Source: an optimization exercise on an open RTL-to-GDS flow (aim: small area and a short achievable clock period). Production flows keep margins and buffers that such runs may drop. At most, simulation tests tie the RTL to the original design; equivalence was not proved. Some runs may be left out. An edit can pass the tests and still lose a function that they never use. The RTL of runs 5 and 6 was laid out without a check of its function.

### flow/design.v
module rad4_exact(
    input [31:0] x,
    input [10:0] y,
    output [31:0] p
    );
    wire [2:0] sign_factor;
    wire [32:0] PP_2;
    wire [32:0] PP_1;
    wire [32:0] PP_0;
    wire [2:0] tmp1;
    wire [2:0] tmp0;
    assign tmp1 = {y[10],y[10:9]}; 
    assign tmp0 = {y[1:0],1'b0};
    rad4_BE2 PP2_gen(
        .x1(tmp1),
        .y(x),
        .sign_factor(sign_factor[2]),
        .PP(PP_2)
        );
    rad4_BE2 PP1_gen(
        .x1(y[3:1]),
        .y(x),
        .sign_factor(sign_factor[1]),
        .PP(PP_1)
        );
    rad4_BE2 PP0_gen(
        .x1(tmp0),
        .y(x),
        .sign_factor(sign_factor[0]),
        .PP(PP_0)
        );
    PP_add2 Final(
        .sign_factor(sign_factor),
        .PP_2(PP_2),
        .PP_1(PP_1),
        .PP_0(PP_0),
        .p(p)
        );
endmodule
module rad4_BE2(
    input [2:0] x1,
    input [31:0] y,
    output sign_factor,
    output [32:0] PP
    );
    wire one, two, sign;
    code2 encode2_block(
        .one(one),
        .two(two),
        .sign(sign),
        .y2(x1[2]),
        .y1(x1[1]),
        .y0(x1[0])
        );
    wire [32:0] tmp1_pp; 
    assign tmp1_pp = {y[31],y};  
    wire [33:0] out1;
    assign out1[0] = sign;
    genvar i;
    generate
        for ( i = 0; i < 33; i = i+1 )
            begin : pp_rad4_first 
            product2 pp_pr(tmp1_pp[i],out1[i],one,two,sign,PP[i],out1[i+1]);
            end
    endgenerate
    assign sign_factor = sign;
endmodule
module code2(one,two,sign,y2,y1,y0);  
	input y2,y1,y0;                     
	output one,two,sign;                
	wire [1:0]k;                        
	xor x1(one,y0,y1);                  
	xor x2(k[1],y2,y1);                 
	not n1(k[0],one);                   
	and a1(two,k[0],k[1]);              
	assign sign=y2;                     
endmodule   
module product2(x1,x0,one,two,sign,p,i);
	input x1,x0,sign,one,two;
	output p,i;
	wire [1:0] k;
	xor xo1(i,x1,sign);
	and a1(k[1],i,one);
	and a0(k[0],x0,two);
	or o1(p,k[1],k[0]);
endmodule
module sgn_gen2(one,two,sign,sign_factor);
    input sign,one,two;
    output sign_factor;
    wire k;
    or o1(k,one,two);
    and a1(sign_factor,sign,k);
endmodule
module PP_add2(
    input [2:0] sign_factor,
    input [32:0] PP_2,
    input [32:0] PP_1,
    input [32:0] PP_0,
    output [31:0] p
    );
    wire [2:0] E_MSB;
    assign E_MSB[0] = ~ PP_0[32];
    assign E_MSB[1] = ~ PP_1[32];
    assign E_MSB[2] = ~ PP_2[32];
    wire [36:0] sum00_FA;
    wire [36:0] carry00_FA;
    wire [36:0] tmp001_FA;
    wire [36:0] tmp002_FA;
    wire [36:0] tmp003_FA;
    assign tmp001_FA = {E_MSB[0],{3{PP_0[32]}},PP_0};
    assign tmp002_FA = {E_MSB[1],PP_1[32],PP_1,sign_factor[2],sign_factor[0]};
    assign tmp003_FA = {PP_2[26:0],{7{sign_factor[2]}},sign_factor[2],{2{sign_factor[2]}}};
    genvar i001;
    generate
        for (i001 = 0; i001 < 37; i001 = i001 + 1)
            begin : pp_FAd200
            FAd2 pp_FAd2(tmp001_FA[i001],tmp002_FA[i001], tmp003_FA[i001], carry00_FA[i001],sum00_FA[i001]);
            end
    endgenerate
    wire [4:0] sum00_HA;
    wire [4:0] carry00_HA;
    wire [4:0] tmp001_HA;
    wire [4:0] tmp002_HA;
    assign tmp001_HA = {5{1'b1}};
    assign tmp002_HA = {PP_2[31:27]};
    genvar i002;
    generate
        for (i002 = 0; i002 < 5; i002 = i002 + 1)
            begin : pp_HAd200
            HAd2 pp_HAd2(tmp001_HA[i002],tmp002_HA[i002],carry00_HA[i002],sum00_HA[i002]);
            end
    endgenerate
    wire [41:0] tmp_sum;
    wire [41:0] tmp_add1;
    wire [41:0] tmp_add2;
    assign tmp_add1 = {sum00_HA[5:0],sum00_FA};
    assign tmp_add2 = {carry00_HA[4:0],carry00_FA,sign_factor[2]}; 
    assign tmp_sum = tmp_add1 + tmp_add2;
    assign p = tmp_sum[41:10];
endmodule
module FAd2(a,b,c,cy,sm);
	input a,b,c;
	output cy,sm;
	wire x,y,z;
	xor x1(x,a,b);
	xor x2(sm,x,c);
	and a1(y,a,b);
	and a2(z,x,c);
	or o1(cy,y,z);
endmodule 
module HAd2(a,b,cy,sm);
	input a,b;
	output cy,sm;
	xor x1(sm,a,b);
	and a1(cy,a,b);
endmodule 
module rad4_odd(
    input [31:0] x,
    input [10:0] y,
    output [31:0] p
    );
    wire [2:0] sign_factor;
    wire [32:0] PP_2;
    wire [32:0] PP_1;
    wire [32:0] PP_0;
    wire [2:0] tmp;
    assign tmp = {y[6:5],1'b0};
    rad4_BE PP2_gen(
        .x1(y[10:8]),
        .y(x),
        .sign_factor(sign_factor[2]),
        .PP(PP_2)
        );
    rad4_BE PP1_gen(
        .x1(y[4:2]),
        .y(x),
        .sign_factor(sign_factor[1]),
        .PP(PP_1)
        );
    rad4_BE PP0_gen(
        .x1(y[2:0]),
        .y(x),
        .sign_factor(sign_factor[0]),
        .PP(PP_0)
        );
    PP_add Final(
        .sign_factor(sign_factor),
        .PP_2(PP_2),
        .PP_1(PP_1),
        .PP_0(PP_0),
        .p(p)
        );
endmodule
module rad4_BE(
    input [2:0] x1,
    input [31:0] y,
    output sign_factor,
    output [32:0] PP
    );
    wire one, two, sign;
    code encode_block(
        .one(one),
        .two(two),
        .sign(sign),
        .y2(x1[2]),
        .y1(x1[1]),
        .y0(x1[0])
        );
    wire [32:0] tmp1_pp; 
    assign tmp1_pp = {y[31],y};  
    wire [33:0] out1;
    assign out1[0] = sign;
    genvar i;
    generate
        for ( i = 0; i < 33; i = i+1 )
            begin : pp_rad4_first 
            product pp_pr(tmp1_pp[i],out1[i],one,two,sign,PP[i],out1[i+1]);
            end
    endgenerate
    sgn_gen sign_gen(one,two,sign,sign_factor);
endmodule
module code(one,two,sign,y2,y1,y0);  
	input y2,y1,y0;                     
	output one,two,sign;                
	wire [1:0]k;                        
	xor x1(one,y0,y1);                  
	xor x2(k[1],y2,y1);                 
	not n1(k[0],one);                   
	and a1(two,k[0],k[1]);              
	assign sign=y2;                     
endmodule   
module product(x1,x0,one,two,sign,p,i);
	input x1,x0,sign,one,two;
	output p,i;
	wire [1:0] k;
	xor xo1(i,x1,sign);
	and a1(k[1],i,one);
	and a0(k[0],x0,two);
	or o1(p,k[1],k[0]);
endmodule
module sgn_gen(one,two,sign,sign_factor);
    input sign,one,two;
    output sign_factor;
    wire k;
    or o1(k,one,two);
    and a1(sign_factor,sign,k);
endmodule
module PP_add(
    input [2:0] sign_factor,
    input [32:0] PP_2,
    input [32:0] PP_1,
    input [32:0] PP_0,
    output [31:0] p
    );
    wire [2:0] E_MSB;
    assign E_MSB[0] = ~ PP_0[32];
    assign E_MSB[1] = ~ PP_1[32];
    assign E_MSB[2] = ~ PP_2[32];
    wire [36:0] sum00_FA;
    wire [36:0] carry00_FA;
    wire [36:0] tmp001_FA;
    wire [36:0] tmp002_FA;
    wire [36:0] tmp003_FA;
    assign tmp001_FA = {E_MSB[0],{3{PP_0[32]}},PP_0};
    assign tmp002_FA = {E_MSB[1],PP_1[32],PP_1,sign_factor[2],sign_factor[0]};
    assign tmp003_FA = {PP_2[28:0],{5{sign_factor[2]}},sign_factor[2],{2{sign_factor[2]}}};
    genvar i001;
    generate
        for (i001 = 0; i001 < 37; i001 = i001 + 1)
            begin : pp_fad00
            FAd pp_fad(tmp001_FA[i001],tmp002_FA[i001], tmp003_FA[i001], carry00_FA[i001],sum00_FA[i001]);
            end
    endgenerate
    wire [4:0] sum00_HA;
    wire [4:0] carry00_HA;
    wire [4:0] tmp001_HA;
    wire [4:0] tmp002_HA;
    assign tmp001_HA = {5{1'b1}};
    assign tmp002_HA = {PP_2[32],PP_2[32:29]};
    genvar i002;
    generate
        for (i002 = 0; i002 < 5; i002 = i002 + 1)
            begin : pp_had00
            HAd pp_had(tmp001_HA[i002],tmp002_HA[i002],carry00_HA[i002],sum00_HA[i002]);
            end
    endgenerate
    wire [41:0] tmp_sum;
    wire [41:0] tmp_add1;
    wire [41:0] tmp_add2;
    assign tmp_add1 = {sum00_HA[4:0],sum00_FA,1'b0};  
    assign tmp_add2 = {carry00_HA[3:0],carry00_FA,1'b0,1'b0};  
    assign tmp_sum = tmp_add1 + tmp_add2;
    assign p = tmp_sum[41:10];
endmodule
module FAd(a,b,c,cy,sm);
	input a,b,c;
	output cy,sm;
	wire x,y,z;
	xor x1(x,a,b);
	xor x2(sm,x,c);
	and a1(y,a,b);
	and a2(z,x,c);
	or o1(cy,y,z);
endmodule 
module HAd(a,b,cy,sm);
	input a,b;
	output cy,sm;
	xor x1(sm,a,b);
	and a1(cy,a,b);
endmodule 
module rad4_odd_trunc(
    input [31:0] x,
    input [10:0] y,
    output [31:0] p
    );
    wire [2:0] sign_factor;
    wire [32:0] PP_2;
    wire [32:0] PP_1;
    wire [32:0] PP_0;
    wire [2:0] tmp;
    assign tmp = {y[6:5],1'b0};
    rad4_BE5 PP2_gen(
        .x1(y[10:8]),
        .y(x),
        .sign_factor(sign_factor[2]),
        .PP(PP_2)
        );
    rad4_BE5 PP1_gen(
        .x1(y[8:6]),
        .y(x),
        .sign_factor(sign_factor[1]),
        .PP(PP_1)
        );
    rad4_BE5 PP0_gen(
        .x1(tmp),
        .y(x),
        .sign_factor(sign_factor[0]),
        .PP(PP_0)
        );
    PP_add5 Final(
        .sign_factor(sign_factor),
        .PP_2(PP_2),
        .PP_1(PP_1),
        .PP_0(PP_0),
        .p(p)
        );
endmodule
module rad4_BE5(
    input [2:0] x1,
    input [31:0] y,
    output sign_factor,
    output [32:0] PP
    );
    wire one, two, sign;
    code5 encode5_block(
        .one(one),
        .two(two),
        .sign(sign),
        .y2(x1[2]),
        .y1(x1[1]),
        .y0(x1[0])
        );
    wire [32:0] tmp1_pp; 
    assign tmp1_pp = {y[31],y};  
    wire [33:0] out1;
    assign out1[0] = sign;
    genvar i;
    generate
        for ( i = 0; i < 33; i = i+1 )
            begin : pp_rad4_first 
            product5 pp_pr(tmp1_pp[i],out1[i],one,two,sign,PP[i],out1[i+1]);
            end
    endgenerate
    sgn_gen5 sign_gen(one,two,sign,sign_factor);
endmodule
module code5(one,two,sign,y2,y1,y0);  
	input y2,y1,y0;                     
	output one,two,sign;                
	wire [1:0]k;                        
	xor x1(one,y0,y1);                  
	xor x2(k[1],y2,y1);                 
	not n1(k[0],one);                   
	and a1(two,k[0],k[1]);              
	assign sign=y2;                     
endmodule   
module product5(x1,x0,one,two,sign,p,i);
	input x1,x0,sign,one,two;
	output p,i;
	wire [1:0] k;
	xor xo1(i,x1,sign);
	and a1(k[1],i,one);
	and a0(k[0],x0,two);
	or o1(p,k[1],k[0]);
endmodule
module sgn_gen5(one,two,sign,sign_factor);
    input sign,one,two;
    output sign_factor;
    wire k;
    or o1(k,one,two);
    and a1(sign_factor,sign,k);
endmodule
module PP_add5(
    input [2:0] sign_factor,
    input [32:0] PP_2,
    input [32:0] PP_1,
    input [32:0] PP_0,
    output [31:0] p
    );
    wire [34:0] sum00_FA;
    wire [34:0] carry00_FA;
    wire [34:0] tmp001_FA;
    wire [34:0] tmp002_FA;
    wire [34:0] tmp003_FA;
    assign tmp001_FA = {{5{PP_0[32]}},PP_0[32:4],PP_0[2]};
    assign tmp002_FA = {{3{PP_1[32]}},PP_1[32:2],PP_1[0]};
    assign tmp003_FA = {PP_2[32],PP_2,sign_factor[1]};
    genvar i001;
    generate
        for (i001 = 0; i001 < 35; i001 = i001 + 1)
            begin : pp_FAd500
            FAd5 pp_FAd5(tmp001_FA[i001],tmp002_FA[i001], tmp003_FA[i001], carry00_FA[i001],sum00_FA[i001]);
            end
    endgenerate
    wire sum00_HA;
    wire carry00_HA;
    HAd5 pp_HAd500(PP_0[3],PP_1[1],carry00_HA,sum00_HA);
    wire sum10_FA;
    wire carry10_FA;
    FAd5 pp_FAd510(sum00_FA[1],carry00_HA,sign_factor[2],carry10_FA,sum10_FA);
    wire [32:0] sum10_HA;
    wire [32:0] carry10_HA;
    wire [32:0] tmp011_HA;
    wire [32:0] tmp012_HA;
    assign tmp011_HA = {sum00_FA[34:2]};
    assign tmp012_HA = {carry00_FA[33:1]};
    genvar i002;
    generate
        for (i002 = 0; i002 < 33; i002 = i002 + 1)
            begin : pp_HAd510
            HAd5 pp_FAd5(tmp011_HA[i002],tmp012_HA[i002], carry10_HA[i002],sum10_HA[i002]);
            end
    endgenerate
    wire [42:0] tmp_sum;
    wire [42:0] tmp_add1;
    wire [42:0] tmp_add2;
    assign tmp_add1 = {sum10_HA,sum10_FA,sum00_HA,sum00_FA[0],PP_0[1:0],5'b0};
    assign tmp_add2 = {carry10_HA[31:0],carry10_FA,1'b0,carry00_FA[0],2'b0,sign_factor[0],5'b0}; 
    assign tmp_sum = tmp_add1 + tmp_add2;
    assign p = {tmp_sum[41:10]};
endmodule
module FAd5(a,b,c,cy,sm);
	input a,b,c;
	output cy,sm;
	wire x,y,z;
	xor x1(x,a,b);
	xor x2(sm,x,c);
	and a1(y,a,b);
	and a2(z,x,c);
	or o1(cy,y,z);
endmodule 
module HAd5(a,b,cy,sm);
	input a,b;
	output cy,sm;
	xor x1(sm,a,b);
	and a1(cy,a,b);
endmodule 
module rad4_odd_trunc1(
    input [31:0] x,
    input [10:0] y,
    output [31:0] p
    );
    wire [2:0] sign_factor;
    wire [32:0] PP_2;
    wire [32:0] PP_1;
    wire [32:0] PP_0;
    wire [2:0] tmp;
    assign tmp = {y[6:5],1'b0};
    rad4_BE4 PP2_gen(
        .x1(y[10:8]),
        .y(x),
        .sign_factor(sign_factor[2]),
        .PP(PP_2)
        );
    rad4_BE4 PP1_gen(
        .x1(y[8:6]),
        .y(x),
        .sign_factor(sign_factor[1]),
        .PP(PP_1)
        );
    rad4_BE4 PP0_gen(
        .x1(tmp),
        .y(x),
        .sign_factor(sign_factor[0]),
        .PP(PP_0)
        );
    PP_add4 Final(
        .sign_factor(sign_factor),
        .PP_2(PP_2),
        .PP_1(PP_1),
        .PP_0(PP_0),
        .p(p)
        );
endmodule
module rad4_BE4(
    input [2:0] x1,
    input [31:0] y,
    output sign_factor,
    output [32:0] PP
    );
    wire one, two, sign;
    code4 encode4_block(
        .one(one),
        .two(two),
        .sign(sign),
        .y2(x1[2]),
        .y1(x1[1]),
        .y0(x1[0])
        );
    wire [32:0] tmp1_pp; 
    assign tmp1_pp = {y[31],y};  
    wire [33:0] out1;
    assign out1[0] = sign;
    genvar i;
    generate
        for ( i = 0; i < 33; i = i+1 )
            begin : pp_rad4_first 
            product4 pp_pr(tmp1_pp[i],out1[i],one,two,sign,PP[i],out1[i+1]);
            end
    endgenerate
    sgn_gen4 sign_gen(one,two,sign,sign_factor);
endmodule
module code4(one,two,sign,y2,y1,y0);  
	input y2,y1,y0;                     
	output one,two,sign;                
	wire [1:0]k;                        
	xor x1(one,y0,y1);                  
	xor x2(k[1],y2,y1);                 
	not n1(k[0],one);                   
	and a1(two,k[0],k[1]);              
	assign sign=y2;                     
endmodule   
module product4(x1,x0,one,two,sign,p,i);
	input x1,x0,sign,one,two;
	output p,i;
	wire [1:0] k;
	xor xo1(i,x1,sign);
	and a1(k[1],i,one);
	and a0(k[0],x0,two);
	or o1(p,k[1],k[0]);
endmodule
module sgn_gen4(one,two,sign,sign_factor);
    input sign,one,two;
    output sign_factor;
    wire k;
    or o1(k,one,two);
    and a1(sign_factor,sign,k);
endmodule
module PP_add4(
    input [2:0] sign_factor,
    input [32:0] PP_2,
    input [32:0] PP_1,
    input [32:0] PP_0,
    output [31:0] p
    );
    wire [34:0] sum00_FA;
    wire [34:0] carry00_FA;
    wire [34:0] tmp001_FA;
    wire [34:0] tmp002_FA;
    wire [34:0] tmp003_FA;
    assign tmp001_FA = {{5{PP_0[32]}},PP_0[32:4],PP_0[2]};
    assign tmp002_FA = {{3{PP_1[32]}},PP_1[32:2],PP_1[0]};
    assign tmp003_FA = {PP_2[32],PP_2,sign_factor[1]};
    genvar i001;
    generate
        for (i001 = 0; i001 < 35; i001 = i001 + 1)
            begin : pp_FAd400
            FAd4 pp_FAd4(tmp001_FA[i001],tmp002_FA[i001], tmp003_FA[i001], carry00_FA[i001],sum00_FA[i001]);
            end
    endgenerate
    wire sum00_HA;
    wire carry00_HA;
    HAd4 pp_HAd400(PP_0[3],PP_1[1],carry00_HA,sum00_HA);
    wire sum10_FA;
    wire carry10_FA;
    FAd4 pp_FAd410(sum00_FA[1],carry00_HA,sign_factor[2],carry10_FA,sum10_FA);
    wire [32:0] sum10_HA;
    wire [32:0] carry10_HA;
    wire [32:0] tmp011_HA;
    wire [32:0] tmp012_HA;
    assign tmp011_HA = {sum00_FA[34:2]};
    assign tmp012_HA = {carry00_FA[33:1]};
    genvar i002;
    generate
        for (i002 = 0; i002 < 33; i002 = i002 + 1)
            begin : pp_HAd410
            HAd4 pp_FAd4(tmp011_HA[i002],tmp012_HA[i002], carry10_HA[i002],sum10_HA[i002]);
            end
    endgenerate
    wire [42:0] tmp_sum;
    wire [42:0] tmp_add1;
    wire [42:0] tmp_add2;
    assign tmp_add1 = {sum10_HA,sum10_FA,sum00_HA,sum00_FA[0],PP_0[1:0],5'b0};
    assign tmp_add2 = {carry10_HA[31:0],carry10_FA,1'b0,carry00_FA[0],2'b0,sign_factor[0],5'b0}; 
    assign tmp_sum = tmp_add1 + tmp_add2;
    assign p = {tmp_sum[41:10]};
endmodule
module FAd4(a,b,c,cy,sm);
	input a,b,c;
	output cy,sm;
	wire x,y,z;
	xor x1(x,a,b);
	xor x2(sm,x,c);
	and a1(y,a,b);
	and a2(z,x,c);
	or o1(cy,y,z);
endmodule 
module HAd4(a,b,cy,sm);
	input a,b;
	output cy,sm;
	xor x1(sm,a,b);
	and a1(cy,a,b);
endmodule 
module fos_exact_v1(
    input [31:0] x_in,
    input [10:0] a1,
    input clk,
    input reset,
    output [31:0] y_out);
    wire signed [31:0] Data_feedforward;
    wire signed [31:0] Data_feedback;
    wire signed [31:0] sum0;
    reg signed  [31:0] Samples_in1; 
    reg signed  [31:0] Samples_in2; 
    reg signed  [31:0] Samples_out; 
    assign Data_feedforward = {Samples_in2}; 
    assign y_out = Samples_in1 - Data_feedforward - Data_feedback; 
    rad4_odd_trunc mult(Samples_out,a1,Data_feedback);
   always @ (posedge clk) 
   if(reset == 1) begin
         Samples_in1 <= 0; 
         Samples_in2 <= 0; 
         Samples_out <= 0; 
      end 
   else begin 
      Samples_in1 <= x_in; 
      Samples_in2 <= Samples_in1; 
      Samples_out <= y_out; 
   end 
endmodule
module fos_exact_v2(
    input [31:0] x_in,
    input [10:0] a1,
    input clk,
    input reset,
    output [31:0] y_out);
    wire signed [31:0] Data_feedforward;
    wire signed [31:0] Data_feedback;
    wire signed [31:0] sum0;
    reg signed  [31:0] Samples_in1; 
    reg signed  [31:0] Samples_in2; 
    reg signed  [31:0] Samples_out; 
    assign Data_feedforward = {Samples_in2}; 
    assign y_out = Samples_in1 - Data_feedforward - Data_feedback; 
    rad4_exact mult(Samples_out,a1,Data_feedback);
   always @ (posedge clk) 
   if(reset == 1) begin
         Samples_in1 <= 0; 
         Samples_in2 <= 0; 
         Samples_out <= 0; 
      end 
   else begin 
      Samples_in1 <= x_in; 
      Samples_in2 <= Samples_in1; 
      Samples_out <= y_out; 
   end 
endmodule
module fos_exact_v3(
    input [31:0] x_in,
    input [10:0] a1,
    input [10:0] b1,
    input clk,
    input reset,
    output [31:0] y_out);
    wire signed [31:0] Data_feedforward;
    wire signed [31:0] Data_feedback;
    wire signed [31:0] sum0;
    reg signed  [31:0] Samples_in1; 
    reg signed  [31:0] Samples_in2; 
    reg signed  [31:0] Samples_out; 
    assign y_out = Samples_in1 + Data_feedforward - Data_feedback; 
    rad4_odd_trunc1 mult(Samples_out,a1,Data_feedback);
    rad4_odd_trunc1 mult1(Samples_in2,b1,Data_feedforward);                     
   always @ (posedge clk) 
   if(reset == 1) begin
         Samples_in1 <= 0; 
         Samples_in2 <= 0; 
         Samples_out <= 0; 
      end 
   else begin 
      Samples_in1 <= x_in; 
      Samples_in2 <= Samples_in1; 
      Samples_out <= y_out; 
   end 
endmodule
module fos_exact_v4(
    input [31:0] x_in,
    input [10:0] a1,
    input clk,
    input reset,
    output [31:0] y_out);
    wire signed [31:0] Data_feedforward;
    wire signed [31:0] Data_feedback;
    wire signed [31:0] sum0;
    reg signed  [31:0] Samples_in1; 
    reg signed  [31:0] Samples_in2; 
    reg signed  [31:0] Samples_out; 
    assign y_out = Samples_in1 - Data_feedback; 
    rad4_odd mult(Samples_out,a1,Data_feedback);
   always @ (posedge clk) 
   if(reset == 1) begin
         Samples_in1 <= 0; 
         Samples_in2 <= 0; 
         Samples_out <= 0; 
      end 
   else begin 
      Samples_in1 <= x_in; 
      Samples_in2 <= Samples_in1; 
      Samples_out <= y_out; 
   end 
endmodule
`timescale 1ns / 10ps
module a_filter_approx(
    input [31:0] x_in,
    input clk,
    input [5:0] reset,
    output [31:0] y_out);
    wire [10:0] a1_1;
    wire [10:0] a1_2;
    wire [10:0] a1_3;
    wire [10:0] a1_4;
    wire [10:0] b1;
    assign a1_1 = -11'sd192;
    assign a1_2 = -11'sd1021;
    assign a1_3 = -11'sd928;
    assign a1_4 = -11'sd1010;
    assign b1 = 11'sd307;
    wire [31:0] y_1;
    wire [31:0] y_2;
    wire [31:0] y_3;
    wire [31:0] y_4;
    wire [31:0] y_5;
    fos_exact_v4 first_stage(x_in,a1_4,clk,reset[0],y_1);
    fos_exact_v3 second_stage(y_1,a1_3,b1,clk,reset[1],y_2);
    fos_exact_v2 third_stage(y_2,a1_2,clk,reset[2],y_3);
    fos_exact_v2 fourth_stage(y_3,a1_2,clk,reset[3],y_4);
    fos_exact_v1 fifth_stage(y_4,a1_1,clk,reset[4],y_5);
    fos_exact_v1 sixth_stage(y_5,a1_1,clk,reset[5],y_out);
endmodule
### flow/run.sh
#!/bin/bash
# synth_recipe.tcl (not shown) runs the flow's synth.tcl, then flattens the netlist and writes it again
# the make line also repeats each setting of config.mk as NAME=value (left out here)
make -C /OpenROAD-flow-scripts/flow DESIGN_CONFIG=/design/flow/config.mk WORK_HOME=/design/flow/orfs CLKGATE_MAP_FILE= SYNTH_SCRIPT=/design/flow/synth_recipe.tcl finish
### flow/config.mk
export PLATFORM = sky130hd
export DESIGN_NAME = a_filter_approx
export DESIGN_NICKNAME = a_filter_approx
export VERILOG_FILES = /design/flow/design.v
export SDC_FILE = /design/flow/constraint.sdc
export NUM_CORES = 4
export LEC_CHECK = 0
export CAP_MARGIN = 20
export CORE_MARGIN = 2
export CORE_UTILIZATION = 40
export SLEW_MARGIN = 20
### flow/constraint.sdc
create_clock -name core_clock -period 10.0 [get_ports {clk}]
set_input_delay 2.0000 -clock core_clock [delete_from_list [all_inputs] [get_ports {clk}]]
set_output_delay 2.0000 -clock core_clock [all_outputs]
set_load 0.01 [all_outputs]
==> impl_metrics.tcl, run 1 <==
set metrics [dict create \
    seq_cell_count 544 \
    buf_share 0.0147 \
    clk_share 0.0437 \
    cp-start-kind "register" \
    slew_violations 0 \
    synthTopCellsByArea "dfxtp_1 25%, ha_1 19%, fa_1 13%" \
    syn_nets 6024 \
    hold_depth 2 \
    grt_pass1_vias 32700 \
    cp_data_arrival_time_ns 7.29 \
    grt_max_degree 97 \
    run_status "no timing/DRC/antenna violations" \
    cts_tree "done" \
    end_kind "primary output" \
    fillCellCount 10800 \
    synth.largest_area_cell "dfxtp_1" \
    synth_top_flop_cell "dfxtp_1" \
    dp_cells 6464 \
    routed-wl-met2_um 43400 \
    met2_usage 0.297 \
    core.rowCount 121 \
    gp_congestion 0.880 \
    fin_hold_ws_ns 0.443 \
    drive_above_1_share 0.0304 \
    crit_path_max_incr_delay_ns 0.55 \
    multiInputGateArea_mm2 0.0291 \
    nets 6088 \
    max-clock-path-buffers 3 \
    hold_buffers 0 \
    biggestCellCategory "multi-input gates" \
    dr_wl_met3_um 2290 \
    post-cts-setup-buffers 0 \
    skew_ns 0.0407 \
    top_layer_used "met4" \
    remaining_drc_errors 0 \
    synth_top_family_by_area "adder cells" \
    synth_most_common_cell "inv_1" \
    final_common_cell "inv_1" \
    crit_buf_inv 3 \
    rr_worst_depth 30 \
    htreeDepth 2 \
    numClockSinks 544 \
    drtAntennaViolNets 0 \
    crit_fanout 6 \
    async_reset_ff_frac 0 \
    yosys_register_bits 544 \
    seqCellArea_mm2 0.0109 \
    antenna_found_initial 0 \
    vias_per_cell 4.90 \
    grt_overflow 0 \
    rsz0062_at_grt "no" \
    cts_resized 0 \
    initial_core_util 0.403 \
    drv_cap 0 \
    place_ws_ns 1.44 \
    inv_count 944 \
    r2r_start "second_stage.Samples_out[3]$_SDFF_PP0_" \
    finalCriticalPeriod_ns 9.29 \
    grt_pass1_wl_um 156000 \
    final_cell_mix "944 x inv_1, 650 x ha_1, 620 x nor2_1" \
    synth_xor_area_frac 0.0739 \
    fin_util 0.442 \
    ys_top_cells_by_count "944 x inv_1, 650 x ha_1, 620 x nor2_1" \
    synth_area_mm2 0.0438 \
    cp.depth 25 \
    holdCritStartpoint "fourth_stage.Samples_in1[15]$_SDFF_PP0_" \
    syn_to_final_growth_pct 9.85 \
    reg2reg_setup_slack_ns 2.49 \
    cpMostUsedCell "a21oi_1" \
    hold_viol 0 \
    synth_mux_area_frac 0.00120 \
    clk_pin_slew_ns 0.06 \
    grt_busiest_layer "met2" \
    crit_required_ns 8.00 \
    nonClockBufferCount 73 \
    synthCells 5048 \
    cts_root_buffer "clkbuf_16" \
    num-multi-input-gates 3489 \
    synth_compound_area_frac 0.144 \
    num_antenna_cells 0 \
    max_freq_mhz 108 \
    crit_start "sixth_stage.Samples_out[5]$_SDFF_PP0_" \
    synth_fa_ha_area_frac 0.317 \
    finalSetupViolCount 0 \
    ys_seq_area_frac 0.249 \
    synth_top_area_frac 0.249 \
    cp_top_family "compound AO/OA/AOI/OAI gates" \
    numCtsBuffers 60 \
    met1Wirelength_um 43600 \
    grtUsageTotal 0.167 \
    coreArea_mm2 0.109 \
    crit_path_end "y_out[31]" \
    setup_ws_ns 0.708 \
    port_buffers 70 \
    drtIter0Drc 1463 \
    nClkBuffers 79 \
    finalCritPeriodShare 0.929 \
    hold_path_end "fourth_stage.Samples_in2[15]$_SDFF_PP0_" \
    clk-insertion-delay-late_ns 0.66 \
    seq_area_frac 0.227 \
    multi_input_area_share 0.605 \
    hpwl_um 74600 \
    slew_headroom 0.286 \
    yosys.area_share.simple 0.127 \
    die_y_um 335 \
    synth_area_per_cell_um2 8.67 \
    ys_types 77 \
    synth-edff-count 0 \
    cpMaxStageDelayCell "clkdlybuf4s50_1" \
    synth-warning-count 5 \
    die_x_um 335 \
    worst_r2r_endpoint "third_stage.Samples_in1[29]$_SDFF_PP0_" \
    first_pass_iters 6 \
    crit_type "reg -> out" \
    setup_tns_ns 0 \
    worstMarginPinSlew_ns 1.07 \
    tapCellCount 1414 \
    dpl_cell_area_mm2 0.0460 \
    hp-class "reg -> reg" \
]
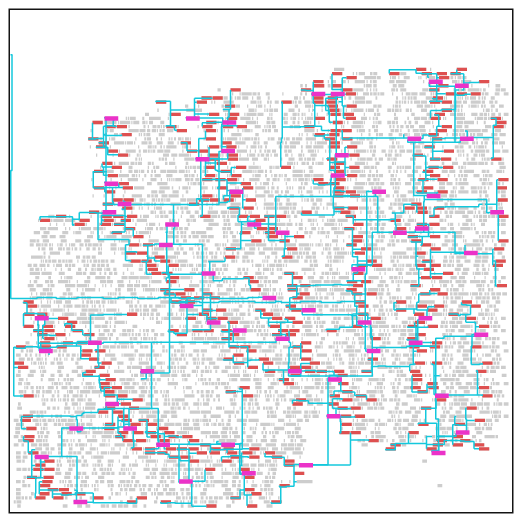
**Above:** run 1 (clock network drawn from the DEF).
Drawn at 1.5 px/um.
[clock wires] cyan | length: 7850 um
[cells driving clock nets] magenta | count: 60
[flip-flops] red | count: 544
routed clock nets: 61

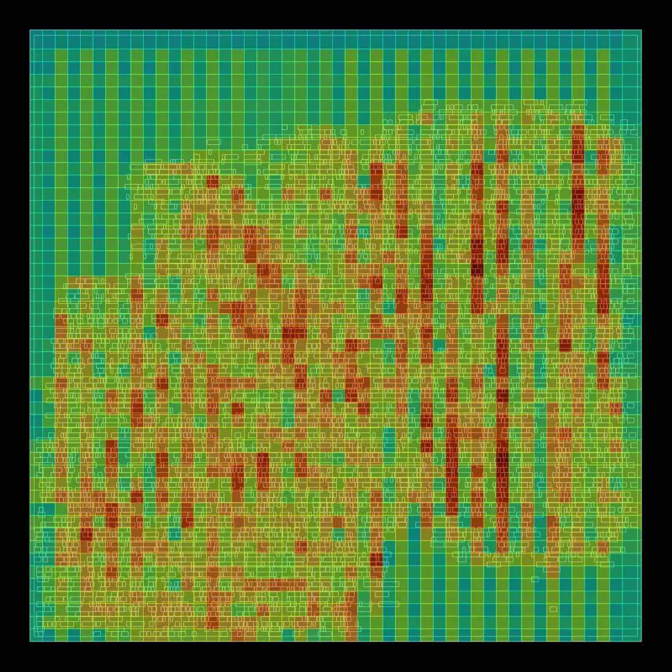
**Above:** run 1 (routing congestion).
GR Util met3: 0.0169
wire per inst: 13.9 um
met1 Track Usage GR: 0.215

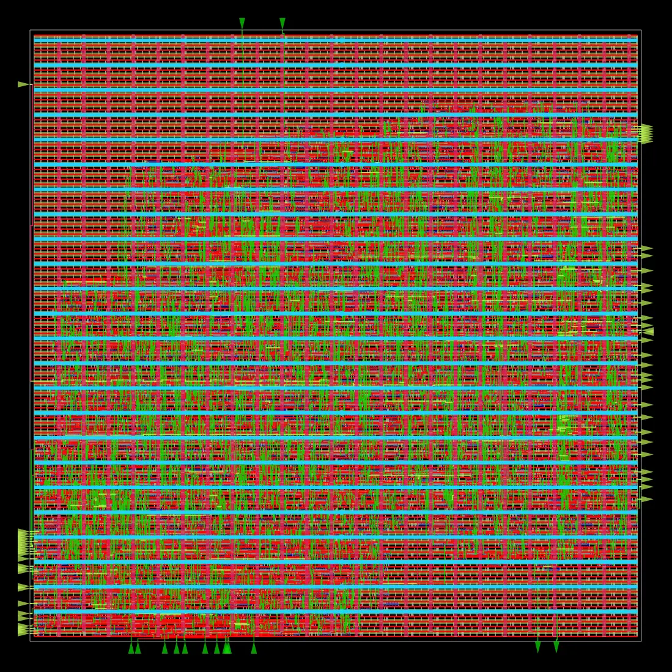
**Above:** run 1 (top view of the die).
Design Area, Final: 0.0481 mm^2
Die ar.: 0.112 mm^2
# IOs: 71
Post-Layout Cell Count: 6574
Routed WL: 91200 um

==> run 2: changes to the inputs <==
==> flow/design.v (replaced) <==
`timescale 1ns / 10ps
module a_filter_approx(
    input [31:0] x_in,
    input clk,
    input [5:0] reset,
    output [31:0] y_out);
    reg [31:0] y1, y2, y3, y4, y5, y6;
    reg [31:0] i2, i3, i4, i5, i6;
    wire [41:0] n1 = {x_in, 10'd0} + {y1, 10'd0} + {{9{y1[31]}}, y1, 1'b0}
                   - {{6{y1[31]}}, y1, 4'd0} + 42'd1021;
    wire [4:0] m2 = {i2[4:3] + i2[1:0], i2[2:0]};
    wire [36:0] n2 = {y1, 5'd0} + {{2{i2[31]}}, i2, 3'd0} + {{5{i2[31]}}, i2}
                   + {y2, 5'd0} - {{4{y2[31]}}, y2, 1'b0} - {{5{y2[31]}}, y2}
                   - {32'd0, m2} + 37'd31;
    wire [41:0] n3 = {y2, 10'd0} - {i3, 10'd0} + {y3, 10'd0}
                   - {{9{y3[31]}}, y3, 1'b0} - {{10{y3[31]}}, y3} + 42'd1021;
    wire [41:0] n4 = {y3, 10'd0} - {i4, 10'd0} + {y4, 10'd0}
                   - {{9{y4[31]}}, y4, 1'b0} - {{10{y4[31]}}, y4} + 42'd1021;
    wire [35:0] n5 = {y4, 4'd0} - {i5, 4'd0} + {{3{y5[31]}}, y5, 1'b0}
                   + {{4{y5[31]}}, y5} + 36'd15;
    wire [35:0] n6 = {y5, 4'd0} - {i6, 4'd0} + {{3{y6[31]}}, y6, 1'b0}
                   + {{4{y6[31]}}, y6} + 36'd15;
    always @(posedge clk) begin
        y1 <= reset[0] ? 32'd0 : n1[41:10];
        y2 <= reset[1] ? 32'd0 : n2[36:5];
        i2 <= reset[1] ? 32'd0 : y1;
        y3 <= reset[2] ? 32'd0 : n3[41:10];
        i3 <= reset[2] ? 32'd0 : y2;
        y4 <= reset[3] ? 32'd0 : n4[41:10];
        i4 <= reset[3] ? 32'd0 : y3;
        y5 <= reset[4] ? 32'd0 : n5[35:4];
        i5 <= reset[4] ? 32'd0 : y4;
        y6 <= reset[5] ? 32'd0 : n6[35:4];
        i6 <= reset[5] ? 32'd0 : y5;
    end
    assign y_out = y6;
endmodule
--- a/flow/config.mk
+++ b/flow/config.mk
@@ -10,2 +10,3 @@
 export CORE_UTILIZATION = 40
+export SETUP_SLACK_MARGIN = 5
 export SLEW_MARGIN = 20
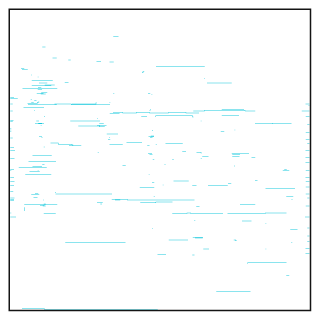
**Above:** run 2 (the metal 3 layer).
Drawn at 1 px/um.
share of all routed wire: 2.8%
main direction: horizontal
wire length on this layer: 2030 um
longest straight run: 113 um
nets with wire on the layer: 143

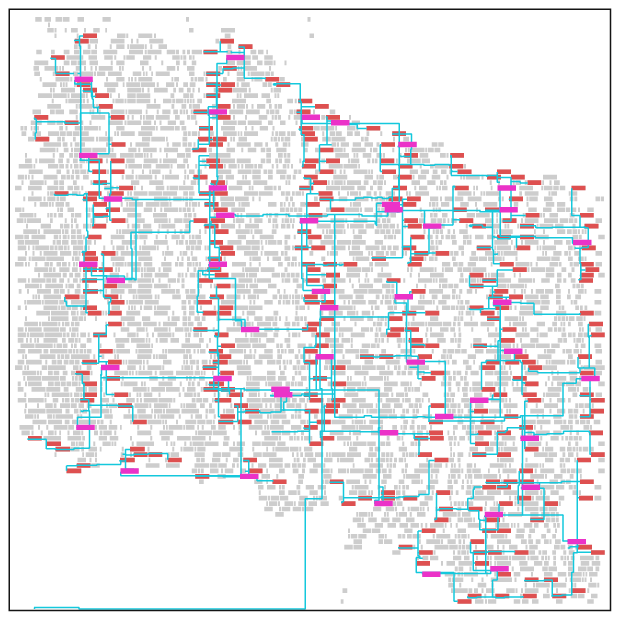
**Above:** run 2 (clock network drawn from the DEF).
Drawn at 2 px/um.
[clock wires] cyan | length: 5830 um
[cells driving clock nets] magenta | count: 46
[flip-flops] red | count: 352
routed clock nets: 47

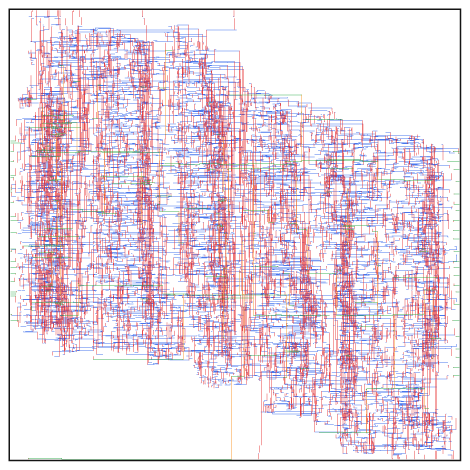
**Above:** run 2 (routed metal, one color a layer).
Drawn at 1.5 px/um.
| layer | color | wire length |
|---|---|---|
| met3 | green | 2030 um |
| met2 | red | 35.0 mm |
| met1 | blue | 33.8 mm |
| met4 | orange | 1440 um |

==> run 2 against run 1 <==
  * First-iteration DRC count is 42% lower
  * Register-to-register slack better by 2.5 ns
  * Critical path type is now reg -> reg
  * Highest routed layer unchanged
  * Fmax is 85% higher
  * Critical endpoint is now y2[30]$_SDFF_PP0_
  * Critical path depth is 8 lower
  * Largest cell class unchanged
  * Still clean
  * Final area is 18% lower
==> impl_metrics.tcl, run 2 <==
set metrics [dict create \
    yosys.area_share.simple 0.0930 \
    synth_fa_ha_area_frac 0.441 \
    grt_busiest_layer "met2" \
    grtUsageTotal 0.165 \
    cp-start-kind "register" \
    finalCritPeriodShare 0.502 \
    crit_start "i2[4]$_SDFF_PP0_" \
    numClockSinks 352 \
    finalCriticalPeriod_ns 5.02 \
    drive_above_1_share 0.0772 \
    post-cts-setup-buffers 15 \
    tapCellCount 1155 \
    grt_pass1_wl_um 122000 \
    ys_types 91 \
    run_status "no timing/DRC/antenna violations" \
    seq_cell_count 352 \
    seq_area_frac 0.180 \
    cts_resized 67 \
    gp_congestion 0.870 \
    final_cells 5028 \
    skew_ns 0.0301 \
    vias_per_cell 4.76 \
    cpMostUsedCell "fa_1" \
    multiInputGateArea_mm2 0.0249 \
    synth_area_per_cell_um2 9.35 \
    hp-class "reg -> reg" \
    crit_path_end "y2[30]$_SDFF_PP0_" \
    final_common_cell "inv_1" \
    synth_top_family_by_area "adder cells" \
    initial_core_util 0.403 \
    die_area_mm2 0.0899 \
    grtUsageMet3 0.0191 \
    worstMarginPinSlew_ns 0.809 \
    use_met1 0.217 \
    antenna_found_initial 0 \
    grt_max_degree 69 \
    r2r_start "i2[4]$_SDFF_PP0_" \
    slew_headroom 0.460 \
    end_kind "register" \
    place_ws_ns 3.98 \
    totalWireLength_um 72200 \
    drtIter0Drc 844 \
    die_y_um 300 \
    crit_required_ns 10.44 \
    synth-edff-count 0 \
    crit_fanout 3 \
    numCtsBuffers 46 \
    setup_ws_ns 4.98 \
    num-multi-input-gates 2453 \
    cp_data_arrival_time_ns 5.46 \
    syn_to_final_growth_pct 12.4 \
    rr_worst_depth 17 \
    yosys_register_bits 352 \
    met1Wirelength_um 33800 \
    synth_xor_area_frac 0.0490 \
    port_buffers 70 \
    routed-wl-met2_um 35000 \
    clk-insertion-delay-late_ns 0.59 \
    async_reset_ff_frac 0 \
    num_antenna_cells 0 \
    crit_buf_inv 1 \
    die_x_um 300 \
    hold_buffers 0 \
    synth_compound_area_frac 0.112 \
    hold_depth 2 \
    fillCellCount 8383 \
    cts_tree "done" \
    htreeDepth 2 \
    ios 71 \
    wl_per_cell_um 14.4 \
    slew_violations 0 \
    core.rowCount 108 \
    cp_top_family "adder cells" \
]
==> run 3: changes to the inputs <==
--- a/flow/config.mk
+++ b/flow/config.mk
@@ -7,2 +7,3 @@
 export LEC_CHECK = 0
+export ABC_CLOCK_PERIOD_IN_PS = 3000
 export CAP_MARGIN = 20
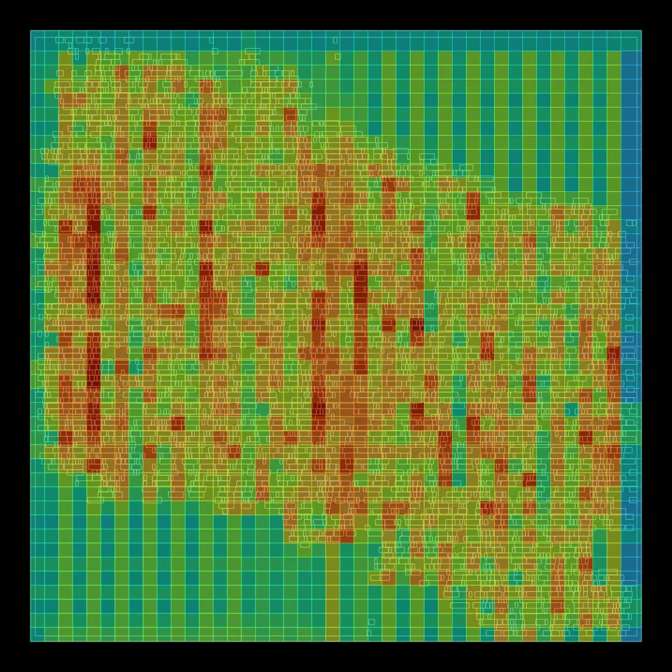
**Above:** run 3 (routing congestion).
Top Usage Layer GRT: met2
met2 Use GR: 0.291

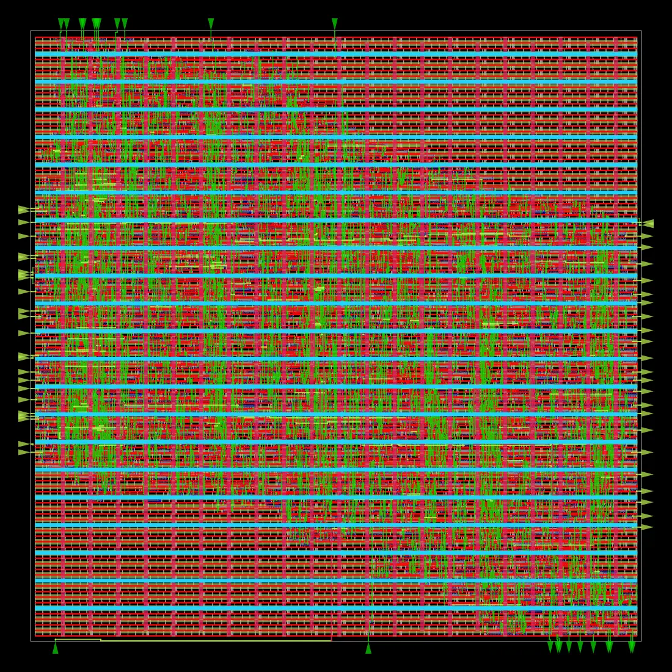
**Above:** run 3 (top view of the die).
fin util: 0.453
Design Area, Final: 0.0393 mm^2
Routed WL: 72200 um

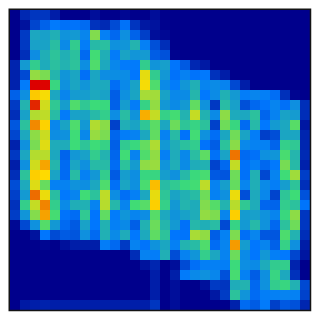
**Above:** run 3 (signal metal coverage by tile).
Drawn at 1 px/um. The die is cut into 30 by 30 equal tiles; dark blue is low, red is high, scaled to the fullest tile. Values are wire area over tile area, all layers added.
mean over tiles: 0.12
tiles over half the peak: 13%
emptiest ninth of the die: north-east

==> run 3 against run 2 <==
  * Synthesized cell count stayed put
  * Sequential share of layout area stayed put
  * Flip-flop and latch count stayed put
  * Clock skew stayed put
  * Final area stayed put
  * Critical path depth stayed put
  * Fmax stayed put
  * Synthesized area stayed put
  * Setup slack stayed put
  * Critical path type unchanged
==> impl_metrics.tcl, run 3 <==
set metrics [dict create \
    grt_pass1_wl_um 122000 \
    setup_tns_ns 0 \
    synth_area_mm2 0.0350 \
    async_reset_ff_frac 0 \
    crit_path_end "y2[30]$_SDFF_PP0_" \
    post-cts-setup-buffers 15 \
    synth_fa_ha_area_frac 0.441 \
    synth_top_flop_cell "dfxtp_1" \
    fin_hold_ws_ns 0.504 \
    hold_depth 2 \
    hold_viol 0 \
    drtAntennaViolNets 0 \
    crit_path_max_incr_delay_ns 0.49 \
    nonClockBufferCount 123 \
    ys_types 91 \
    num-multi-input-gates 2453 \
    routed-wl-met2_um 35000 \
    die_area_mm2 0.0899 \
    met1Wirelength_um 33800 \
    syn_nets 4737 \
    clk_share 0.0398 \
    final_cell_mix "829 x inv_1, 460 x fa_1, 454 x ha_1" \
    final_cells 5028 \
    yosys_register_bits 352 \
    cpMaxStageDelayCell "fa_1" \
    worst_r2r_endpoint "y2[30]$_SDFF_PP0_" \
    multiInputGateArea_mm2 0.0249 \
    synth_mux_area_frac 0.00161 \
    synth_compound_area_frac 0.112 \
    drv_cap 0 \
    grtUsageTotal 0.165 \
    htreeDepth 2 \
    cts_resized 67 \
    num_antenna_cells 0 \
    wl_per_cell_um 14.4 \
    gp_congestion 0.870 \
    ys_seq_area_frac 0.201 \
    seq_cell_count 352 \
    grt_max_degree 69 \
    ios 71 \
    coreArea_mm2 0.0868 \
    cp_data_arrival_time_ns 5.46 \
    seq_area_frac 0.180 \
    remaining_drc_errors 0 \
    end_kind "register" \
    cp-start-kind "register" \
    drive_above_1_share 0.0772 \
    vias_per_cell 4.76 \
    drtIter0Drc 844 \
    finalCritPeriodShare 0.502 \
    grt_overflow 0 \
    worstMarginPinSlew_ns 0.809 \
    rr_worst_depth 17 \
    cp.depth 17 \
    synthTopCellsByArea "fa_1 27%, dfxtp_1 20%, ha_1 17%" \
    synth-edff-count 0 \
    dpl_cell_area_mm2 0.0369 \
    inv_count 863 \
    grt_pass1_vias 24900 \
    cts_tree "done" \
    crit_start "i2[4]$_SDFF_PP0_" \
    die_y_um 300 \
    synth_area_per_cell_um2 9.35 \
    numClockSinks 352 \
    r2r_start "i2[4]$_SDFF_PP0_" \
    synth_most_common_cell "inv_1" \
    initial_core_util 0.403 \
    crit_fanout 3 \
    max_freq_mhz 199 \
    cpMostUsedCell "fa_1" \
    setup_ws_ns 4.98 \
    ys_top_cells_by_count "863 x inv_1, 485 x ha_1, 468 x fa_1" \
    place_ws_ns 3.98 \
    final_common_cell "inv_1" \
    holdCritStartpoint "y5[0]$_SDFF_PP0_" \
    nets 4831 \
    core.rowCount 108 \
    run_status "no timing/DRC/antenna violations" \
    hpwl_um 58600 \
    cts_root_buffer "clkbuf_16" \
    crit_buf_inv 1 \
    rsz0062_at_grt "yes" \
    finalSetupViolCount 0 \
    slew_violations 0 \
    syn_to_final_growth_pct 12.4 \
    finalCriticalPeriod_ns 5.02 \
    clk-insertion-delay-late_ns 0.59 \
    first_pass_iters 5 \
    hold_path_end "i6[0]$_SDFF_PP0_" \
    max-clock-path-buffers 3 \
    multi_input_area_share 0.634 \
    hp-class "reg -> reg" \
    slew_headroom 0.460 \
    tapCellCount 1155 \
]
==> run 4: changes to the inputs <==
--- a/flow/config.mk
+++ b/flow/config.mk
@@ -7,3 +7,2 @@
 export LEC_CHECK = 0
-export ABC_CLOCK_PERIOD_IN_PS = 3000
 export CAP_MARGIN = 20
@@ -11,3 +10,2 @@
 export CORE_UTILIZATION = 40
-export SETUP_SLACK_MARGIN = 5
 export SLEW_MARGIN = 20
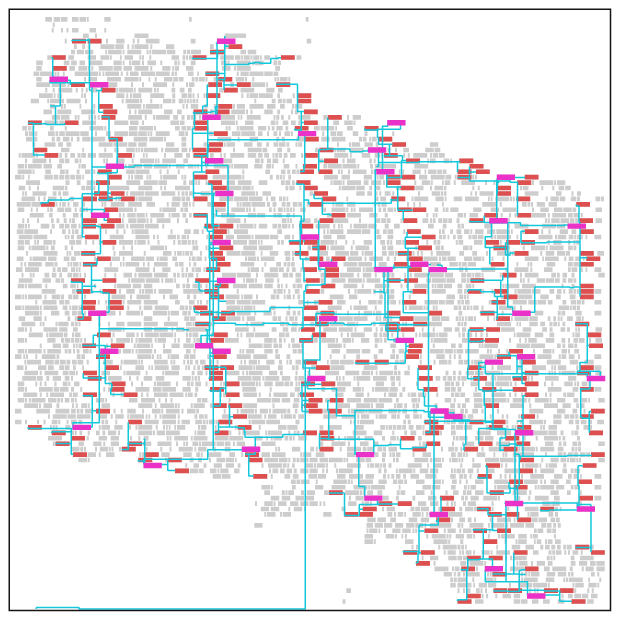
**Above:** run 4 (clock network drawn from the DEF).
Drawn at 2 px/um.
[cells driving clock nets] magenta | count: 46
[flip-flops] red | count: 352
[clock wires] cyan | length: 5550 um
routed clock nets: 47

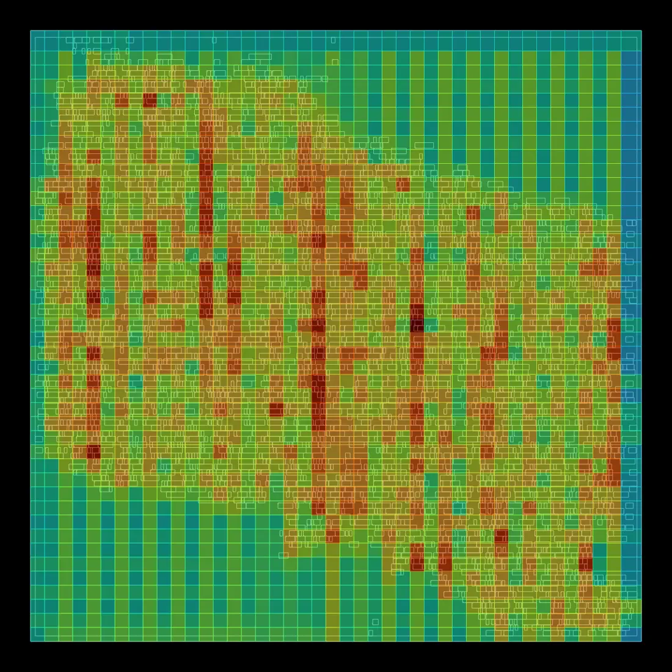
**Above:** run 4 (routing congestion).
fin util: 0.443
met2 Use GR: 0.284
met1 Track Usage GR: 0.216
global-route usage over all layers: 0.163
GR Util met3: 0.0156

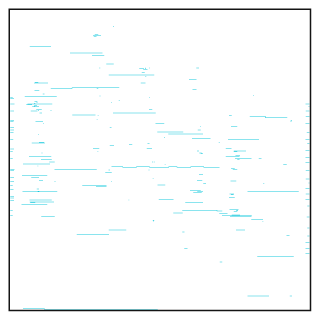
**Above:** run 4 (the metal 3 layer).
Drawn at 1 px/um.
wire length on this layer: 1830 um
main direction: horizontal
longest straight run: 113 um
share of all routed wire: 2.6%

==> run 4 against run 3 <==
  * Synthesized cell count unchanged
  * Synthesized area stayed put
  * Critical path depth down 2
  * Core utilization shrank 1.0 points
  * Via count down 1.0%
  * Critical path type is now in -> reg
  * Largest cell class unchanged
  * Highest routed layer unchanged
==> impl_metrics.tcl, run 4 <==
set metrics [dict create \
    crit_buf_inv 3 \
    htreeDepth 2 \
    clk_share 0.0411 \
    holdCritStartpoint "y5[0]$_SDFF_PP0_" \
    finalCritPeriodShare 0.545 \
    final_cells 4986 \
    end_kind "register" \
    core.rowCount 108 \
    initial_core_util 0.403 \
    first_pass_iters 5 \
    hpwl_um 58400 \
    run_status "no timing/DRC/antenna violations" \
    gp_congestion 0.855 \
    cts_tree "done" \
    yosys.area_share.simple 0.0930 \
    totalWireLength_um 70200 \
    vias_per_cell 4.75 \
    setup_tns_ns 0 \
    antenna_found_initial 0 \
    syn_to_final_growth_pct 9.80 \
    r2r_start "i2[4]$_SDFF_PP0_" \
    reg2reg_setup_slack_ns 4.75 \
    dp_cells 4901 \
    synthTopCellsByArea "fa_1 27%, dfxtp_1 20%, ha_1 17%" \
    die_y_um 300 \
    hp-class "reg -> reg" \
    grt_pass1_wl_um 121000 \
    nonClockBufferCount 78 \
    cp.depth 15 \
    nClkBuffers 60 \
    synth_mux_area_frac 0.00161 \
    routed-wl-met2_um 33700 \
    synth_compound_area_frac 0.112 \
    fin_area_mm2 0.0384 \
    rsz0062_at_grt "no" \
    synth_fa_ha_area_frac 0.441 \
    die_x_um 300 \
    top_layer_used "met4" \
    ios 71 \
    syn_nets 4737 \
    clk-insertion-delay-late_ns 0.60 \
    synth-warning-count 1 \
    seq_cell_count 352 \
    max_freq_mhz 184 \
    biggestCellCategory "multi-input gates" \
    numClockSinks 352 \
    finalSetupViolCount 0 \
    worstMarginPinSlew_ns 0.826 \
    synthCells 3745 \
    multi_input_area_share 0.635 \
    remaining_drc_errors 0 \
    cp_top_family "adder cells" \
    num_antenna_cells 0 \
    ys_top_cells_by_count "863 x inv_1, 485 x ha_1, 468 x fa_1" \
    numCtsBuffers 46 \
    seq_area_frac 0.183 \
    cts_resized 0 \
]
==> run 5: changes to the inputs <==
==> flow/design.v (replaced) <==
`timescale 1ns / 10ps
module a_filter_approx(
    input [31:0] x_in,
    input clk,
    input [5:0] reset,
    output [31:0] y_out);
    reg [31:0] y1, y2, y3, y4, y5, y6;
    reg [31:0] j2;
    reg [31:0] i3n, i4n, i5n, i6n;
    function [41:0] add42;
        input [41:0] a, b;
        reg [41:0] g, p, x;
        integer i, l;
        begin
            x = a ^ b;
            g = a & b;
            p = x;
            for (l = 0; l < 6; l = l + 1)
                for (i = 41; i >= 0; i = i - 1)
                    if (((i >> l) & 1) && (i >= (1 << l))) begin
                        g[i] = g[i] | (p[i] & g[((i >> l) << l) - 1]);
                        p[i] = p[i] & p[((i >> l) << l) - 1];
                    end
            add42 = x ^ {g[40:0], 1'b0};
        end
    endfunction
    function [83:0] csa42;
        input [41:0] a, b, c;
        begin
            csa42 = {{(a[40:0] & b[40:0]) | (a[40:0] & c[40:0]) | (b[40:0] & c[40:0]), 1'b0},
                     a ^ b ^ c};
        end
    endfunction
    wire [83:0] c1a = csa42({y1, 10'b1111111110}, {{9{y1[31]}}, y1, 1'b0},
                            ~{{6{y1[31]}}, y1, 4'b0});
    wire [83:0] c1b = csa42(c1a[41:0], c1a[83:42], {x_in, 10'b0});
    wire [41:0] n1 = add42(c1b[41:0], c1b[83:42]);
    wire [83:0] c2a = csa42({5'd0, y1, 5'b00001}, {5'd0, j2, 5'd0}, {5'd0, y2, 5'd0});
    wire [83:0] c2b = csa42({5'd0, ~{{4{y2[31]}}, y2, 1'b0}}, {5'd0, ~{{5{y2[31]}}, y2}},
                            42'd32);
    wire [83:0] c2c = csa42(c2a[41:0], c2a[83:42], c2b[41:0]);
    wire [83:0] c2d = csa42(c2c[41:0], c2c[83:42], c2b[83:42]);
    wire [41:0] n2 = add42(c2d[41:0], c2d[83:42]);
    wire [41:0] nj = add42({5'd0, {2{y1[31]}}, y1, 3'd0}, {5'd0, {5{y1[31]}}, y1});
    function [41:0] sec34;
        input [31:0] u, in, o;
        reg [83:0] r0, r1, r2, r3;
        begin
            r0 = csa42({u, 10'b0}, {in, 10'b1111111111}, {o, 10'b0});
            r1 = csa42(~{{9{o[31]}}, o, 1'b0}, ~{{10{o[31]}}, o}, 42'd1024);
            r2 = csa42(r0[41:0], r0[83:42], r1[41:0]);
            r3 = csa42(r2[41:0], r2[83:42], r1[83:42]);
            sec34 = add42(r3[41:0], r3[83:42]);
        end
    endfunction
    wire [41:0] n3 = sec34(y2, i3n, y3);
    wire [41:0] n4 = sec34(y3, i4n, y4);
    function [41:0] sec56;
        input [31:0] u, in, o;
        reg [83:0] r0, r1;
        begin
            r0 = csa42({6'd0, u, 4'b1111}, {6'd0, in, 4'b1111},
                       {6'd0, {3{o[31]}}, o, 1'b1});
            r1 = csa42(r0[41:0], r0[83:42], {6'd0, {4{o[31]}}, o});
            sec56 = add42(r1[41:0], r1[83:42]);
        end
    endfunction
    wire [41:0] n5 = sec56(y4, i5n, y5);
    wire [41:0] n6 = sec56(y5, i6n, y6);
    always @(posedge clk) begin
        y1 <= reset[0] ? 32'd0 : n1[41:10];
        y2 <= reset[1] ? 32'd0 : n2[36:5];
        j2 <= reset[1] ? 32'd0 : nj[36:5];
        y3 <= reset[2] ? 32'd0 : n3[41:10];
        i3n <= ~(reset[2] ? 32'd0 : y2);
        y4 <= reset[3] ? 32'd0 : n4[41:10];
        i4n <= ~(reset[3] ? 32'd0 : y3);
        y5 <= reset[4] ? 32'd0 : n5[35:4];
        i5n <= ~(reset[4] ? 32'd0 : y4);
        y6 <= reset[5] ? 32'd0 : n6[35:4];
        i6n <= ~(reset[5] ? 32'd0 : y5);
    end
    assign y_out = y6;
endmodule
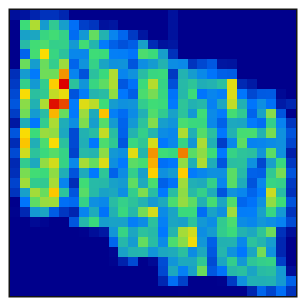
**Above:** run 5 (signal metal coverage by tile).
Drawn at 1 px/um. The die is cut into 29 by 29 equal tiles; dark blue is low, red is high, scaled to the fullest tile. Values are wire area over tile area, all layers added.
fullest tile: 0.38
mean over tiles: 0.11
emptiest ninth of the die: south-west
nearly empty tiles: 25%
tiles over half the peak: 16%

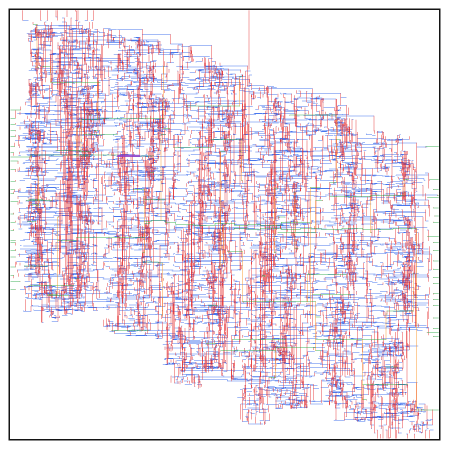
**Above:** run 5 (routed metal, one color a layer).
Drawn at 1.5 px/um.
| layer | color | wire length |
|---|---|---|
| met5 | purple | 13.8 um |
| met4 | orange | 1070 um |
| met2 | red | 26.9 mm |
| met3 | green | 1480 um |
| met1 | blue | 27.2 mm |

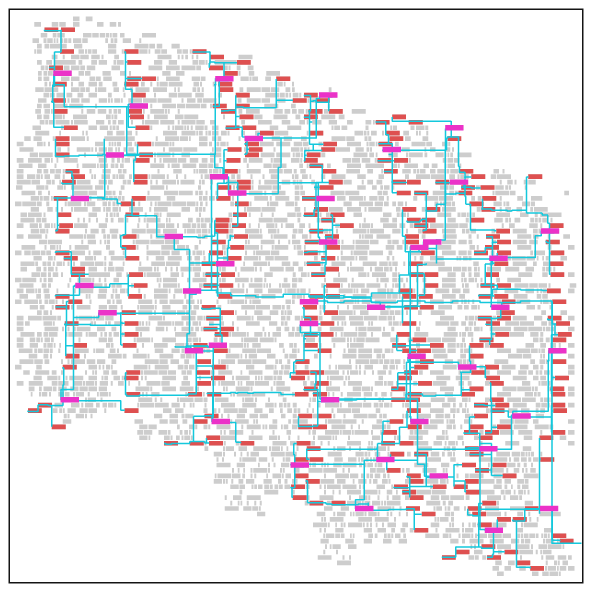
**Above:** run 5 (clock network drawn from the DEF).
Drawn at 2 px/um.
[flip-flops] red | count: 351
[clock wires] cyan | length: 5300 um
[cells driving clock nets] magenta | count: 44
routed clock nets: 45

==> run 5 against run 4 <==
  * Global-route usage is 1.8 points lower
  * Core utilization is 0.52 points higher
  * Critical path depth is 2 lower
  * Non-clock buffer count down 5
  * Final cell count decreased by 13%
  * Die area shrank 9.0%
  * Register-to-register slack improved by 0.43 ns
  * Final area down 8.0%
  * Fmax rose by 7.3%
  * Sequential share of layout area is 1.5 points higher
  * Synthesized cell count down 15%
  * Critical path type unchanged
  * Critical endpoint unchanged
  * Highest routed layer is now met5
==> impl_metrics.tcl, run 5 <==
set metrics [dict create \
    slew_headroom 0.347 \
    biggestCellCategory "multi-input gates" \
    synth.largest_area_cell "fa_1" \
    synth_top_flop_cell "dfxtp_1" \
    grt_pass1_wl_um 98100 \
    grtUsageTotal 0.145 \
    cpMaxStageDelayCell "fa_1" \
    multi_input_area_share 0.627 \
    ys_top_cells_by_count "658 x inv_1, 454 x fa_1, 426 x ha_1" \
    synth-warning-count 1 \
    drtAntennaViolNets 0 \
    die_y_um 286 \
    crit_start "x_in[3]" \
    finalSetupViolCount 0 \
    reg2reg_setup_slack_ns 5.18 \
    totalWireLength_um 56700 \
    hpwl_um 47100 \
    holdCritStartpoint "y3[7]$_SDFF_PP0_" \
    synth_compound_area_frac 0.0863 \
    clk_pin_slew_ns 0.06 \
    use_met1 0.193 \
    max_freq_mhz 197 \
    numCtsBuffers 44 \
    num_antenna_cells 0 \
    cts_tree "done" \
    run_status "no timing/DRC/antenna violations" \
    rr_worst_depth 18 \
    cp_data_arrival_time_ns 5.60 \
    async_reset_ff_frac 0 \
    place_ws_ns 4.31 \
    synth_fa_ha_area_frac 0.453 \
    antenna_found_initial 1 \
    grtUsageMet3 0.0179 \
    crit_required_ns 10.52 \
    clk_share 0.0472 \
    finalCritPeriodShare 0.508 \
    post-cts-setup-buffers 0 \
    seq_cell_count 351 \
    ios 71 \
    synth_area_mm2 0.0318 \
    yosys_register_bits 351 \
    synth_xor_area_frac 0.0622 \
    drv_cap 0 \
    grt_max_degree 67 \
    setup_tns_ns 0 \
    grt_pass1_vias 20300 \
    rsz0062_at_grt "no" \
    met1Wirelength_um 27200 \
    remaining_drc_errors 0 \
    dpl_cell_area_mm2 0.0337 \
    slew_violations 0 \
    skew_ns 0.0360 \
    cp-start-kind "input pin" \
    synth-edff-count 0 \
    crit_type "in -> reg" \
    nClkBuffers 55 \
    vias_per_cell 4.54 \
]
==> run 6: changes to the inputs <==
==> flow/flow/run.sh (new file) <==
#!/bin/bash
# Standard layout (standard.sh, unchanged synthesis and flow), with the
# repair steps aiming for more setup slack than the 10 ns clock needs.
set -e
grep -v '^export SETUP_SLACK_MARGIN' config.mk > config.mk.new
echo 'export SETUP_SLACK_MARGIN = 6.5' >> config.mk.new
mv config.mk.new config.mk
bash standard.sh > standard.log 2>&1
==> flow/standard.sh (new file) <==
#!/bin/bash
# synth_recipe.tcl (not shown) runs the flow's synth.tcl, then flattens the netlist and writes it again
# the make line also repeats each setting of config.mk as NAME=value (left out here)
make -C /OpenROAD-flow-scripts/flow DESIGN_CONFIG=/design/flow/config.mk WORK_HOME=/design/flow/orfs CLKGATE_MAP_FILE= SYNTH_SCRIPT=/design/flow/synth_recipe.tcl "${@:-finish}"
--- a/flow/config.mk
+++ b/flow/config.mk
@@ -11 +11,2 @@
 export SLEW_MARGIN = 20
+export SETUP_SLACK_MARGIN = 6.5
removed: flow/run.sh
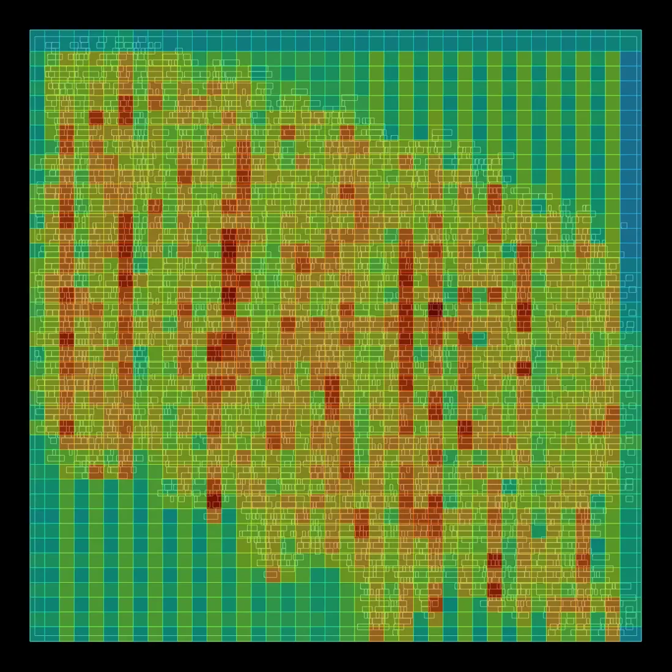
**Above:** run 6 (routing congestion).
met1 Track Usage GR: 0.209
global-route usage over all layers: 0.161
met2 Use GR: 0.286
wire per inst: 14.0 um
fin util: 0.505

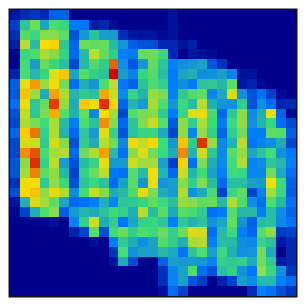
**Above:** run 6 (signal metal coverage by tile).
Drawn at 1 px/um. The die is cut into 29 by 29 equal tiles; dark blue is low, red is high, scaled to the fullest tile. Values are wire area over tile area, all layers added.
fullest tile: 0.37
nearly empty tiles: 22%
tiles over half the peak: 25%
mean over tiles: 0.12

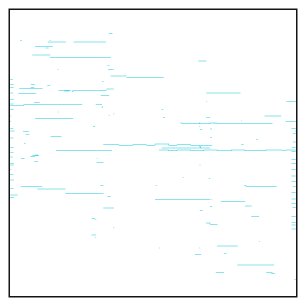
**Above:** run 6 (the metal 3 layer).
Drawn at 1 px/um.
wire length on this layer: 1540 um
main direction: horizontal
share of all routed wire: 2.4%

==> run 6 against run 5 <==
  * Via count rose by 7.1%
  * Non-clock buffer count rose by 227
  * Worst hold slack improved by 0.0061 ns
  * Critical path depth did not move
  * Critical endpoint unchanged
==> impl_metrics.tcl, run 6 <==
set metrics [dict create \
    ys_top_cells_by_count "658 x inv_1, 454 x fa_1, 426 x ha_1" \
    holdCritStartpoint "y3[1]$_SDFF_PP0_" \
    clk_share 0.0386 \
    ys_types 75 \
    ios 71 \
    worst_r2r_endpoint "y3[31]$_SDFF_PP0_" \
    biggestCellCategory "multi-input gates" \
    remaining_drc_errors 0 \
    rsz0062_at_grt "yes" \
    antenna_found_initial 1 \
    grtUsageMet3 0.0186 \
    synth_area_mm2 0.0318 \
    yosys_register_bits 351 \
    hold_depth 1 \
    cts_tree "done" \
    synthCells 3165 \
    max_freq_mhz 221 \
    routed-wl-met2_um 31900 \
    synth.largest_area_cell "fa_1" \
    rr_worst_depth 20 \
    place_ws_ns 4.46 \
    syn_nets 4084 \
    final_cells 4557 \
    async_reset_ff_frac 0 \
    dr_wl_met3_um 1540 \
    final_common_cell "inv_1" \
    drv_cap 0 \
    hp-class "reg -> reg" \
    nClkBuffers 58 \
    synth_xor_area_frac 0.0622 \
    die_y_um 286 \
    cts_root_buffer "clkbuf_16" \
    synth_mux_area_frac 0.00118 \
    num-multi-input-gates 2116 \
    reg2reg_setup_slack_ns 5.68 \
    hold_viol 0 \
    ys_seq_area_frac 0.221 \
    cp.depth 13 \
    seq_cell_count 351 \
    port_buffers 70 \
    finalCriticalPeriod_ns 4.53 \
    dpl_cell_area_mm2 0.0345 \
    cpMaxStageDelayCell "fa_2" \
    dp_cells 4247 \
    max-clock-path-buffers 3 \
    buf_share 0.0640 \
    setup_ws_ns 5.47 \
    gp_congestion 0.836 \
    setup_tns_ns 0 \
    first_pass_iters 5 \
    synth-edff-count 0 \
    synthTopCellsByArea "fa_1 29%, dfxtp_1 22%, ha_1 17%" \
    run_status "no timing/DRC/antenna violations" \
    grt_overflow 0 \
    synth_top_area_frac 0.286 \
    final_cell_mix "565 x inv_1, 430 x fa_1, 336 x ha_1" \
    htreeDepth 2 \
    slew_headroom 0.308 \
    crit_type "in -> reg" \
    crit_buf_inv 1 \
    synth_fa_ha_area_frac 0.453 \
    seqCellArea_mm2 0.00726 \
    nonClockBufferCount 300 \
    synth_area_per_cell_um2 10.0 \
    synth-warning-count 1 \
    skew_ns 0.0361 \
    grt_busiest_layer "met2" \
    synth_top_flop_cell "dfxtp_1" \
    top_layer_used "met5" \
    seq_area_frac 0.182 \
    grt_pass1_wl_um 109000 \
    fin_hold_ws_ns 0.381 \
    met1Wirelength_um 29100 \
    crit_start "x_in[2]" \
    synth_most_common_cell "inv_1" \
    clk_pin_slew_ns 0.06 \
    r2r_start "y3[2]$_SDFF_PP0_" \
    cp_data_arrival_time_ns 5.05 \
    num_antenna_cells 0 \
    die_x_um 286 \
    initial_core_util 0.403 \
    grt_pass1_vias 22100 \
    drtAntennaViolNets 0 \
    yosys.area_share.simple 0.0936 \
]
==> run 7: changes to the inputs <==
--- a/flow/design.v
+++ b/flow/design.v
@@ -37,8 +37,6 @@
     wire [41:0] n1 = add42(c1b[41:0], c1b[83:42]);
-    wire [83:0] c2a = csa42({5'd0, y1, 5'b00001}, {5'd0, j2, 5'd0}, {5'd0, y2, 5'd0});
-    wire [83:0] c2b = csa42({5'd0, ~{{4{y2[31]}}, y2, 1'b0}}, {5'd0, ~{{5{y2[31]}}, y2}},
-                            42'd32);
-    wire [83:0] c2c = csa42(c2a[41:0], c2a[83:42], c2b[41:0]);
-    wire [83:0] c2d = csa42(c2c[41:0], c2c[83:42], c2b[83:42]);
-    wire [41:0] n2 = add42(c2d[41:0], c2d[83:42]);
+    wire [83:0] c2a = csa42({5'd0, y1, 5'b11111}, {5'd0, j2, 5'b00010}, {5'd0, y2, 5'd0});
+    wire [83:0] c2b = csa42(c2a[41:0], c2a[83:42], {5'd0, ~{{4{y2[31]}}, y2, 1'b0}});
+    wire [83:0] c2c = csa42(c2b[41:0], c2b[83:42], {5'd0, ~{{5{y2[31]}}, y2}});
+    wire [41:0] n2 = add42(c2c[41:0], c2c[83:42]);
     wire [41:0] nj = add42({5'd0, {2{y1[31]}}, y1, 3'd0}, {5'd0, {5{y1[31]}}, y1});
@@ -46,9 +44,8 @@
         input [31:0] u, in, o;
-        reg [83:0] r0, r1, r2, r3;
+        reg [83:0] r0, r1, r2;
         begin
-            r0 = csa42({u, 10'b0}, {in, 10'b1111111111}, {o, 10'b0});
-            r1 = csa42(~{{9{o[31]}}, o, 1'b0}, ~{{10{o[31]}}, o}, 42'd1024);
-            r2 = csa42(r0[41:0], r0[83:42], r1[41:0]);
-            r3 = csa42(r2[41:0], r2[83:42], r1[83:42]);
-            sec34 = add42(r3[41:0], r3[83:42]);
+            r0 = csa42({u, 10'h3ff}, {in, 10'h3ff}, {o, 10'h001});
+            r1 = csa42(r0[41:0], r0[83:42], ~{{9{o[31]}}, o, 1'b0});
+            r2 = csa42(r1[41:0], r1[83:42], ~{{10{o[31]}}, o});
+            sec34 = add42(r2[41:0], r2[83:42]);
         end
==> flow/run.sh (new file) <==
#!/bin/bash
# synth_recipe.tcl (not shown) runs the flow's synth.tcl, then flattens the netlist and writes it again
# the make line also repeats each setting of config.mk as NAME=value (left out here)
make -C /OpenROAD-flow-scripts/flow DESIGN_CONFIG=/design/flow/config.mk WORK_HOME=/design/flow/orfs CLKGATE_MAP_FILE= SYNTH_SCRIPT=/design/flow/synth_recipe.tcl finish
--- a/flow/config.mk
+++ b/flow/config.mk
@@ -11,2 +11 @@
 export SLEW_MARGIN = 20
-export SETUP_SLACK_MARGIN = 6.5
removed: flow/flow/run.sh
removed: flow/standard.sh
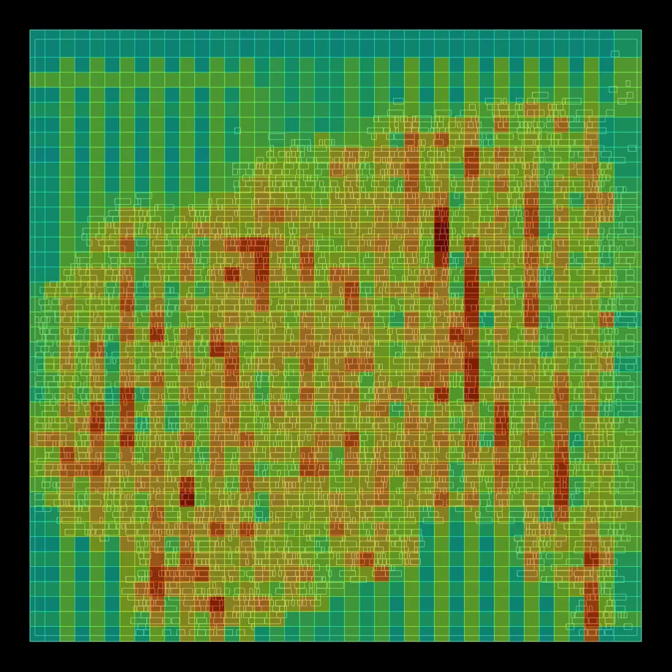
**Above:** run 7 (routing congestion).
global-route usage over all layers: 0.159
GR Util met3: 0.0187

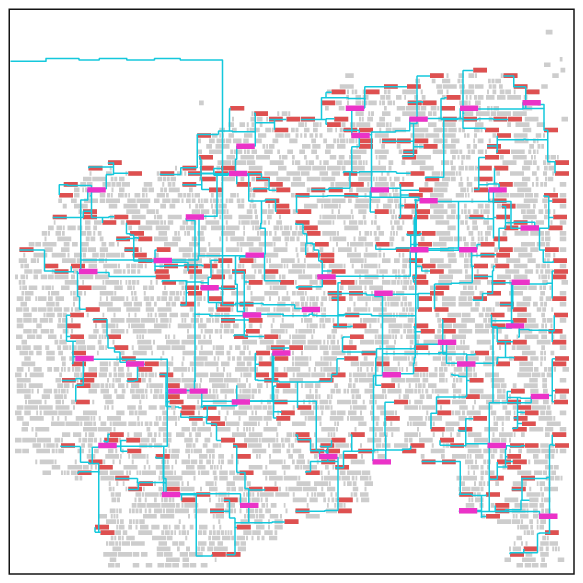
**Above:** run 7 (clock network drawn from the DEF).
Drawn at 2 px/um.
[clock wires] cyan | length: 5690 um
[cells driving clock nets] magenta | count: 43
[flip-flops] red | count: 351
routed clock nets: 44

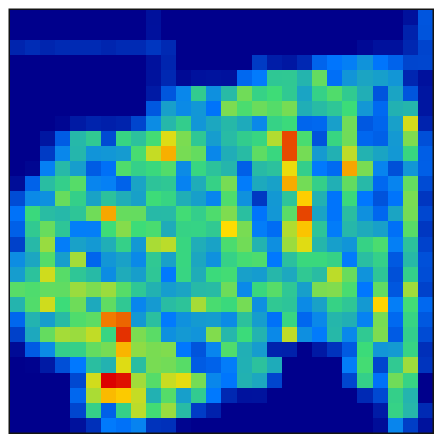
**Above:** run 7 (signal metal coverage by tile).
Drawn at 1.5 px/um. The die is cut into 28 by 28 equal tiles; dark blue is low, red is high, scaled to the fullest tile. Values are wire area over tile area, all layers added.
mean over tiles: 0.11
densest ninth of the die: center
emptiest ninth of the die: north-west
fullest tile: 0.39

==> run 7 against run 6 <==
  * Global-route usage fell by 0.15 points
  * First-iteration DRC count is 8.2% higher
  * Die area shrank 3.0%
  * Synthesized cell count decreased by 3.3%
  * Clock-buffer cell count up 4
  * Wire length decreased by 7.9%
  * Setup slack got worse by 0.81 ns
  * Synthesized area shrank 3.0%
  * Final cell count down 7.8%
==> impl_metrics.tcl, run 7 <==
set metrics [dict create \
    run_status "no timing/DRC/antenna violations" \
    hold_depth 1 \
    buf_share 0.0210 \
    max-clock-path-buffers 3 \
    multiInputGateArea_mm2 0.0217 \
    grt_max_degree 69 \
    finalCritPeriodShare 0.533 \
    drtIter0Drc 701 \
    synth.largest_area_cell "fa_1" \
    synth-edff-count 0 \
    seq_area_frac 0.206 \
    coreArea_mm2 0.0762 \
    initial_core_util 0.405 \
    seq_cell_count 351 \
    tapCellCount 1030 \
    crit_fanout 5 \
    drtAntennaViolNets 0 \
    place_ws_ns 4.11 \
    ios 71 \
    final_cell_mix "510 x inv_1, 456 x fa_1, 351 x dfxtp_1" \
    crit_path_end "y1[27]$_SDFF_PP0_" \
    async_reset_ff_frac 0 \
    cts_tree "done" \
    die_x_um 282 \
    wl_per_cell_um 14.0 \
    numCtsBuffers 43 \
    totalWireLength_um 58700 \
    num-multi-input-gates 2155 \
    biggestCellCategory "multi-input gates" \
    ys_seq_area_frac 0.228 \
    synth_compound_area_frac 0.0864 \
    inv_count 512 \
    vias_per_cell 4.70 \
    worst_r2r_endpoint "y4[31]$_SDFF_PP0_" \
    use_met1 0.200 \
    numClockSinks 351 \
    cp-start-kind "input pin" \
    synth-warning-count 1 \
    synth_top_family_by_area "adder cells" \
    clk_pin_slew_ns 0.06 \
    slew_headroom 0.490 \
    synth_mux_area_frac 0.00170 \
    hold_path_end "i6n[2]$_DFF_P_" \
    crit_start "x_in[0]" \
    synth_fa_ha_area_frac 0.431 \
    fillCellCount 7320 \
    synth_top_flop_cell "dfxtp_1" \
    antenna_found_initial 0 \
    drive_above_1_share 0.0366 \
    routed-wl-met2_um 29700 \
    rsz0062_at_grt "no" \
    fin_hold_ws_ns 0.439 \
    port_buffers 70 \
    fin_area_mm2 0.0341 \
    dpl_cell_area_mm2 0.0327 \
    worstMarginPinSlew_ns 0.763 \
    synthCells 3060 \
    crit_path_max_incr_delay_ns 0.52 \
    cp.depth 13 \
    grt_overflow 0 \
    num_antenna_cells 0 \
    remaining_drc_errors 0 \
    synth_area_per_cell_um2 10.1 \
    synth_area_mm2 0.0308 \
    hold_viol 0 \
    reg2reg_setup_slack_ns 4.96 \
    dr_wl_met3_um 1580 \
    slew_violations 0 \
    synth_xor_area_frac 0.0753 \
    syn_nets 3889 \
    synthTopCellsByArea "fa_1 30%, dfxtp_1 23%, ha_1 14%" \
    ys_types 72 \
    ys_top_cells_by_count "510 x inv_1, 456 x fa_1, 351 x dfxtp_1" \
    crit_required_ns 10.44 \
    clk-insertion-delay-late_ns 0.57 \
    syn_to_final_growth_pct 10.7 \
    multi_input_area_share 0.637 \
    r2r_start "y3[11]$_SDFF_PP0_" \
    met1Wirelength_um 26200 \
    die_area_mm2 0.0793 \
    clk_share 0.0424 \
    die_y_um 282 \
    nets 3967 \
    nClkBuffers 62 \
    grt_pass1_vias 20900 \
    htreeDepth 2 \
    post-cts-setup-buffers 0 \
    holdCritStartpoint "y5[2]$_SDFF_PP0_" \
    end_kind "register" \
    cpMaxStageDelayCell "a311oi_1" \
    grt_busiest_layer "met2" \
    setup_ws_ns 4.67 \
    hp-class "reg -> reg" \
    nonClockBufferCount 75 \
    first_pass_iters 5 \
    crit_type "in -> reg" \
    core.rowCount 101 \
    yosys.area_share.simple 0.110 \
    yosys_register_bits 351 \
    cpMostUsedCell "a21oi_1" \
    grt_pass1_wl_um 102000 \
]
==> run 8: changes to the inputs <==
--- a/flow/design.v
+++ b/flow/design.v
@@ -36,3 +36,3 @@
     wire [83:0] c1b = csa42(c1a[41:0], c1a[83:42], {x_in, 10'b0});
-    wire [41:0] n1 = add42(c1b[41:0], c1b[83:42]);
+    wire [41:0] n1 = c1b[41:0] + c1b[83:42];
     wire [83:0] c2a = csa42({5'd0, y1, 5'b11111}, {5'd0, j2, 5'b00010}, {5'd0, y2, 5'd0});
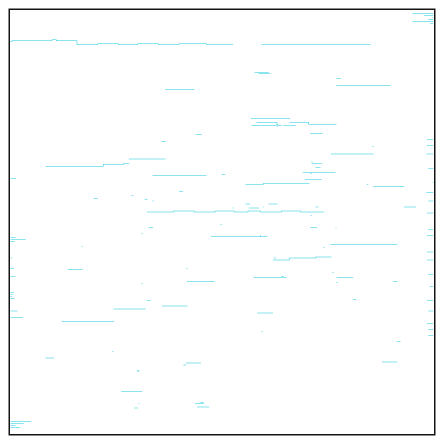
**Above:** run 8 (the metal 3 layer).
Drawn at 1.5 px/um.
main direction: horizontal
share of all routed wire: 2.3%
nets with wire on the layer: 77

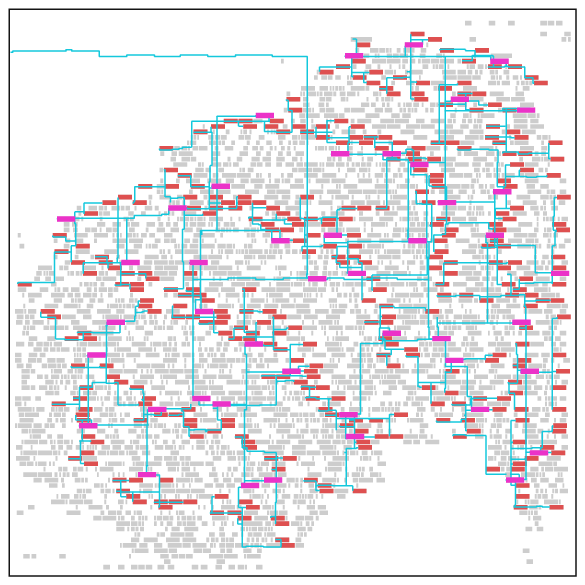
**Above:** run 8 (clock network drawn from the DEF).
Drawn at 2 px/um.
[clock wires] cyan | length: 5500 um
[cells driving clock nets] magenta | count: 45
[flip-flops] red | count: 351
routed clock nets: 46

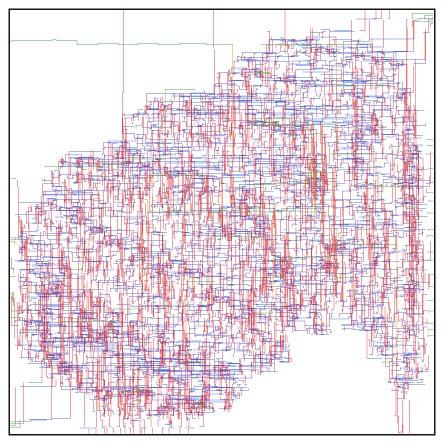
**Above:** run 8 (routed metal, one color a layer).
Drawn at 1.5 px/um.
| layer | color | wire length |
|---|---|---|
| met2 | red | 30.6 mm |
| met3 | green | 1360 um |
| met4 | orange | 1210 um |
| met1 | blue | 26.2 mm |

==> run 8 against run 7 <==
  * Critical endpoint is now y1[28]$_SDFF_PP0_
  * First-iteration DRC count grew 1.1%
  * Highest routed layer unchanged
  * Wire length grew 1.1%
  * Worst hold slack lost 0.0088 ns
  * Fmax grew 6.8%
  * Final area grew 1.3%
  * Flip-flop and latch count is the same
  * Largest cell class unchanged
  * Critical path depth grew 1
==> impl_metrics.tcl, run 8 <==
set metrics [dict create \
    crit_buf_inv 3 \
    slew_violations 0 \
    clk-insertion-delay-late_ns 0.60 \
    final_common_cell "inv_1" \
    biggestCellCategory "multi-input gates" \
    nets 3997 \
    max_freq_mhz 200 \
    die_area_mm2 0.0799 \
    synth.largest_area_cell "fa_1" \
    worst_r2r_endpoint "y2[27]$_SDFF_PP0_" \
    skew_ns 0.0344 \
    vias_per_cell 4.78 \
    grtUsageMet3 0.0183 \
    syn_to_final_growth_pct 11.4 \
    grt_busiest_layer "met2" \
    cpMaxStageDelayCell "fa_1" \
    crit_path_max_incr_delay_ns 0.53 \
    yosys.area_share.simple 0.110 \
    fin_util 0.448 \
    hpwl_um 48000 \
    drtIter0Drc 709 \
    finalCriticalPeriod_ns 4.99 \
    nClkBuffers 61 \
    seq_area_frac 0.203 \
    met2_usage 0.301 \
    dpl_cell_area_mm2 0.0329 \
    hold_depth 1 \
    post-cts-setup-buffers 0 \
    dr_wl_met3_um 1360 \
    rsz0062_at_grt "no" \
    drtAntennaViolNets 0 \
    multi_input_area_share 0.633 \
    cts_resized 0 \
    synth_fa_ha_area_frac 0.427 \
    slew_headroom 0.500 \
    synth_top_flop_cell "dfxtp_1" \
    core.rowCount 102 \
    clk_pin_slew_ns 0.06 \
    synth_top_family_by_area "adder cells" \
    tapCellCount 1040 \
    fin_hold_ws_ns 0.430 \
    coreArea_mm2 0.0772 \
    cts_root_buffer "clkbuf_16" \
    die_x_um 283 \
    synth_mux_area_frac 0.00455 \
    cpMostUsedCell "inv_1" \
    synth-warning-count 1 \
    run_status "no timing/DRC/antenna violations" \
    hold_path_end "i6n[2]$_DFF_P_" \
    buf_share 0.0214 \
    end_kind "register" \
    routed-wl-met2_um 30600 \
    die_y_um 283 \
    htreeDepth 2 \
    dp_cells 4163 \
    port_buffers 70 \
    synth_top_area_frac 0.293 \
    crit_start "x_in[1]" \
    cp.depth 14 \
    nonClockBufferCount 77 \
    synthTopCellsByArea "fa_1 29%, dfxtp_1 23%, ha_1 13%" \
    r2r_start "y2[5]$_SDFF_PP0_" \
    setup_tns_ns 0 \
    clk_share 0.0478 \
    reg2reg_setup_slack_ns 5.09 \
    hold_buffers 0 \
    rr_worst_depth 15 \
    ys_seq_area_frac 0.226 \
    synth_most_common_cell "inv_1" \
    crit_fanout 7 \
    synth_area_mm2 0.0311 \
    gp_congestion 0.827 \
    grt_max_degree 70 \
    ios 71 \
    use_met1 0.195 \
    num-multi-input-gates 2173 \
    drive_above_1_share 0.0421 \
    hp-class "reg -> reg" \
    max-clock-path-buffers 3 \
    top_layer_used "met4" \
    seq_cell_count 351 \
    synth-edff-count 0 \
    met1Wirelength_um 26200 \
    drv_cap 0 \
    initial_core_util 0.402 \
    setup_ws_ns 5.01 \
    remaining_drc_errors 0 \
    crit_required_ns 10.47 \
    async_reset_ff_frac 0 \
    synthCells 3090 \
    synth_area_per_cell_um2 10.1 \
    ys_top_cells_by_count "520 x inv_1, 454 x fa_1, 351 x dfxtp_1" \
    grtUsageTotal 0.160 \
    grt_pass1_wl_um 104000 \
    antenna_found_initial 0 \
]
==> run 9: changes to the inputs <==
--- a/flow/config.mk
+++ b/flow/config.mk
@@ -10,2 +10,3 @@
 export CORE_UTILIZATION = 40
+export SETUP_SLACK_MARGIN = 5
 export SLEW_MARGIN = 20
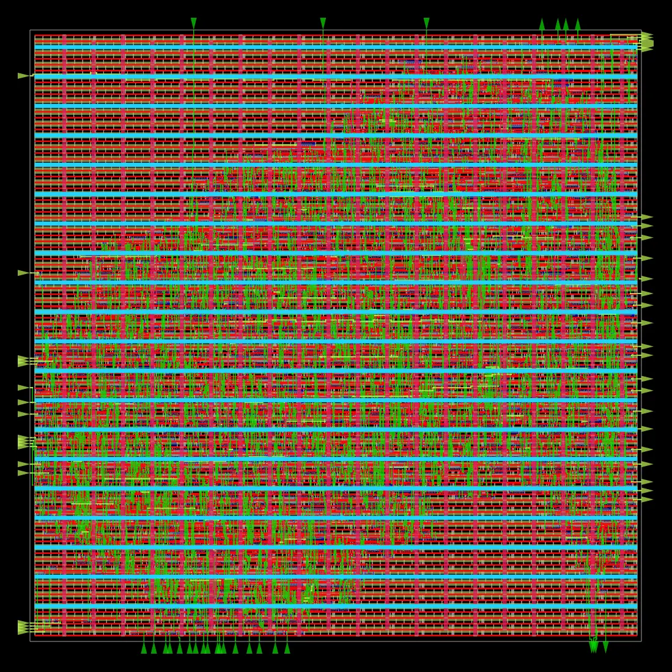
**Above:** run 9 (top view of the die).
Die X: 283 um
Routed WL: 59500 um
Die ar.: 0.0799 mm^2

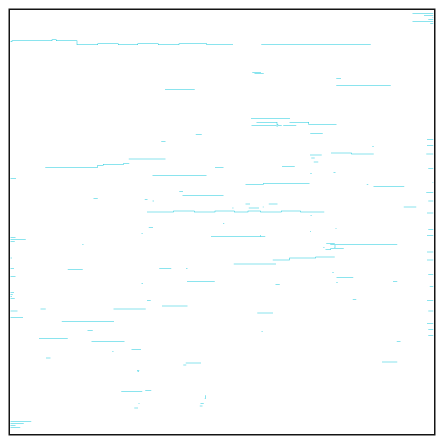
**Above:** run 9 (the metal 3 layer).
Drawn at 1.5 px/um.
share of all routed wire: 2.4%
main direction: horizontal
wire length on this layer: 1440 um
nets with wire on the layer: 83

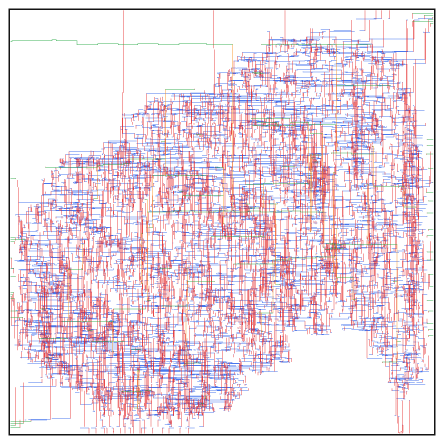
**Above:** run 9 (routed metal, one color a layer).
Drawn at 1.5 px/um.
| layer | color | wire length |
|---|---|---|
| met2 | red | 30.7 mm |
| met4 | orange | 1210 um |
| met1 | blue | 26.1 mm |
| met3 | green | 1440 um |

==> run 9 against run 8 <==
  * Flip-flop and latch count did not move
  * Fmax grew 3.1%
  * Worst hold slack is essentially flat
  * Sequential share of layout area about the same
  * Non-clock buffer count increased by 6
  * Final cell count rose by 0.14%
  * Critical path type unchanged
  * First-iteration DRC count is 3.7% lower
==> impl_metrics.tcl, run 9 <==
set metrics [dict create \
    use_met1 0.195 \
    htreeDepth 2 \
    synth-edff-count 0 \
    rsz0062_at_grt "yes" \
    synth_mux_area_frac 0.00455 \
    cp_top_family "compound AO/OA/AOI/OAI gates" \
    num-multi-input-gates 2173 \
    ys_top_cells_by_count "520 x inv_1, 454 x fa_1, 351 x dfxtp_1" \
    finalSetupViolCount 0 \
    synthTopCellsByArea "fa_1 29%, dfxtp_1 23%, ha_1 13%" \
    grtUsageMet3 0.0183 \
    final_common_cell "inv_1" \
    dr_wl_met3_um 1440 \
    wl_per_cell_um 14.0 \
    hold_depth 1 \
    setup_tns_ns 0 \
    cpMaxStageDelayCell "fa_1" \
    tapCellCount 1040 \
    port_buffers 70 \
    crit_type "in -> reg" \
    synth_top_flop_cell "dfxtp_1" \
    post-cts-setup-buffers 0 \
    numCtsBuffers 45 \
    fin_util 0.449 \
    cts_tree "done" \
    fin_area_mm2 0.0347 \
    crit_path_end "y1[28]$_SDFF_PP0_" \
    syn_nets 3917 \
    hold_path_end "i6n[2]$_DFF_P_" \
    inv_count 522 \
    synthCells 3090 \
    setup_ws_ns 5.16 \
    numClockSinks 351 \
    grtUsageTotal 0.160 \
    run_status "no timing/DRC/antenna violations" \
    end_kind "register" \
    async_reset_ff_frac 0 \
    nets 4003 \
    buf_share 0.0230 \
    cp.depth 14 \
    crit_required_ns 10.47 \
    final_cell_mix "520 x inv_1, 454 x fa_1, 340 x dfxtp_1" \
    r2r_start "y1[9]$_SDFF_PP0_" \
    multiInputGateArea_mm2 0.0219 \
    clk_pin_slew_ns 0.06 \
    synth_compound_area_frac 0.0985 \
    slew_headroom 0.499 \
    grt_overflow 0 \
    synth_area_per_cell_um2 10.1 \
    crit_path_max_incr_delay_ns 0.53 \
    grt_pass1_wl_um 105000 \
    hold_viol 0 \
    synth_fa_ha_area_frac 0.427 \
    met2_usage 0.301 \
    hold_buffers 0 \
    drtAntennaViolNets 0 \
    coreArea_mm2 0.0772 \
    rr_worst_depth 15 \
    first_pass_iters 4 \
    synth_top_family_by_area "adder cells" \
    initial_core_util 0.402 \
    skew_ns 0.0361 \
]
==> run 10: changes to the inputs <==
--- a/flow/config.mk
+++ b/flow/config.mk
@@ -7,2 +7,3 @@
 export LEC_CHECK = 0
+export ABC_AREA = 1
 export CAP_MARGIN = 20
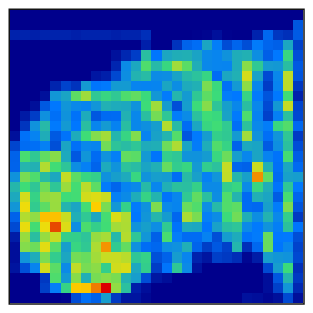
**Above:** run 10 (signal metal coverage by tile).
Drawn at 1 px/um. The die is cut into 29 by 29 equal tiles; dark blue is low, red is high, scaled to the fullest tile. Values are wire area over tile area, all layers added.
fullest tile: 0.46
emptiest ninth of the die: north-west
tiles over half the peak: 17%

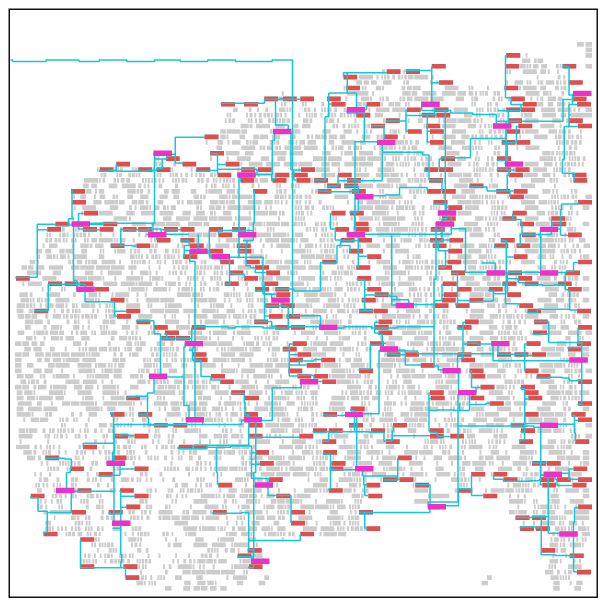
**Above:** run 10 (clock network drawn from the DEF).
Drawn at 2 px/um.
[flip-flops] red | count: 351
[cells driving clock nets] magenta | count: 46
[clock wires] cyan | length: 5920 um
routed clock nets: 47

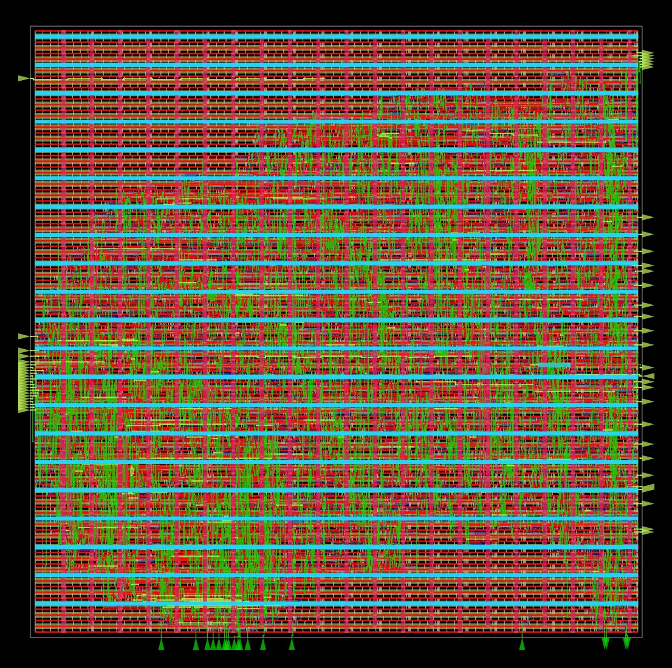
**Above:** run 10 (top view of the die).
Routed WL: 72600 um
die height: 293 um
row count: 106
fin util: 0.444

==> run 10 against run 9 <==
  * Fmax up 18%
  * Die area up 7.7%
  * First-iteration DRC count up 61%
  * Worst hold slack worse by 0.0086 ns
  * Wire length up 22%
  * Highest routed layer is now met5
  * Flip-flop and latch count unchanged
  * Still clean
  * Setup slack better by 0.73 ns
  * Clock-buffer cell count up 4
==> impl_metrics.tcl, run 10 <==
set metrics [dict create \
    rsz0062_at_grt "no" \
    synth_mux_area_frac 0 \
    r2r_start "y1[2]$_SDFF_PP0_" \
    yosys.area_share.simple 0.181 \
    initial_core_util 0.402 \
    setup_tns_ns 0 \
    cts_tree "done" \
    multiInputGateArea_mm2 0.0231 \
    top_layer_used "met5" \
    fin_hold_ws_ns 0.421 \
    crit_path_end "y2[28]$_SDFF_PP0_" \
    synth_top_flop_cell "dfxtp_1" \
    htreeDepth 2 \
    crit_fanout 10 \
    wl_per_cell_um 13.7 \
    synth_most_common_cell "inv_1" \
    synth_top_area_frac 0.271 \
    drv_cap 0 \
    ys_types 49 \
    grtUsageTotal 0.178 \
    port_buffers 70 \
    nonClockBufferCount 79 \
    clk_pin_slew_ns 0.05 \
    hold_path_end "i6n[2]$_DFF_P_" \
    synth-edff-count 0 \
    tapCellCount 1080 \
    met2_usage 0.322 \
    antenna_found_initial 1 \
    cts_root_buffer "clkbuf_16" \
    synth_xor_area_frac 0.0256 \
    rr_worst_depth 17 \
    crit_buf_inv 3 \
    cts_resized 0 \
    cp_data_arrival_time_ns 4.56 \
    cp_top_family "adder cells" \
    fillCellCount 8321 \
    remaining_drc_errors 0 \
    numClockSinks 351 \
    async_reset_ff_frac 0 \
    synth_top_family_by_area "adder cells" \
    crit_path_max_incr_delay_ns 0.55 \
    hpwl_um 59700 \
    synth_compound_area_frac 0.0876 \
    clk-insertion-delay-late_ns 0.60 \
    synth_fa_ha_area_frac 0.396 \
    grt_max_degree 58 \
    cp-start-kind "register" \
    met1Wirelength_um 32700 \
    numCtsBuffers 46 \
    num_antenna_cells 0 \
    gp_congestion 0.905 \
    vias_per_cell 4.73 \
    seqCellArea_mm2 0.00703 \
    worst_r2r_endpoint "y2[28]$_SDFF_PP0_" \
    reg2reg_setup_slack_ns 5.89 \
    crit_type "reg -> reg" \
    final_common_cell "inv_1" \
    die_area_mm2 0.0860 \
    grt_pass1_wl_um 124000 \
    ys_top_cells_by_count "811 x inv_1, 787 x nand2_1, 454 x fa_1" \
    inv_count 828 \
    grt_pass1_vias 25400 \
    clk_share 0.0438 \
    dr_wl_met3_um 2140 \
    setup_ws_ns 5.89 \
    seq_cell_count 351 \
    max-clock-path-buffers 3 \
    grt_busiest_layer "met2" \
    grtUsageMet3 0.0211 \
    holdCritStartpoint "y5[2]$_SDFF_PP0_" \
    use_met1 0.221 \
    first_pass_iters 6 \
    syn_nets 4936 \
    nets 5015 \
    worstMarginPinSlew_ns 0.951 \
    coreArea_mm2 0.0833 \
    nClkBuffers 65 \
    grt_overflow 0 \
    biggestCellCategory "multi-input gates" \
    synth_area_per_cell_um2 8.15 \
    dp_cells 5220 \
    hold_depth 1 \
    post-cts-setup-buffers 0 \
    seq_area_frac 0.190 \
    finalCritPeriodShare 0.411 \
    place_ws_ns 5.36 \
    multi_input_area_share 0.625 \
    yosys_register_bits 351 \
    crit_start "y1[2]$_SDFF_PP0_" \
    synth.largest_area_cell "fa_1" \
    finalSetupViolCount 0 \
    run_status "no timing/DRC/antenna violations" \
    slew_violations 0 \
    end_kind "register" \
    cp.depth 17 \
    drtAntennaViolNets 0 \
    finalCriticalPeriod_ns 4.11 \
    crit_required_ns 10.45 \
    routed-wl-met2_um 35700 \
    die_x_um 293 \
    drive_above_1_share 0.0429 \
    slew_headroom 0.362 \
    ys_seq_area_frac 0.210 \
    synth_area_mm2 0.0335 \
    synthCells 4109 \
    ios 71 \
    hold_buffers 0 \
    dpl_cell_area_mm2 0.0354 \
    drtIter0Drc 1102 \
    synth-warning-count 1 \
    buf_share 0.0208 \
    fin_area_mm2 0.0370 \
    hp-class "reg -> reg" \
    skew_ns 0.0302 \
    synthTopCellsByArea "fa_1 27%, dfxtp_1 21%, ha_1 12%" \
    final_cell_mix "810 x inv_1, 787 x nand2_1, 454 x fa_1" \
]
==> run 11: changes to the inputs <==
--- a/flow/config.mk
+++ b/flow/config.mk
@@ -11,2 +11,3 @@
 export CORE_UTILIZATION = 40
+export CTS_BUF_LIST = sky130_fd_sc_hd__clkbuf_4 sky130_fd_sc_hd__clkbuf_8
 export SETUP_SLACK_MARGIN = 5
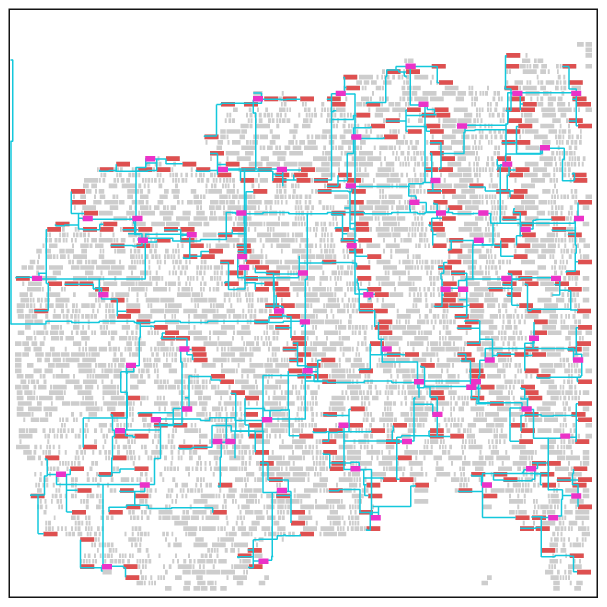
**Above:** run 11 (clock network drawn from the DEF).
Drawn at 2 px/um.
[cells driving clock nets] magenta | count: 71
[clock wires] cyan | length: 6350 um
[flip-flops] red | count: 351
flops lie: spread over the die

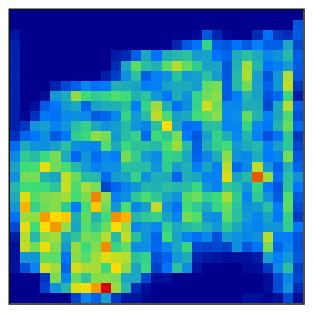
**Above:** run 11 (signal metal coverage by tile).
Drawn at 1 px/um. The die is cut into 29 by 29 equal tiles; dark blue is low, red is high, scaled to the fullest tile. Values are wire area over tile area, all layers added.
emptiest ninth of the die: north-west
densest ninth of the die: south-west
nearly empty tiles: 21%
mean over tiles: 0.13
fullest tile: 0.46

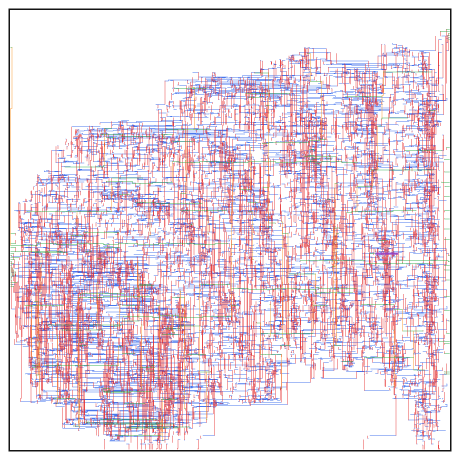
**Above:** run 11 (routed metal, one color a layer).
Drawn at 1.5 px/um.
| layer | color | wire length |
|---|---|---|
| met4 | orange | 2050 um |
| met3 | green | 2540 um |
| met1 | blue | 32.6 mm |
| met2 | red | 36.0 mm |
| met5 | purple | 13.8 um |

==> run 11 against run 10 <==
  * Final area about the same
  * Non-clock buffer count unchanged
  * Critical path depth unchanged
  * Clock-buffer cell count up 36
  * Worst hold slack better by 0.0020 ns
  * Synthesized cell count unchanged
  * Still clean on timing, DRC and antenna
  * Fmax down 0.50%
==> impl_metrics.tcl, run 11 <==
set metrics [dict create \
    gp_congestion 0.905 \
    totalWireLength_um 73200 \
    inv_count 828 \
    met1Wirelength_um 32600 \
    nClkBuffers 101 \
    tapCellCount 1080 \
    crit_chain "fa_1 > inv_1 > fa_1 > fa_1 > inv_1 > ha_1 > nand2_1 > nand2_1 > nand2_1 > nand2_1 > nand2_1 > nand2_1 > a21oi_1 > nand2_2 > fa_1 > xnor2_1 > nor2_1" \
    finalCriticalPeriod_ns 4.13 \
    remaining_drc_errors 0 \
    syn_nets 4936 \
    setup_tns_ns 0 \
    buf_share 0.0208 \
    synth_area_per_cell_um2 8.15 \
    synth_mux_area_frac 0 \
    final_cells 5346 \
    hold_path_end "i6n[2]$_DFF_P_" \
    seq_area_frac 0.190 \
    numCtsBuffers 71 \
    grt_max_degree 58 \
    synth_most_common_cell "inv_1" \
    seqCellArea_mm2 0.00703 \
    fin_hold_ws_ns 0.423 \
    worstMarginPinSlew_ns 0.944 \
    slew_violations 0 \
    port_buffers 70 \
    crit_required_ns 10.52 \
    dpl_cell_area_mm2 0.0354 \
    hold_buffers 0 \
    synth_top_family_by_area "adder cells" \
    cp_top_family "adder cells" \
    finalCritPeriodShare 0.413 \
    cp.depth 17 \
    yosys_register_bits 351 \
    met2_usage 0.322 \
    place_ws_ns 5.36 \
    clk_pin_slew_ns 0.06 \
    synthTopCellsByArea "fa_1 27%, dfxtp_1 21%, ha_1 12%" \
    nets 5040 \
    dp_cells 5220 \
    r2r_start "y1[12]$_SDFF_PP0_" \
    synth_top_flop_cell "dfxtp_1" \
    ys_top_cells_by_count "811 x inv_1, 787 x nand2_1, 454 x fa_1" \
    hold_viol 0 \
    top_layer_used "met5" \
    coreArea_mm2 0.0833 \
    run_status "no timing/DRC/antenna violations" \
    fillCellCount 8338 \
    fin_area_mm2 0.0370 \
    cp-start-kind "register" \
    hp-class "reg -> reg" \
    synth-edff-count 0 \
    max_freq_mhz 242 \
    crit_fanout 6 \
    vias_per_cell 4.72 \
    synthCells 4109 \
    grt_busiest_layer "met2" \
    multiInputGateArea_mm2 0.0231 \
    crit_type "reg -> reg" \
    max-clock-path-buffers 3 \
    syn_to_final_growth_pct 10.5 \
    crit_path_max_incr_delay_ns 0.63 \
    nonClockBufferCount 79 \
    use_met1 0.221 \
    ios 71 \
    reg2reg_setup_slack_ns 5.87 \
    synth_compound_area_frac 0.0876 \
    async_reset_ff_frac 0 \
    initial_core_util 0.402 \
    cpMaxStageDelayCell "dfxtp_1" \
    skew_ns 0.0366 \
    crit_start "y1[12]$_SDFF_PP0_" \
    biggestCellCategory "multi-input gates" \
    first_pass_iters 5 \
    synth_area_mm2 0.0335 \
    routed-wl-met2_um 36000 \
    dr_wl_met3_um 2540 \
    cp_data_arrival_time_ns 4.65 \
    clk_share 0.0438 \
    cts_root_buffer "clkbuf_8" \
    synth_xor_area_frac 0.0256 \
    cts_tree "done" \
    final_common_cell "inv_1" \
    cts_resized 0 \
    ys_types 49 \
    synth_top_area_frac 0.271 \
    grt_pass1_wl_um 125000 \
    vias 25200 \
    finalSetupViolCount 0 \
    die_x_um 293 \
    worst_r2r_endpoint "y2[28]$_SDFF_PP0_" \
    cpMostUsedCell "nand2_1" \
    yosys.area_share.simple 0.181 \
    grt_pass1_vias 25600 \
    wl_per_cell_um 13.7 \
    rr_worst_depth 17 \
    rsz0062_at_grt "no" \
    core.rowCount 106 \
    synth_fa_ha_area_frac 0.396 \
    end_kind "register" \
    setup_ws_ns 5.87 \
    drtAntennaViolNets 0 \
    drv_cap 0 \
    seq_cell_count 351 \
    post-cts-setup-buffers 0 \
    grtUsageMet3 0.0288 \
    ys_seq_area_frac 0.210 \
    final_cell_mix "810 x inv_1, 787 x nand2_1, 454 x fa_1" \
    htreeDepth 3 \
    drive_above_1_share 0.0542 \
    grtUsageTotal 0.179 \
    multi_input_area_share 0.625 \
    num-multi-input-gates 2882 \
    hpwl_um 59700 \
    clk-insertion-delay-late_ns 0.68 \
    antenna_found_initial 2 \
    num_antenna_cells 1 \
    grt_overflow 0 \
    holdCritStartpoint "y5[2]$_SDFF_PP0_" \
    fin_util 0.444 \
    die_y_um 293 \
    synth-warning-count 1 \
    numClockSinks 351 \
    synth.largest_area_cell "fa_1" \
    slew_headroom 0.367 \
    hold_depth 1 \
    die_area_mm2 0.0860 \
    crit_path_end "y2[28]$_SDFF_PP0_" \
    drtIter0Drc 1106 \
    crit_buf_inv 2 \
]
==> run 12: changes to the inputs <==
--- a/flow/config.mk
+++ b/flow/config.mk
@@ -11,3 +11,4 @@
 export CORE_UTILIZATION = 40
-export CTS_BUF_LIST = sky130_fd_sc_hd__clkbuf_4 sky130_fd_sc_hd__clkbuf_8
+export CTS_CLUSTER_DIAMETER = 100
+export CTS_CLUSTER_SIZE = 22
 export SETUP_SLACK_MARGIN = 5
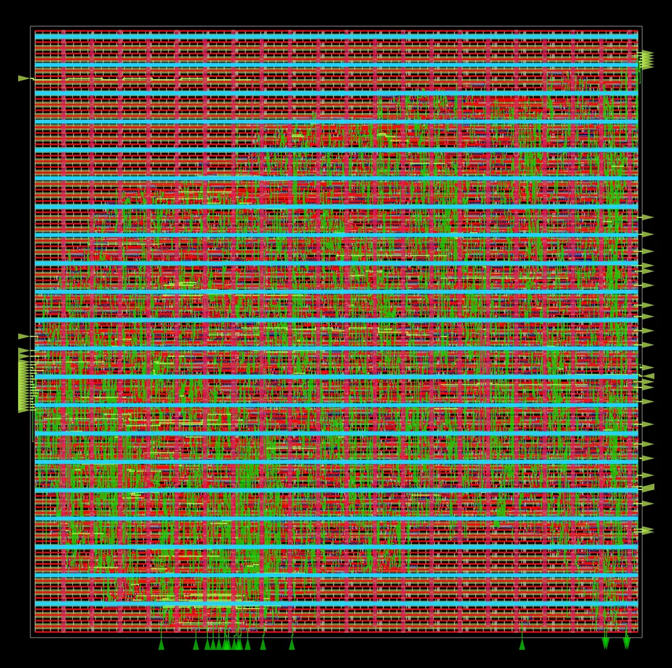
**Above:** run 12 (top view of the die).
Die X: 293 um
Design Area, Final: 0.0362 mm^2
fin util: 0.434
Die ar.: 0.0860 mm^2

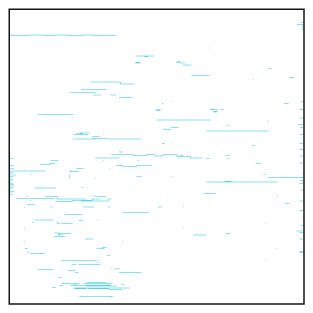
**Above:** run 12 (the metal 3 layer).
Drawn at 1 px/um.
main direction: horizontal
wire length on this layer: 1950 um
longest straight run: 70.8 um

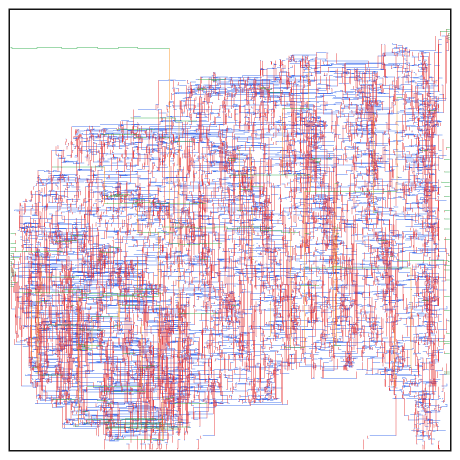
**Above:** run 12 (routed metal, one color a layer).
Drawn at 1.5 px/um.
| layer | color | wire length |
|---|---|---|
| met4 | orange | 1660 um |
| met1 | blue | 32.5 mm |
| met2 | red | 36.0 mm |
| met3 | green | 1950 um |

==> run 12 against run 11 <==
  * Still clean
  * Worst hold slack improved by 0.011 ns
  * Synthesized area did not move
  * First-iteration DRC count hardly changed
  * Core utilization decreased by 0.99 points
  * Global-route usage fell by 0.37 points
  * Wire length down 1.4%
  * Clock skew decreased by 0.0091 ns
  * Die area unchanged
  * Via count decreased by 1.3%
  * Synthesized cell count is the same
  * Critical path type unchanged
  * Largest cell class unchanged
==> impl_metrics.tcl, run 12 <==
set metrics [dict create \
    run_status "no timing/DRC/antenna violations" \
    synth-edff-count 0 \
    yosys_register_bits 351 \
    clk-insertion-delay-late_ns 0.59 \
    grt_pass1_wl_um 124000 \
    multi_input_area_share 0.639 \
    nets 4992 \
    reg2reg_setup_slack_ns 5.86 \
    grt_pass1_vias 25100 \
    grt_overflow 0 \
    htreeDepth 1 \
    hold_path_end "i6n[2]$_DFF_P_" \
    async_reset_ff_frac 0 \
    synth_top_family_by_area "adder cells" \
    clk_share 0.0221 \
    hp-class "reg -> reg" \
    multiInputGateArea_mm2 0.0231 \
    routed-wl-met2_um 36000 \
    r2r_start "y2[6]$_SDFF_PP0_" \
    crit_required_ns 10.45 \
    syn_to_final_growth_pct 8.06 \
    hold_buffers 0 \
    numClockSinks 351 \
    crit_path_end "y2[28]$_SDFF_PP0_" \
    ys_types 49 \
    inv_count 828 \
    yosys.area_share.simple 0.181 \
    grt_busiest_layer "met2" \
    tapCellCount 1080 \
    hpwl_um 59700 \
    synthCells 4109 \
    biggestCellCategory "multi-input gates" \
    setup_ws_ns 5.86 \
    fillCellCount 8411 \
    worst_r2r_endpoint "y2[28]$_SDFF_PP0_" \
    slew_headroom 0.356 \
    synth_xor_area_frac 0.0256 \
    antenna_found_initial 0 \
    place_ws_ns 5.36 \
    cp_data_arrival_time_ns 4.59 \
    max-clock-path-buffers 3 \
    synth-warning-count 1 \
    hold_depth 1 \
    synth_top_flop_cell "dfxtp_1" \
    cts_tree "done" \
    grt_max_degree 58 \
    synth_mux_area_frac 0 \
    fin_hold_ws_ns 0.434 \
    clk_pin_slew_ns 0.10 \
    core.rowCount 106 \
    num-multi-input-gates 2882 \
    drtIter0Drc 1107 \
    vias_per_cell 4.73 \
    totalWireLength_um 72100 \
    slew_violations 0 \
    crit_buf_inv 3 \
    met2_usage 0.324 \
    final_cell_mix "810 x inv_1, 787 x nand2_1, 454 x fa_1" \
    seq_area_frac 0.194 \
    final_common_cell "inv_1" \
    initial_core_util 0.402 \
    drv_cap 0 \
    post-cts-setup-buffers 0 \
    synth_area_mm2 0.0335 \
    nClkBuffers 23 \
    rr_worst_depth 17 \
    first_pass_iters 5 \
    dpl_cell_area_mm2 0.0354 \
    seq_cell_count 351 \
    ios 71 \
    drive_above_1_share 0.0345 \
    hold_viol 0 \
    cp-start-kind "register" \
    end_kind "register" \
    dr_wl_met3_um 1950 \
    cts_root_buffer "clkbuf_16" \
]
==> run 13: changes to the inputs <==
--- a/flow/config.mk
+++ b/flow/config.mk
@@ -10,3 +10,3 @@
 export CORE_MARGIN = 2
-export CORE_UTILIZATION = 40
+export CORE_UTILIZATION = 55
 export CTS_CLUSTER_DIAMETER = 100
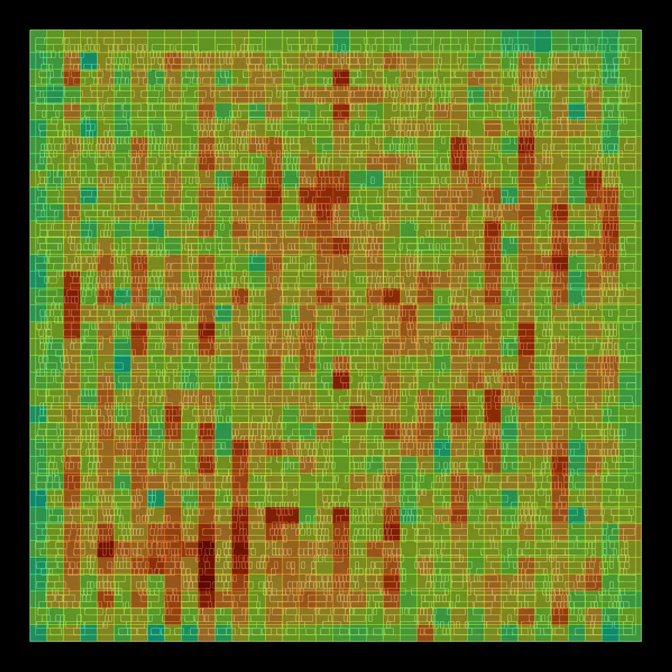
**Above:** run 13 (routing congestion).
GR Util met3: 0.0213
wire per inst: 14.7 um
met2 Use GR: 0.436
global-route usage over all layers: 0.245
fin util: 0.595

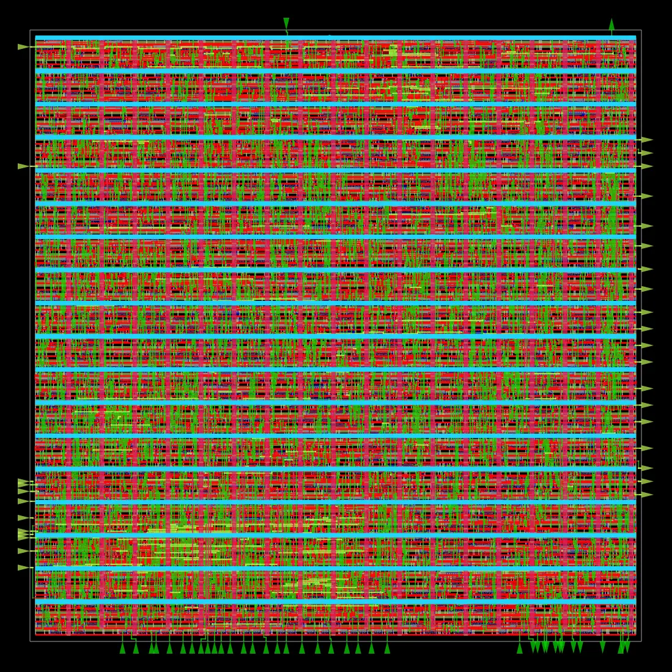
**Above:** run 13 (top view of the die).
die height: 251 um
row count: 90
Routed WL: 72800 um
Post-Layout Cell Count: 4965

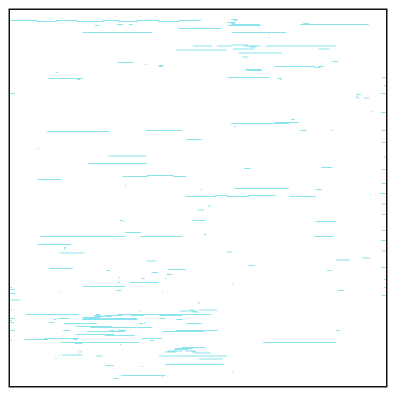
**Above:** run 13 (the metal 3 layer).
Drawn at 1.5 px/um.
longest straight run: 62.3 um
share of all routed wire: 3.2%

==> run 13 against run 12 <==
  * Critical endpoint is now y4[27]$_SDFF_PP0_
  * Largest cell class unchanged
  * Final area decreased by 0.93%
  * Fmax increased by 0.13%
  * Final cell count decreased by 5.6%
  * First-iteration DRC count increased by 21%
  * Still clean on timing, DRC and antenna
==> impl_metrics.tcl, run 13 <==
set metrics [dict create \
    routed-wl-met2_um 35400 \
    place_ws_ns 5.36 \
    crit_chain "fa_1 > inv_1 > fa_1 > fa_1 > inv_1 > ha_1 > nand2_1 > inv_2 > nand2_1 > nor3_2 > nand2_1 > nand2_1 > nand2_1 > nand2_2 > nand2_1 > a21oi_1 > nor2_1" \
    seqCellArea_mm2 0.00703 \
    cpMostUsedCell "nand2_1" \
    ys_types 49 \
    synth_top_family_by_area "adder cells" \
    async_reset_ff_frac 0 \
    synth_mux_area_frac 0 \
    antenna_found_initial 0 \
    drtIter0Drc 1340 \
    final_cell_mix "811 x inv_1, 787 x nand2_1, 454 x fa_1" \
    met1Wirelength_um 33500 \
    numClockSinks 351 \
    fillCellCount 5616 \
    nets 4997 \
    hp-class "reg -> reg" \
    clk_pin_slew_ns 0.09 \
    nClkBuffers 27 \
    final_common_cell "inv_1" \
    synth_top_flop_cell "dfxtp_1" \
    hpwl_um 60200 \
    biggestCellCategory "multi-input gates" \
    crit_start "y4[1]$_SDFF_PP0_" \
    inv_count 828 \
    cts_resized 0 \
    crit_buf_inv 3 \
    cts_tree "done" \
    vias_per_cell 5.03 \
    crit_required_ns 10.47 \
    tapCellCount 782 \
    htreeDepth 1 \
    finalSetupViolCount 0 \
    synth_compound_area_frac 0.0876 \
    post-cts-setup-buffers 0 \
    synth_area_per_cell_um2 8.15 \
    fin_area_mm2 0.0358 \
    synthTopCellsByArea "fa_1 27%, dfxtp_1 21%, ha_1 12%" \
    synth_fa_ha_area_frac 0.396 \
    first_pass_iters 5 \
    grt_max_degree 55 \
    skew_ns 0.0280 \
    grt_pass1_vias 25100 \
    reg2reg_setup_slack_ns 5.87 \
    crit_path_max_incr_delay_ns 0.56 \
    run_status "no timing/DRC/antenna violations" \
    synth_most_common_cell "inv_1" \
    hold_path_end "i6n[2]$_DFF_P_" \
    drive_above_1_share 0.0354 \
    slew_headroom 0.393 \
    synth.largest_area_cell "fa_1" \
    cp-start-kind "register" \
    cts_root_buffer "clkbuf_16" \
    clk-insertion-delay-late_ns 0.58 \
    seq_cell_count 351 \
    yosys.area_share.simple 0.181 \
    dp_cells 4926 \
    dr_wl_met3_um 2350 \
    yosys_register_bits 351 \
    synthCells 4109 \
    worstMarginPinSlew_ns 0.905 \
    synth-edff-count 0 \
    numCtsBuffers 24 \
    ys_top_cells_by_count "811 x inv_1, 787 x nand2_1, 454 x fa_1" \
    nonClockBufferCount 83 \
    setup_ws_ns 5.87 \
    vias 25000 \
    initial_core_util 0.556 \
    buf_share 0.0223 \
    gp_congestion 0.932 \
    rr_worst_depth 17 \
    cp.depth 17 \
    num-multi-input-gates 2882 \
    ios 71 \
    seq_area_frac 0.196 \
    remaining_drc_errors 0 \
    fin_hold_ws_ns 0.452 \
    cpMaxStageDelayCell "dfxtp_1" \
    synth_area_mm2 0.0335 \
    synth_xor_area_frac 0.0256 \
    rsz0062_at_grt "no" \
    drtAntennaViolNets 0 \
    cp_top_family "adder cells" \
    r2r_start "y4[1]$_SDFF_PP0_" \
    clk_share 0.0224 \
    synth_top_area_frac 0.271 \
    multi_input_area_share 0.645 \
    crit_type "reg -> reg" \
    port_buffers 70 \
    slew_violations 0 \
    synth-warning-count 1 \
    multiInputGateArea_mm2 0.0231 \
    syn_nets 4936 \
    holdCritStartpoint "y5[2]$_SDFF_PP0_" \
    grt_pass1_wl_um 125000 \
    grt_overflow 0 \
    finalCriticalPeriod_ns 4.13 \
    worst_r2r_endpoint "y4[27]$_SDFF_PP0_" \
    hold_depth 1 \
    finalCritPeriodShare 0.413 \
    coreArea_mm2 0.0602 \
    crit_fanout 14 \
    die_area_mm2 0.0629 \
    end_kind "register" \
    max_freq_mhz 242 \
    num_antenna_cells 0 \
    hold_viol 0 \
    die_x_um 251 \
    crit_path_end "y4[27]$_SDFF_PP0_" \
    use_met1 0.328 \
    setup_tns_ns 0 \
    syn_to_final_growth_pct 7.05 \
    grt_busiest_layer "met2" \
]

==> notes/layouts.md <==
Pictures saved along the way, in no particular order.

The metal 3 layer.
(a)
Drawn at 1 px/um.
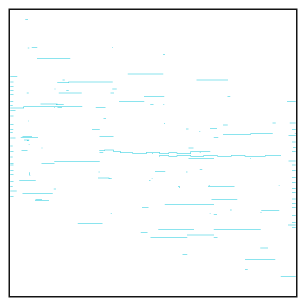
(b)
Drawn at 1.5 px/um.
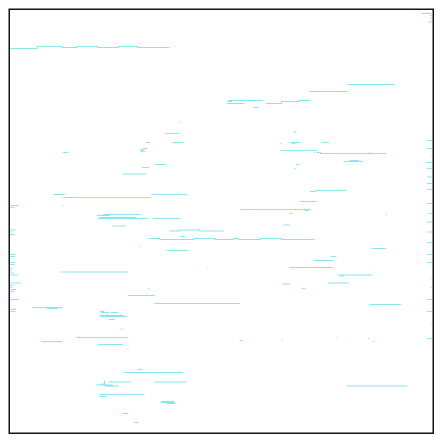
(c)
Drawn at 1 px/um.
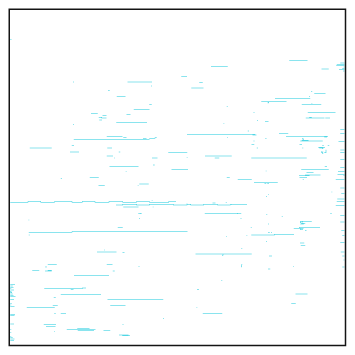
(c) is run 1.
(b) is run 7.
(a) is run 5.


==> notes/layouts.md <==
Pictures saved along the way, in no particular order.

Clock network drawn from the DEF.
Drawn at 2 px/um.
picture 1
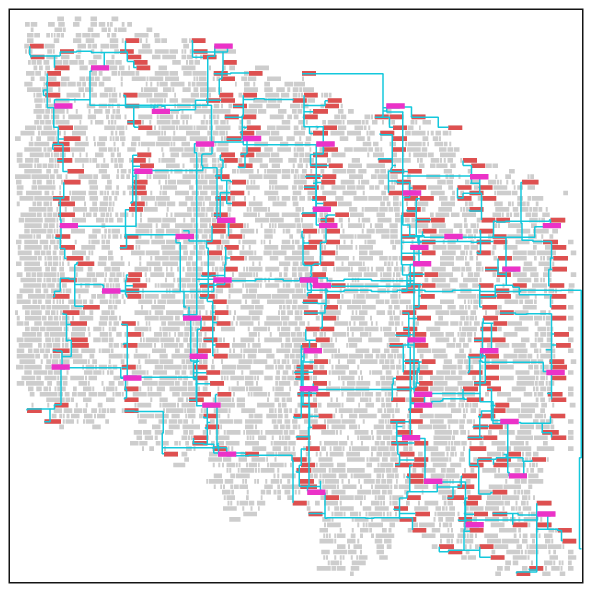
picture 2
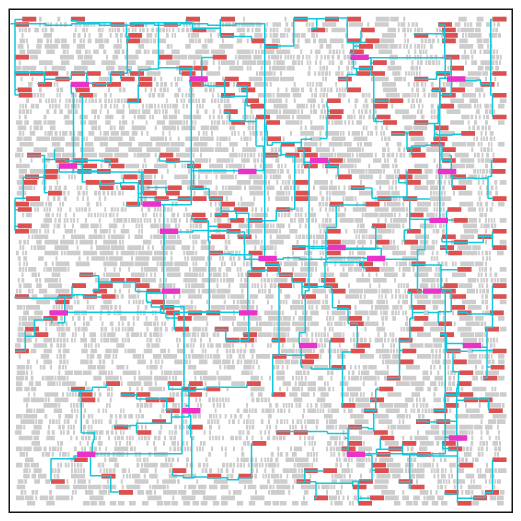
picture 3
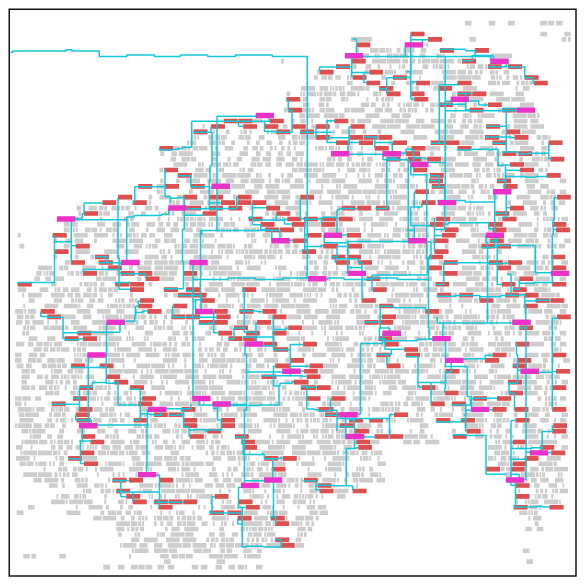
picture 4
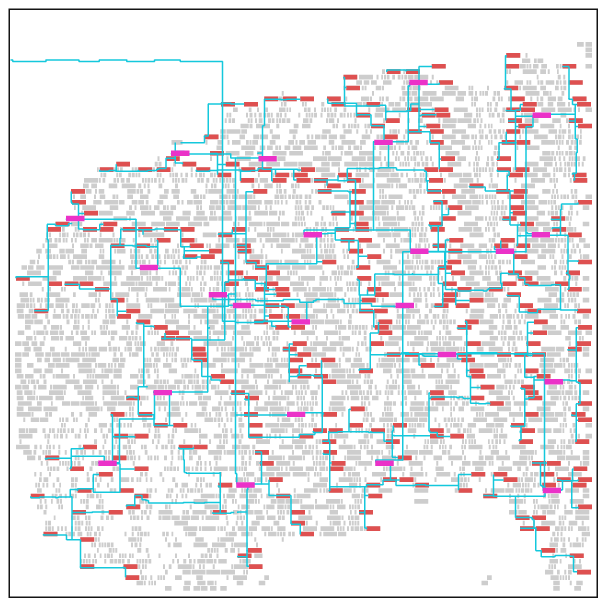
| from | picture |
|---|---|
| run 13 | picture 2 |
| run 6 | picture 1 |
| run 9 | picture 3 |
| run 12 | picture 4 |
Of these, smallest die: picture 2

Key to picture 3:
[flip-flops] red | count: 351
[cells driving clock nets] magenta | count: 45
[clock wires] cyan | length: 5520 um
routed clock nets: 46

## port drivers added, routing unchanged
The results above use ideal ports. As a check the final layouts listed here were re-extracted and re-timed, cells and wires unchanged. Step 1 assumes that a clkbuf_16 drives the clock port and a buf_2 every other input. Step 2 times the ports against the registers' clock, not the clock port: input delays grow and output delays shrink by t, the midpoint of the rising clock arrivals with the driver on. Three values: ideal ports, drivers, drivers and shift; two values: the first two.
run	t (ns)	setup WS [ns]	worst setup path after step 2	latest minus earliest clock arrival (ns)
run 1	0.703	0.708 / 0.642 / 1.345	register to output	0.042 / 0.042
run 2	0.640	4.981 / 4.981 / 4.448	input to register	0.033 / 0.032
run 3	0.640	4.981 / 4.981 / 4.448	input to register	0.033 / 0.032
run 4	0.641	4.551 / 4.587 / 3.946	input to register	0.044 / 0.044
run 5	0.645	4.923 / 4.967 / 4.322	input to register	0.037 / 0.037
run 6	0.643	5.475 / 5.505 / 4.863	input to register	0.037 / 0.037
run 7	0.625	4.668 / 4.707 / 4.083	input to register	0.025 / 0.025
run 8	0.641	5.008 / 5.047 / 4.406	input to register	0.039 / 0.039
run 9	0.641	5.158 / 5.196 / 4.555	input to register	0.040 / 0.040
run 10	0.649	5.892 / 5.892 / 5.320	input to register	0.031 / 0.032
run 11	0.720	5.871 / 5.871 / 5.309	input to register	0.042 / 0.042
run 12	0.633	5.860 / 5.860 / 5.327	input to register	0.028 / 0.027
run 13	0.635	5.866 / 5.866 / 5.316	input to register	0.028 / 0.028
After both steps every run listed still meets setup and hold. The setup slack of run 6, which loses most, moves by +0.030 ns with the drivers and by -0.612 ns with both steps.
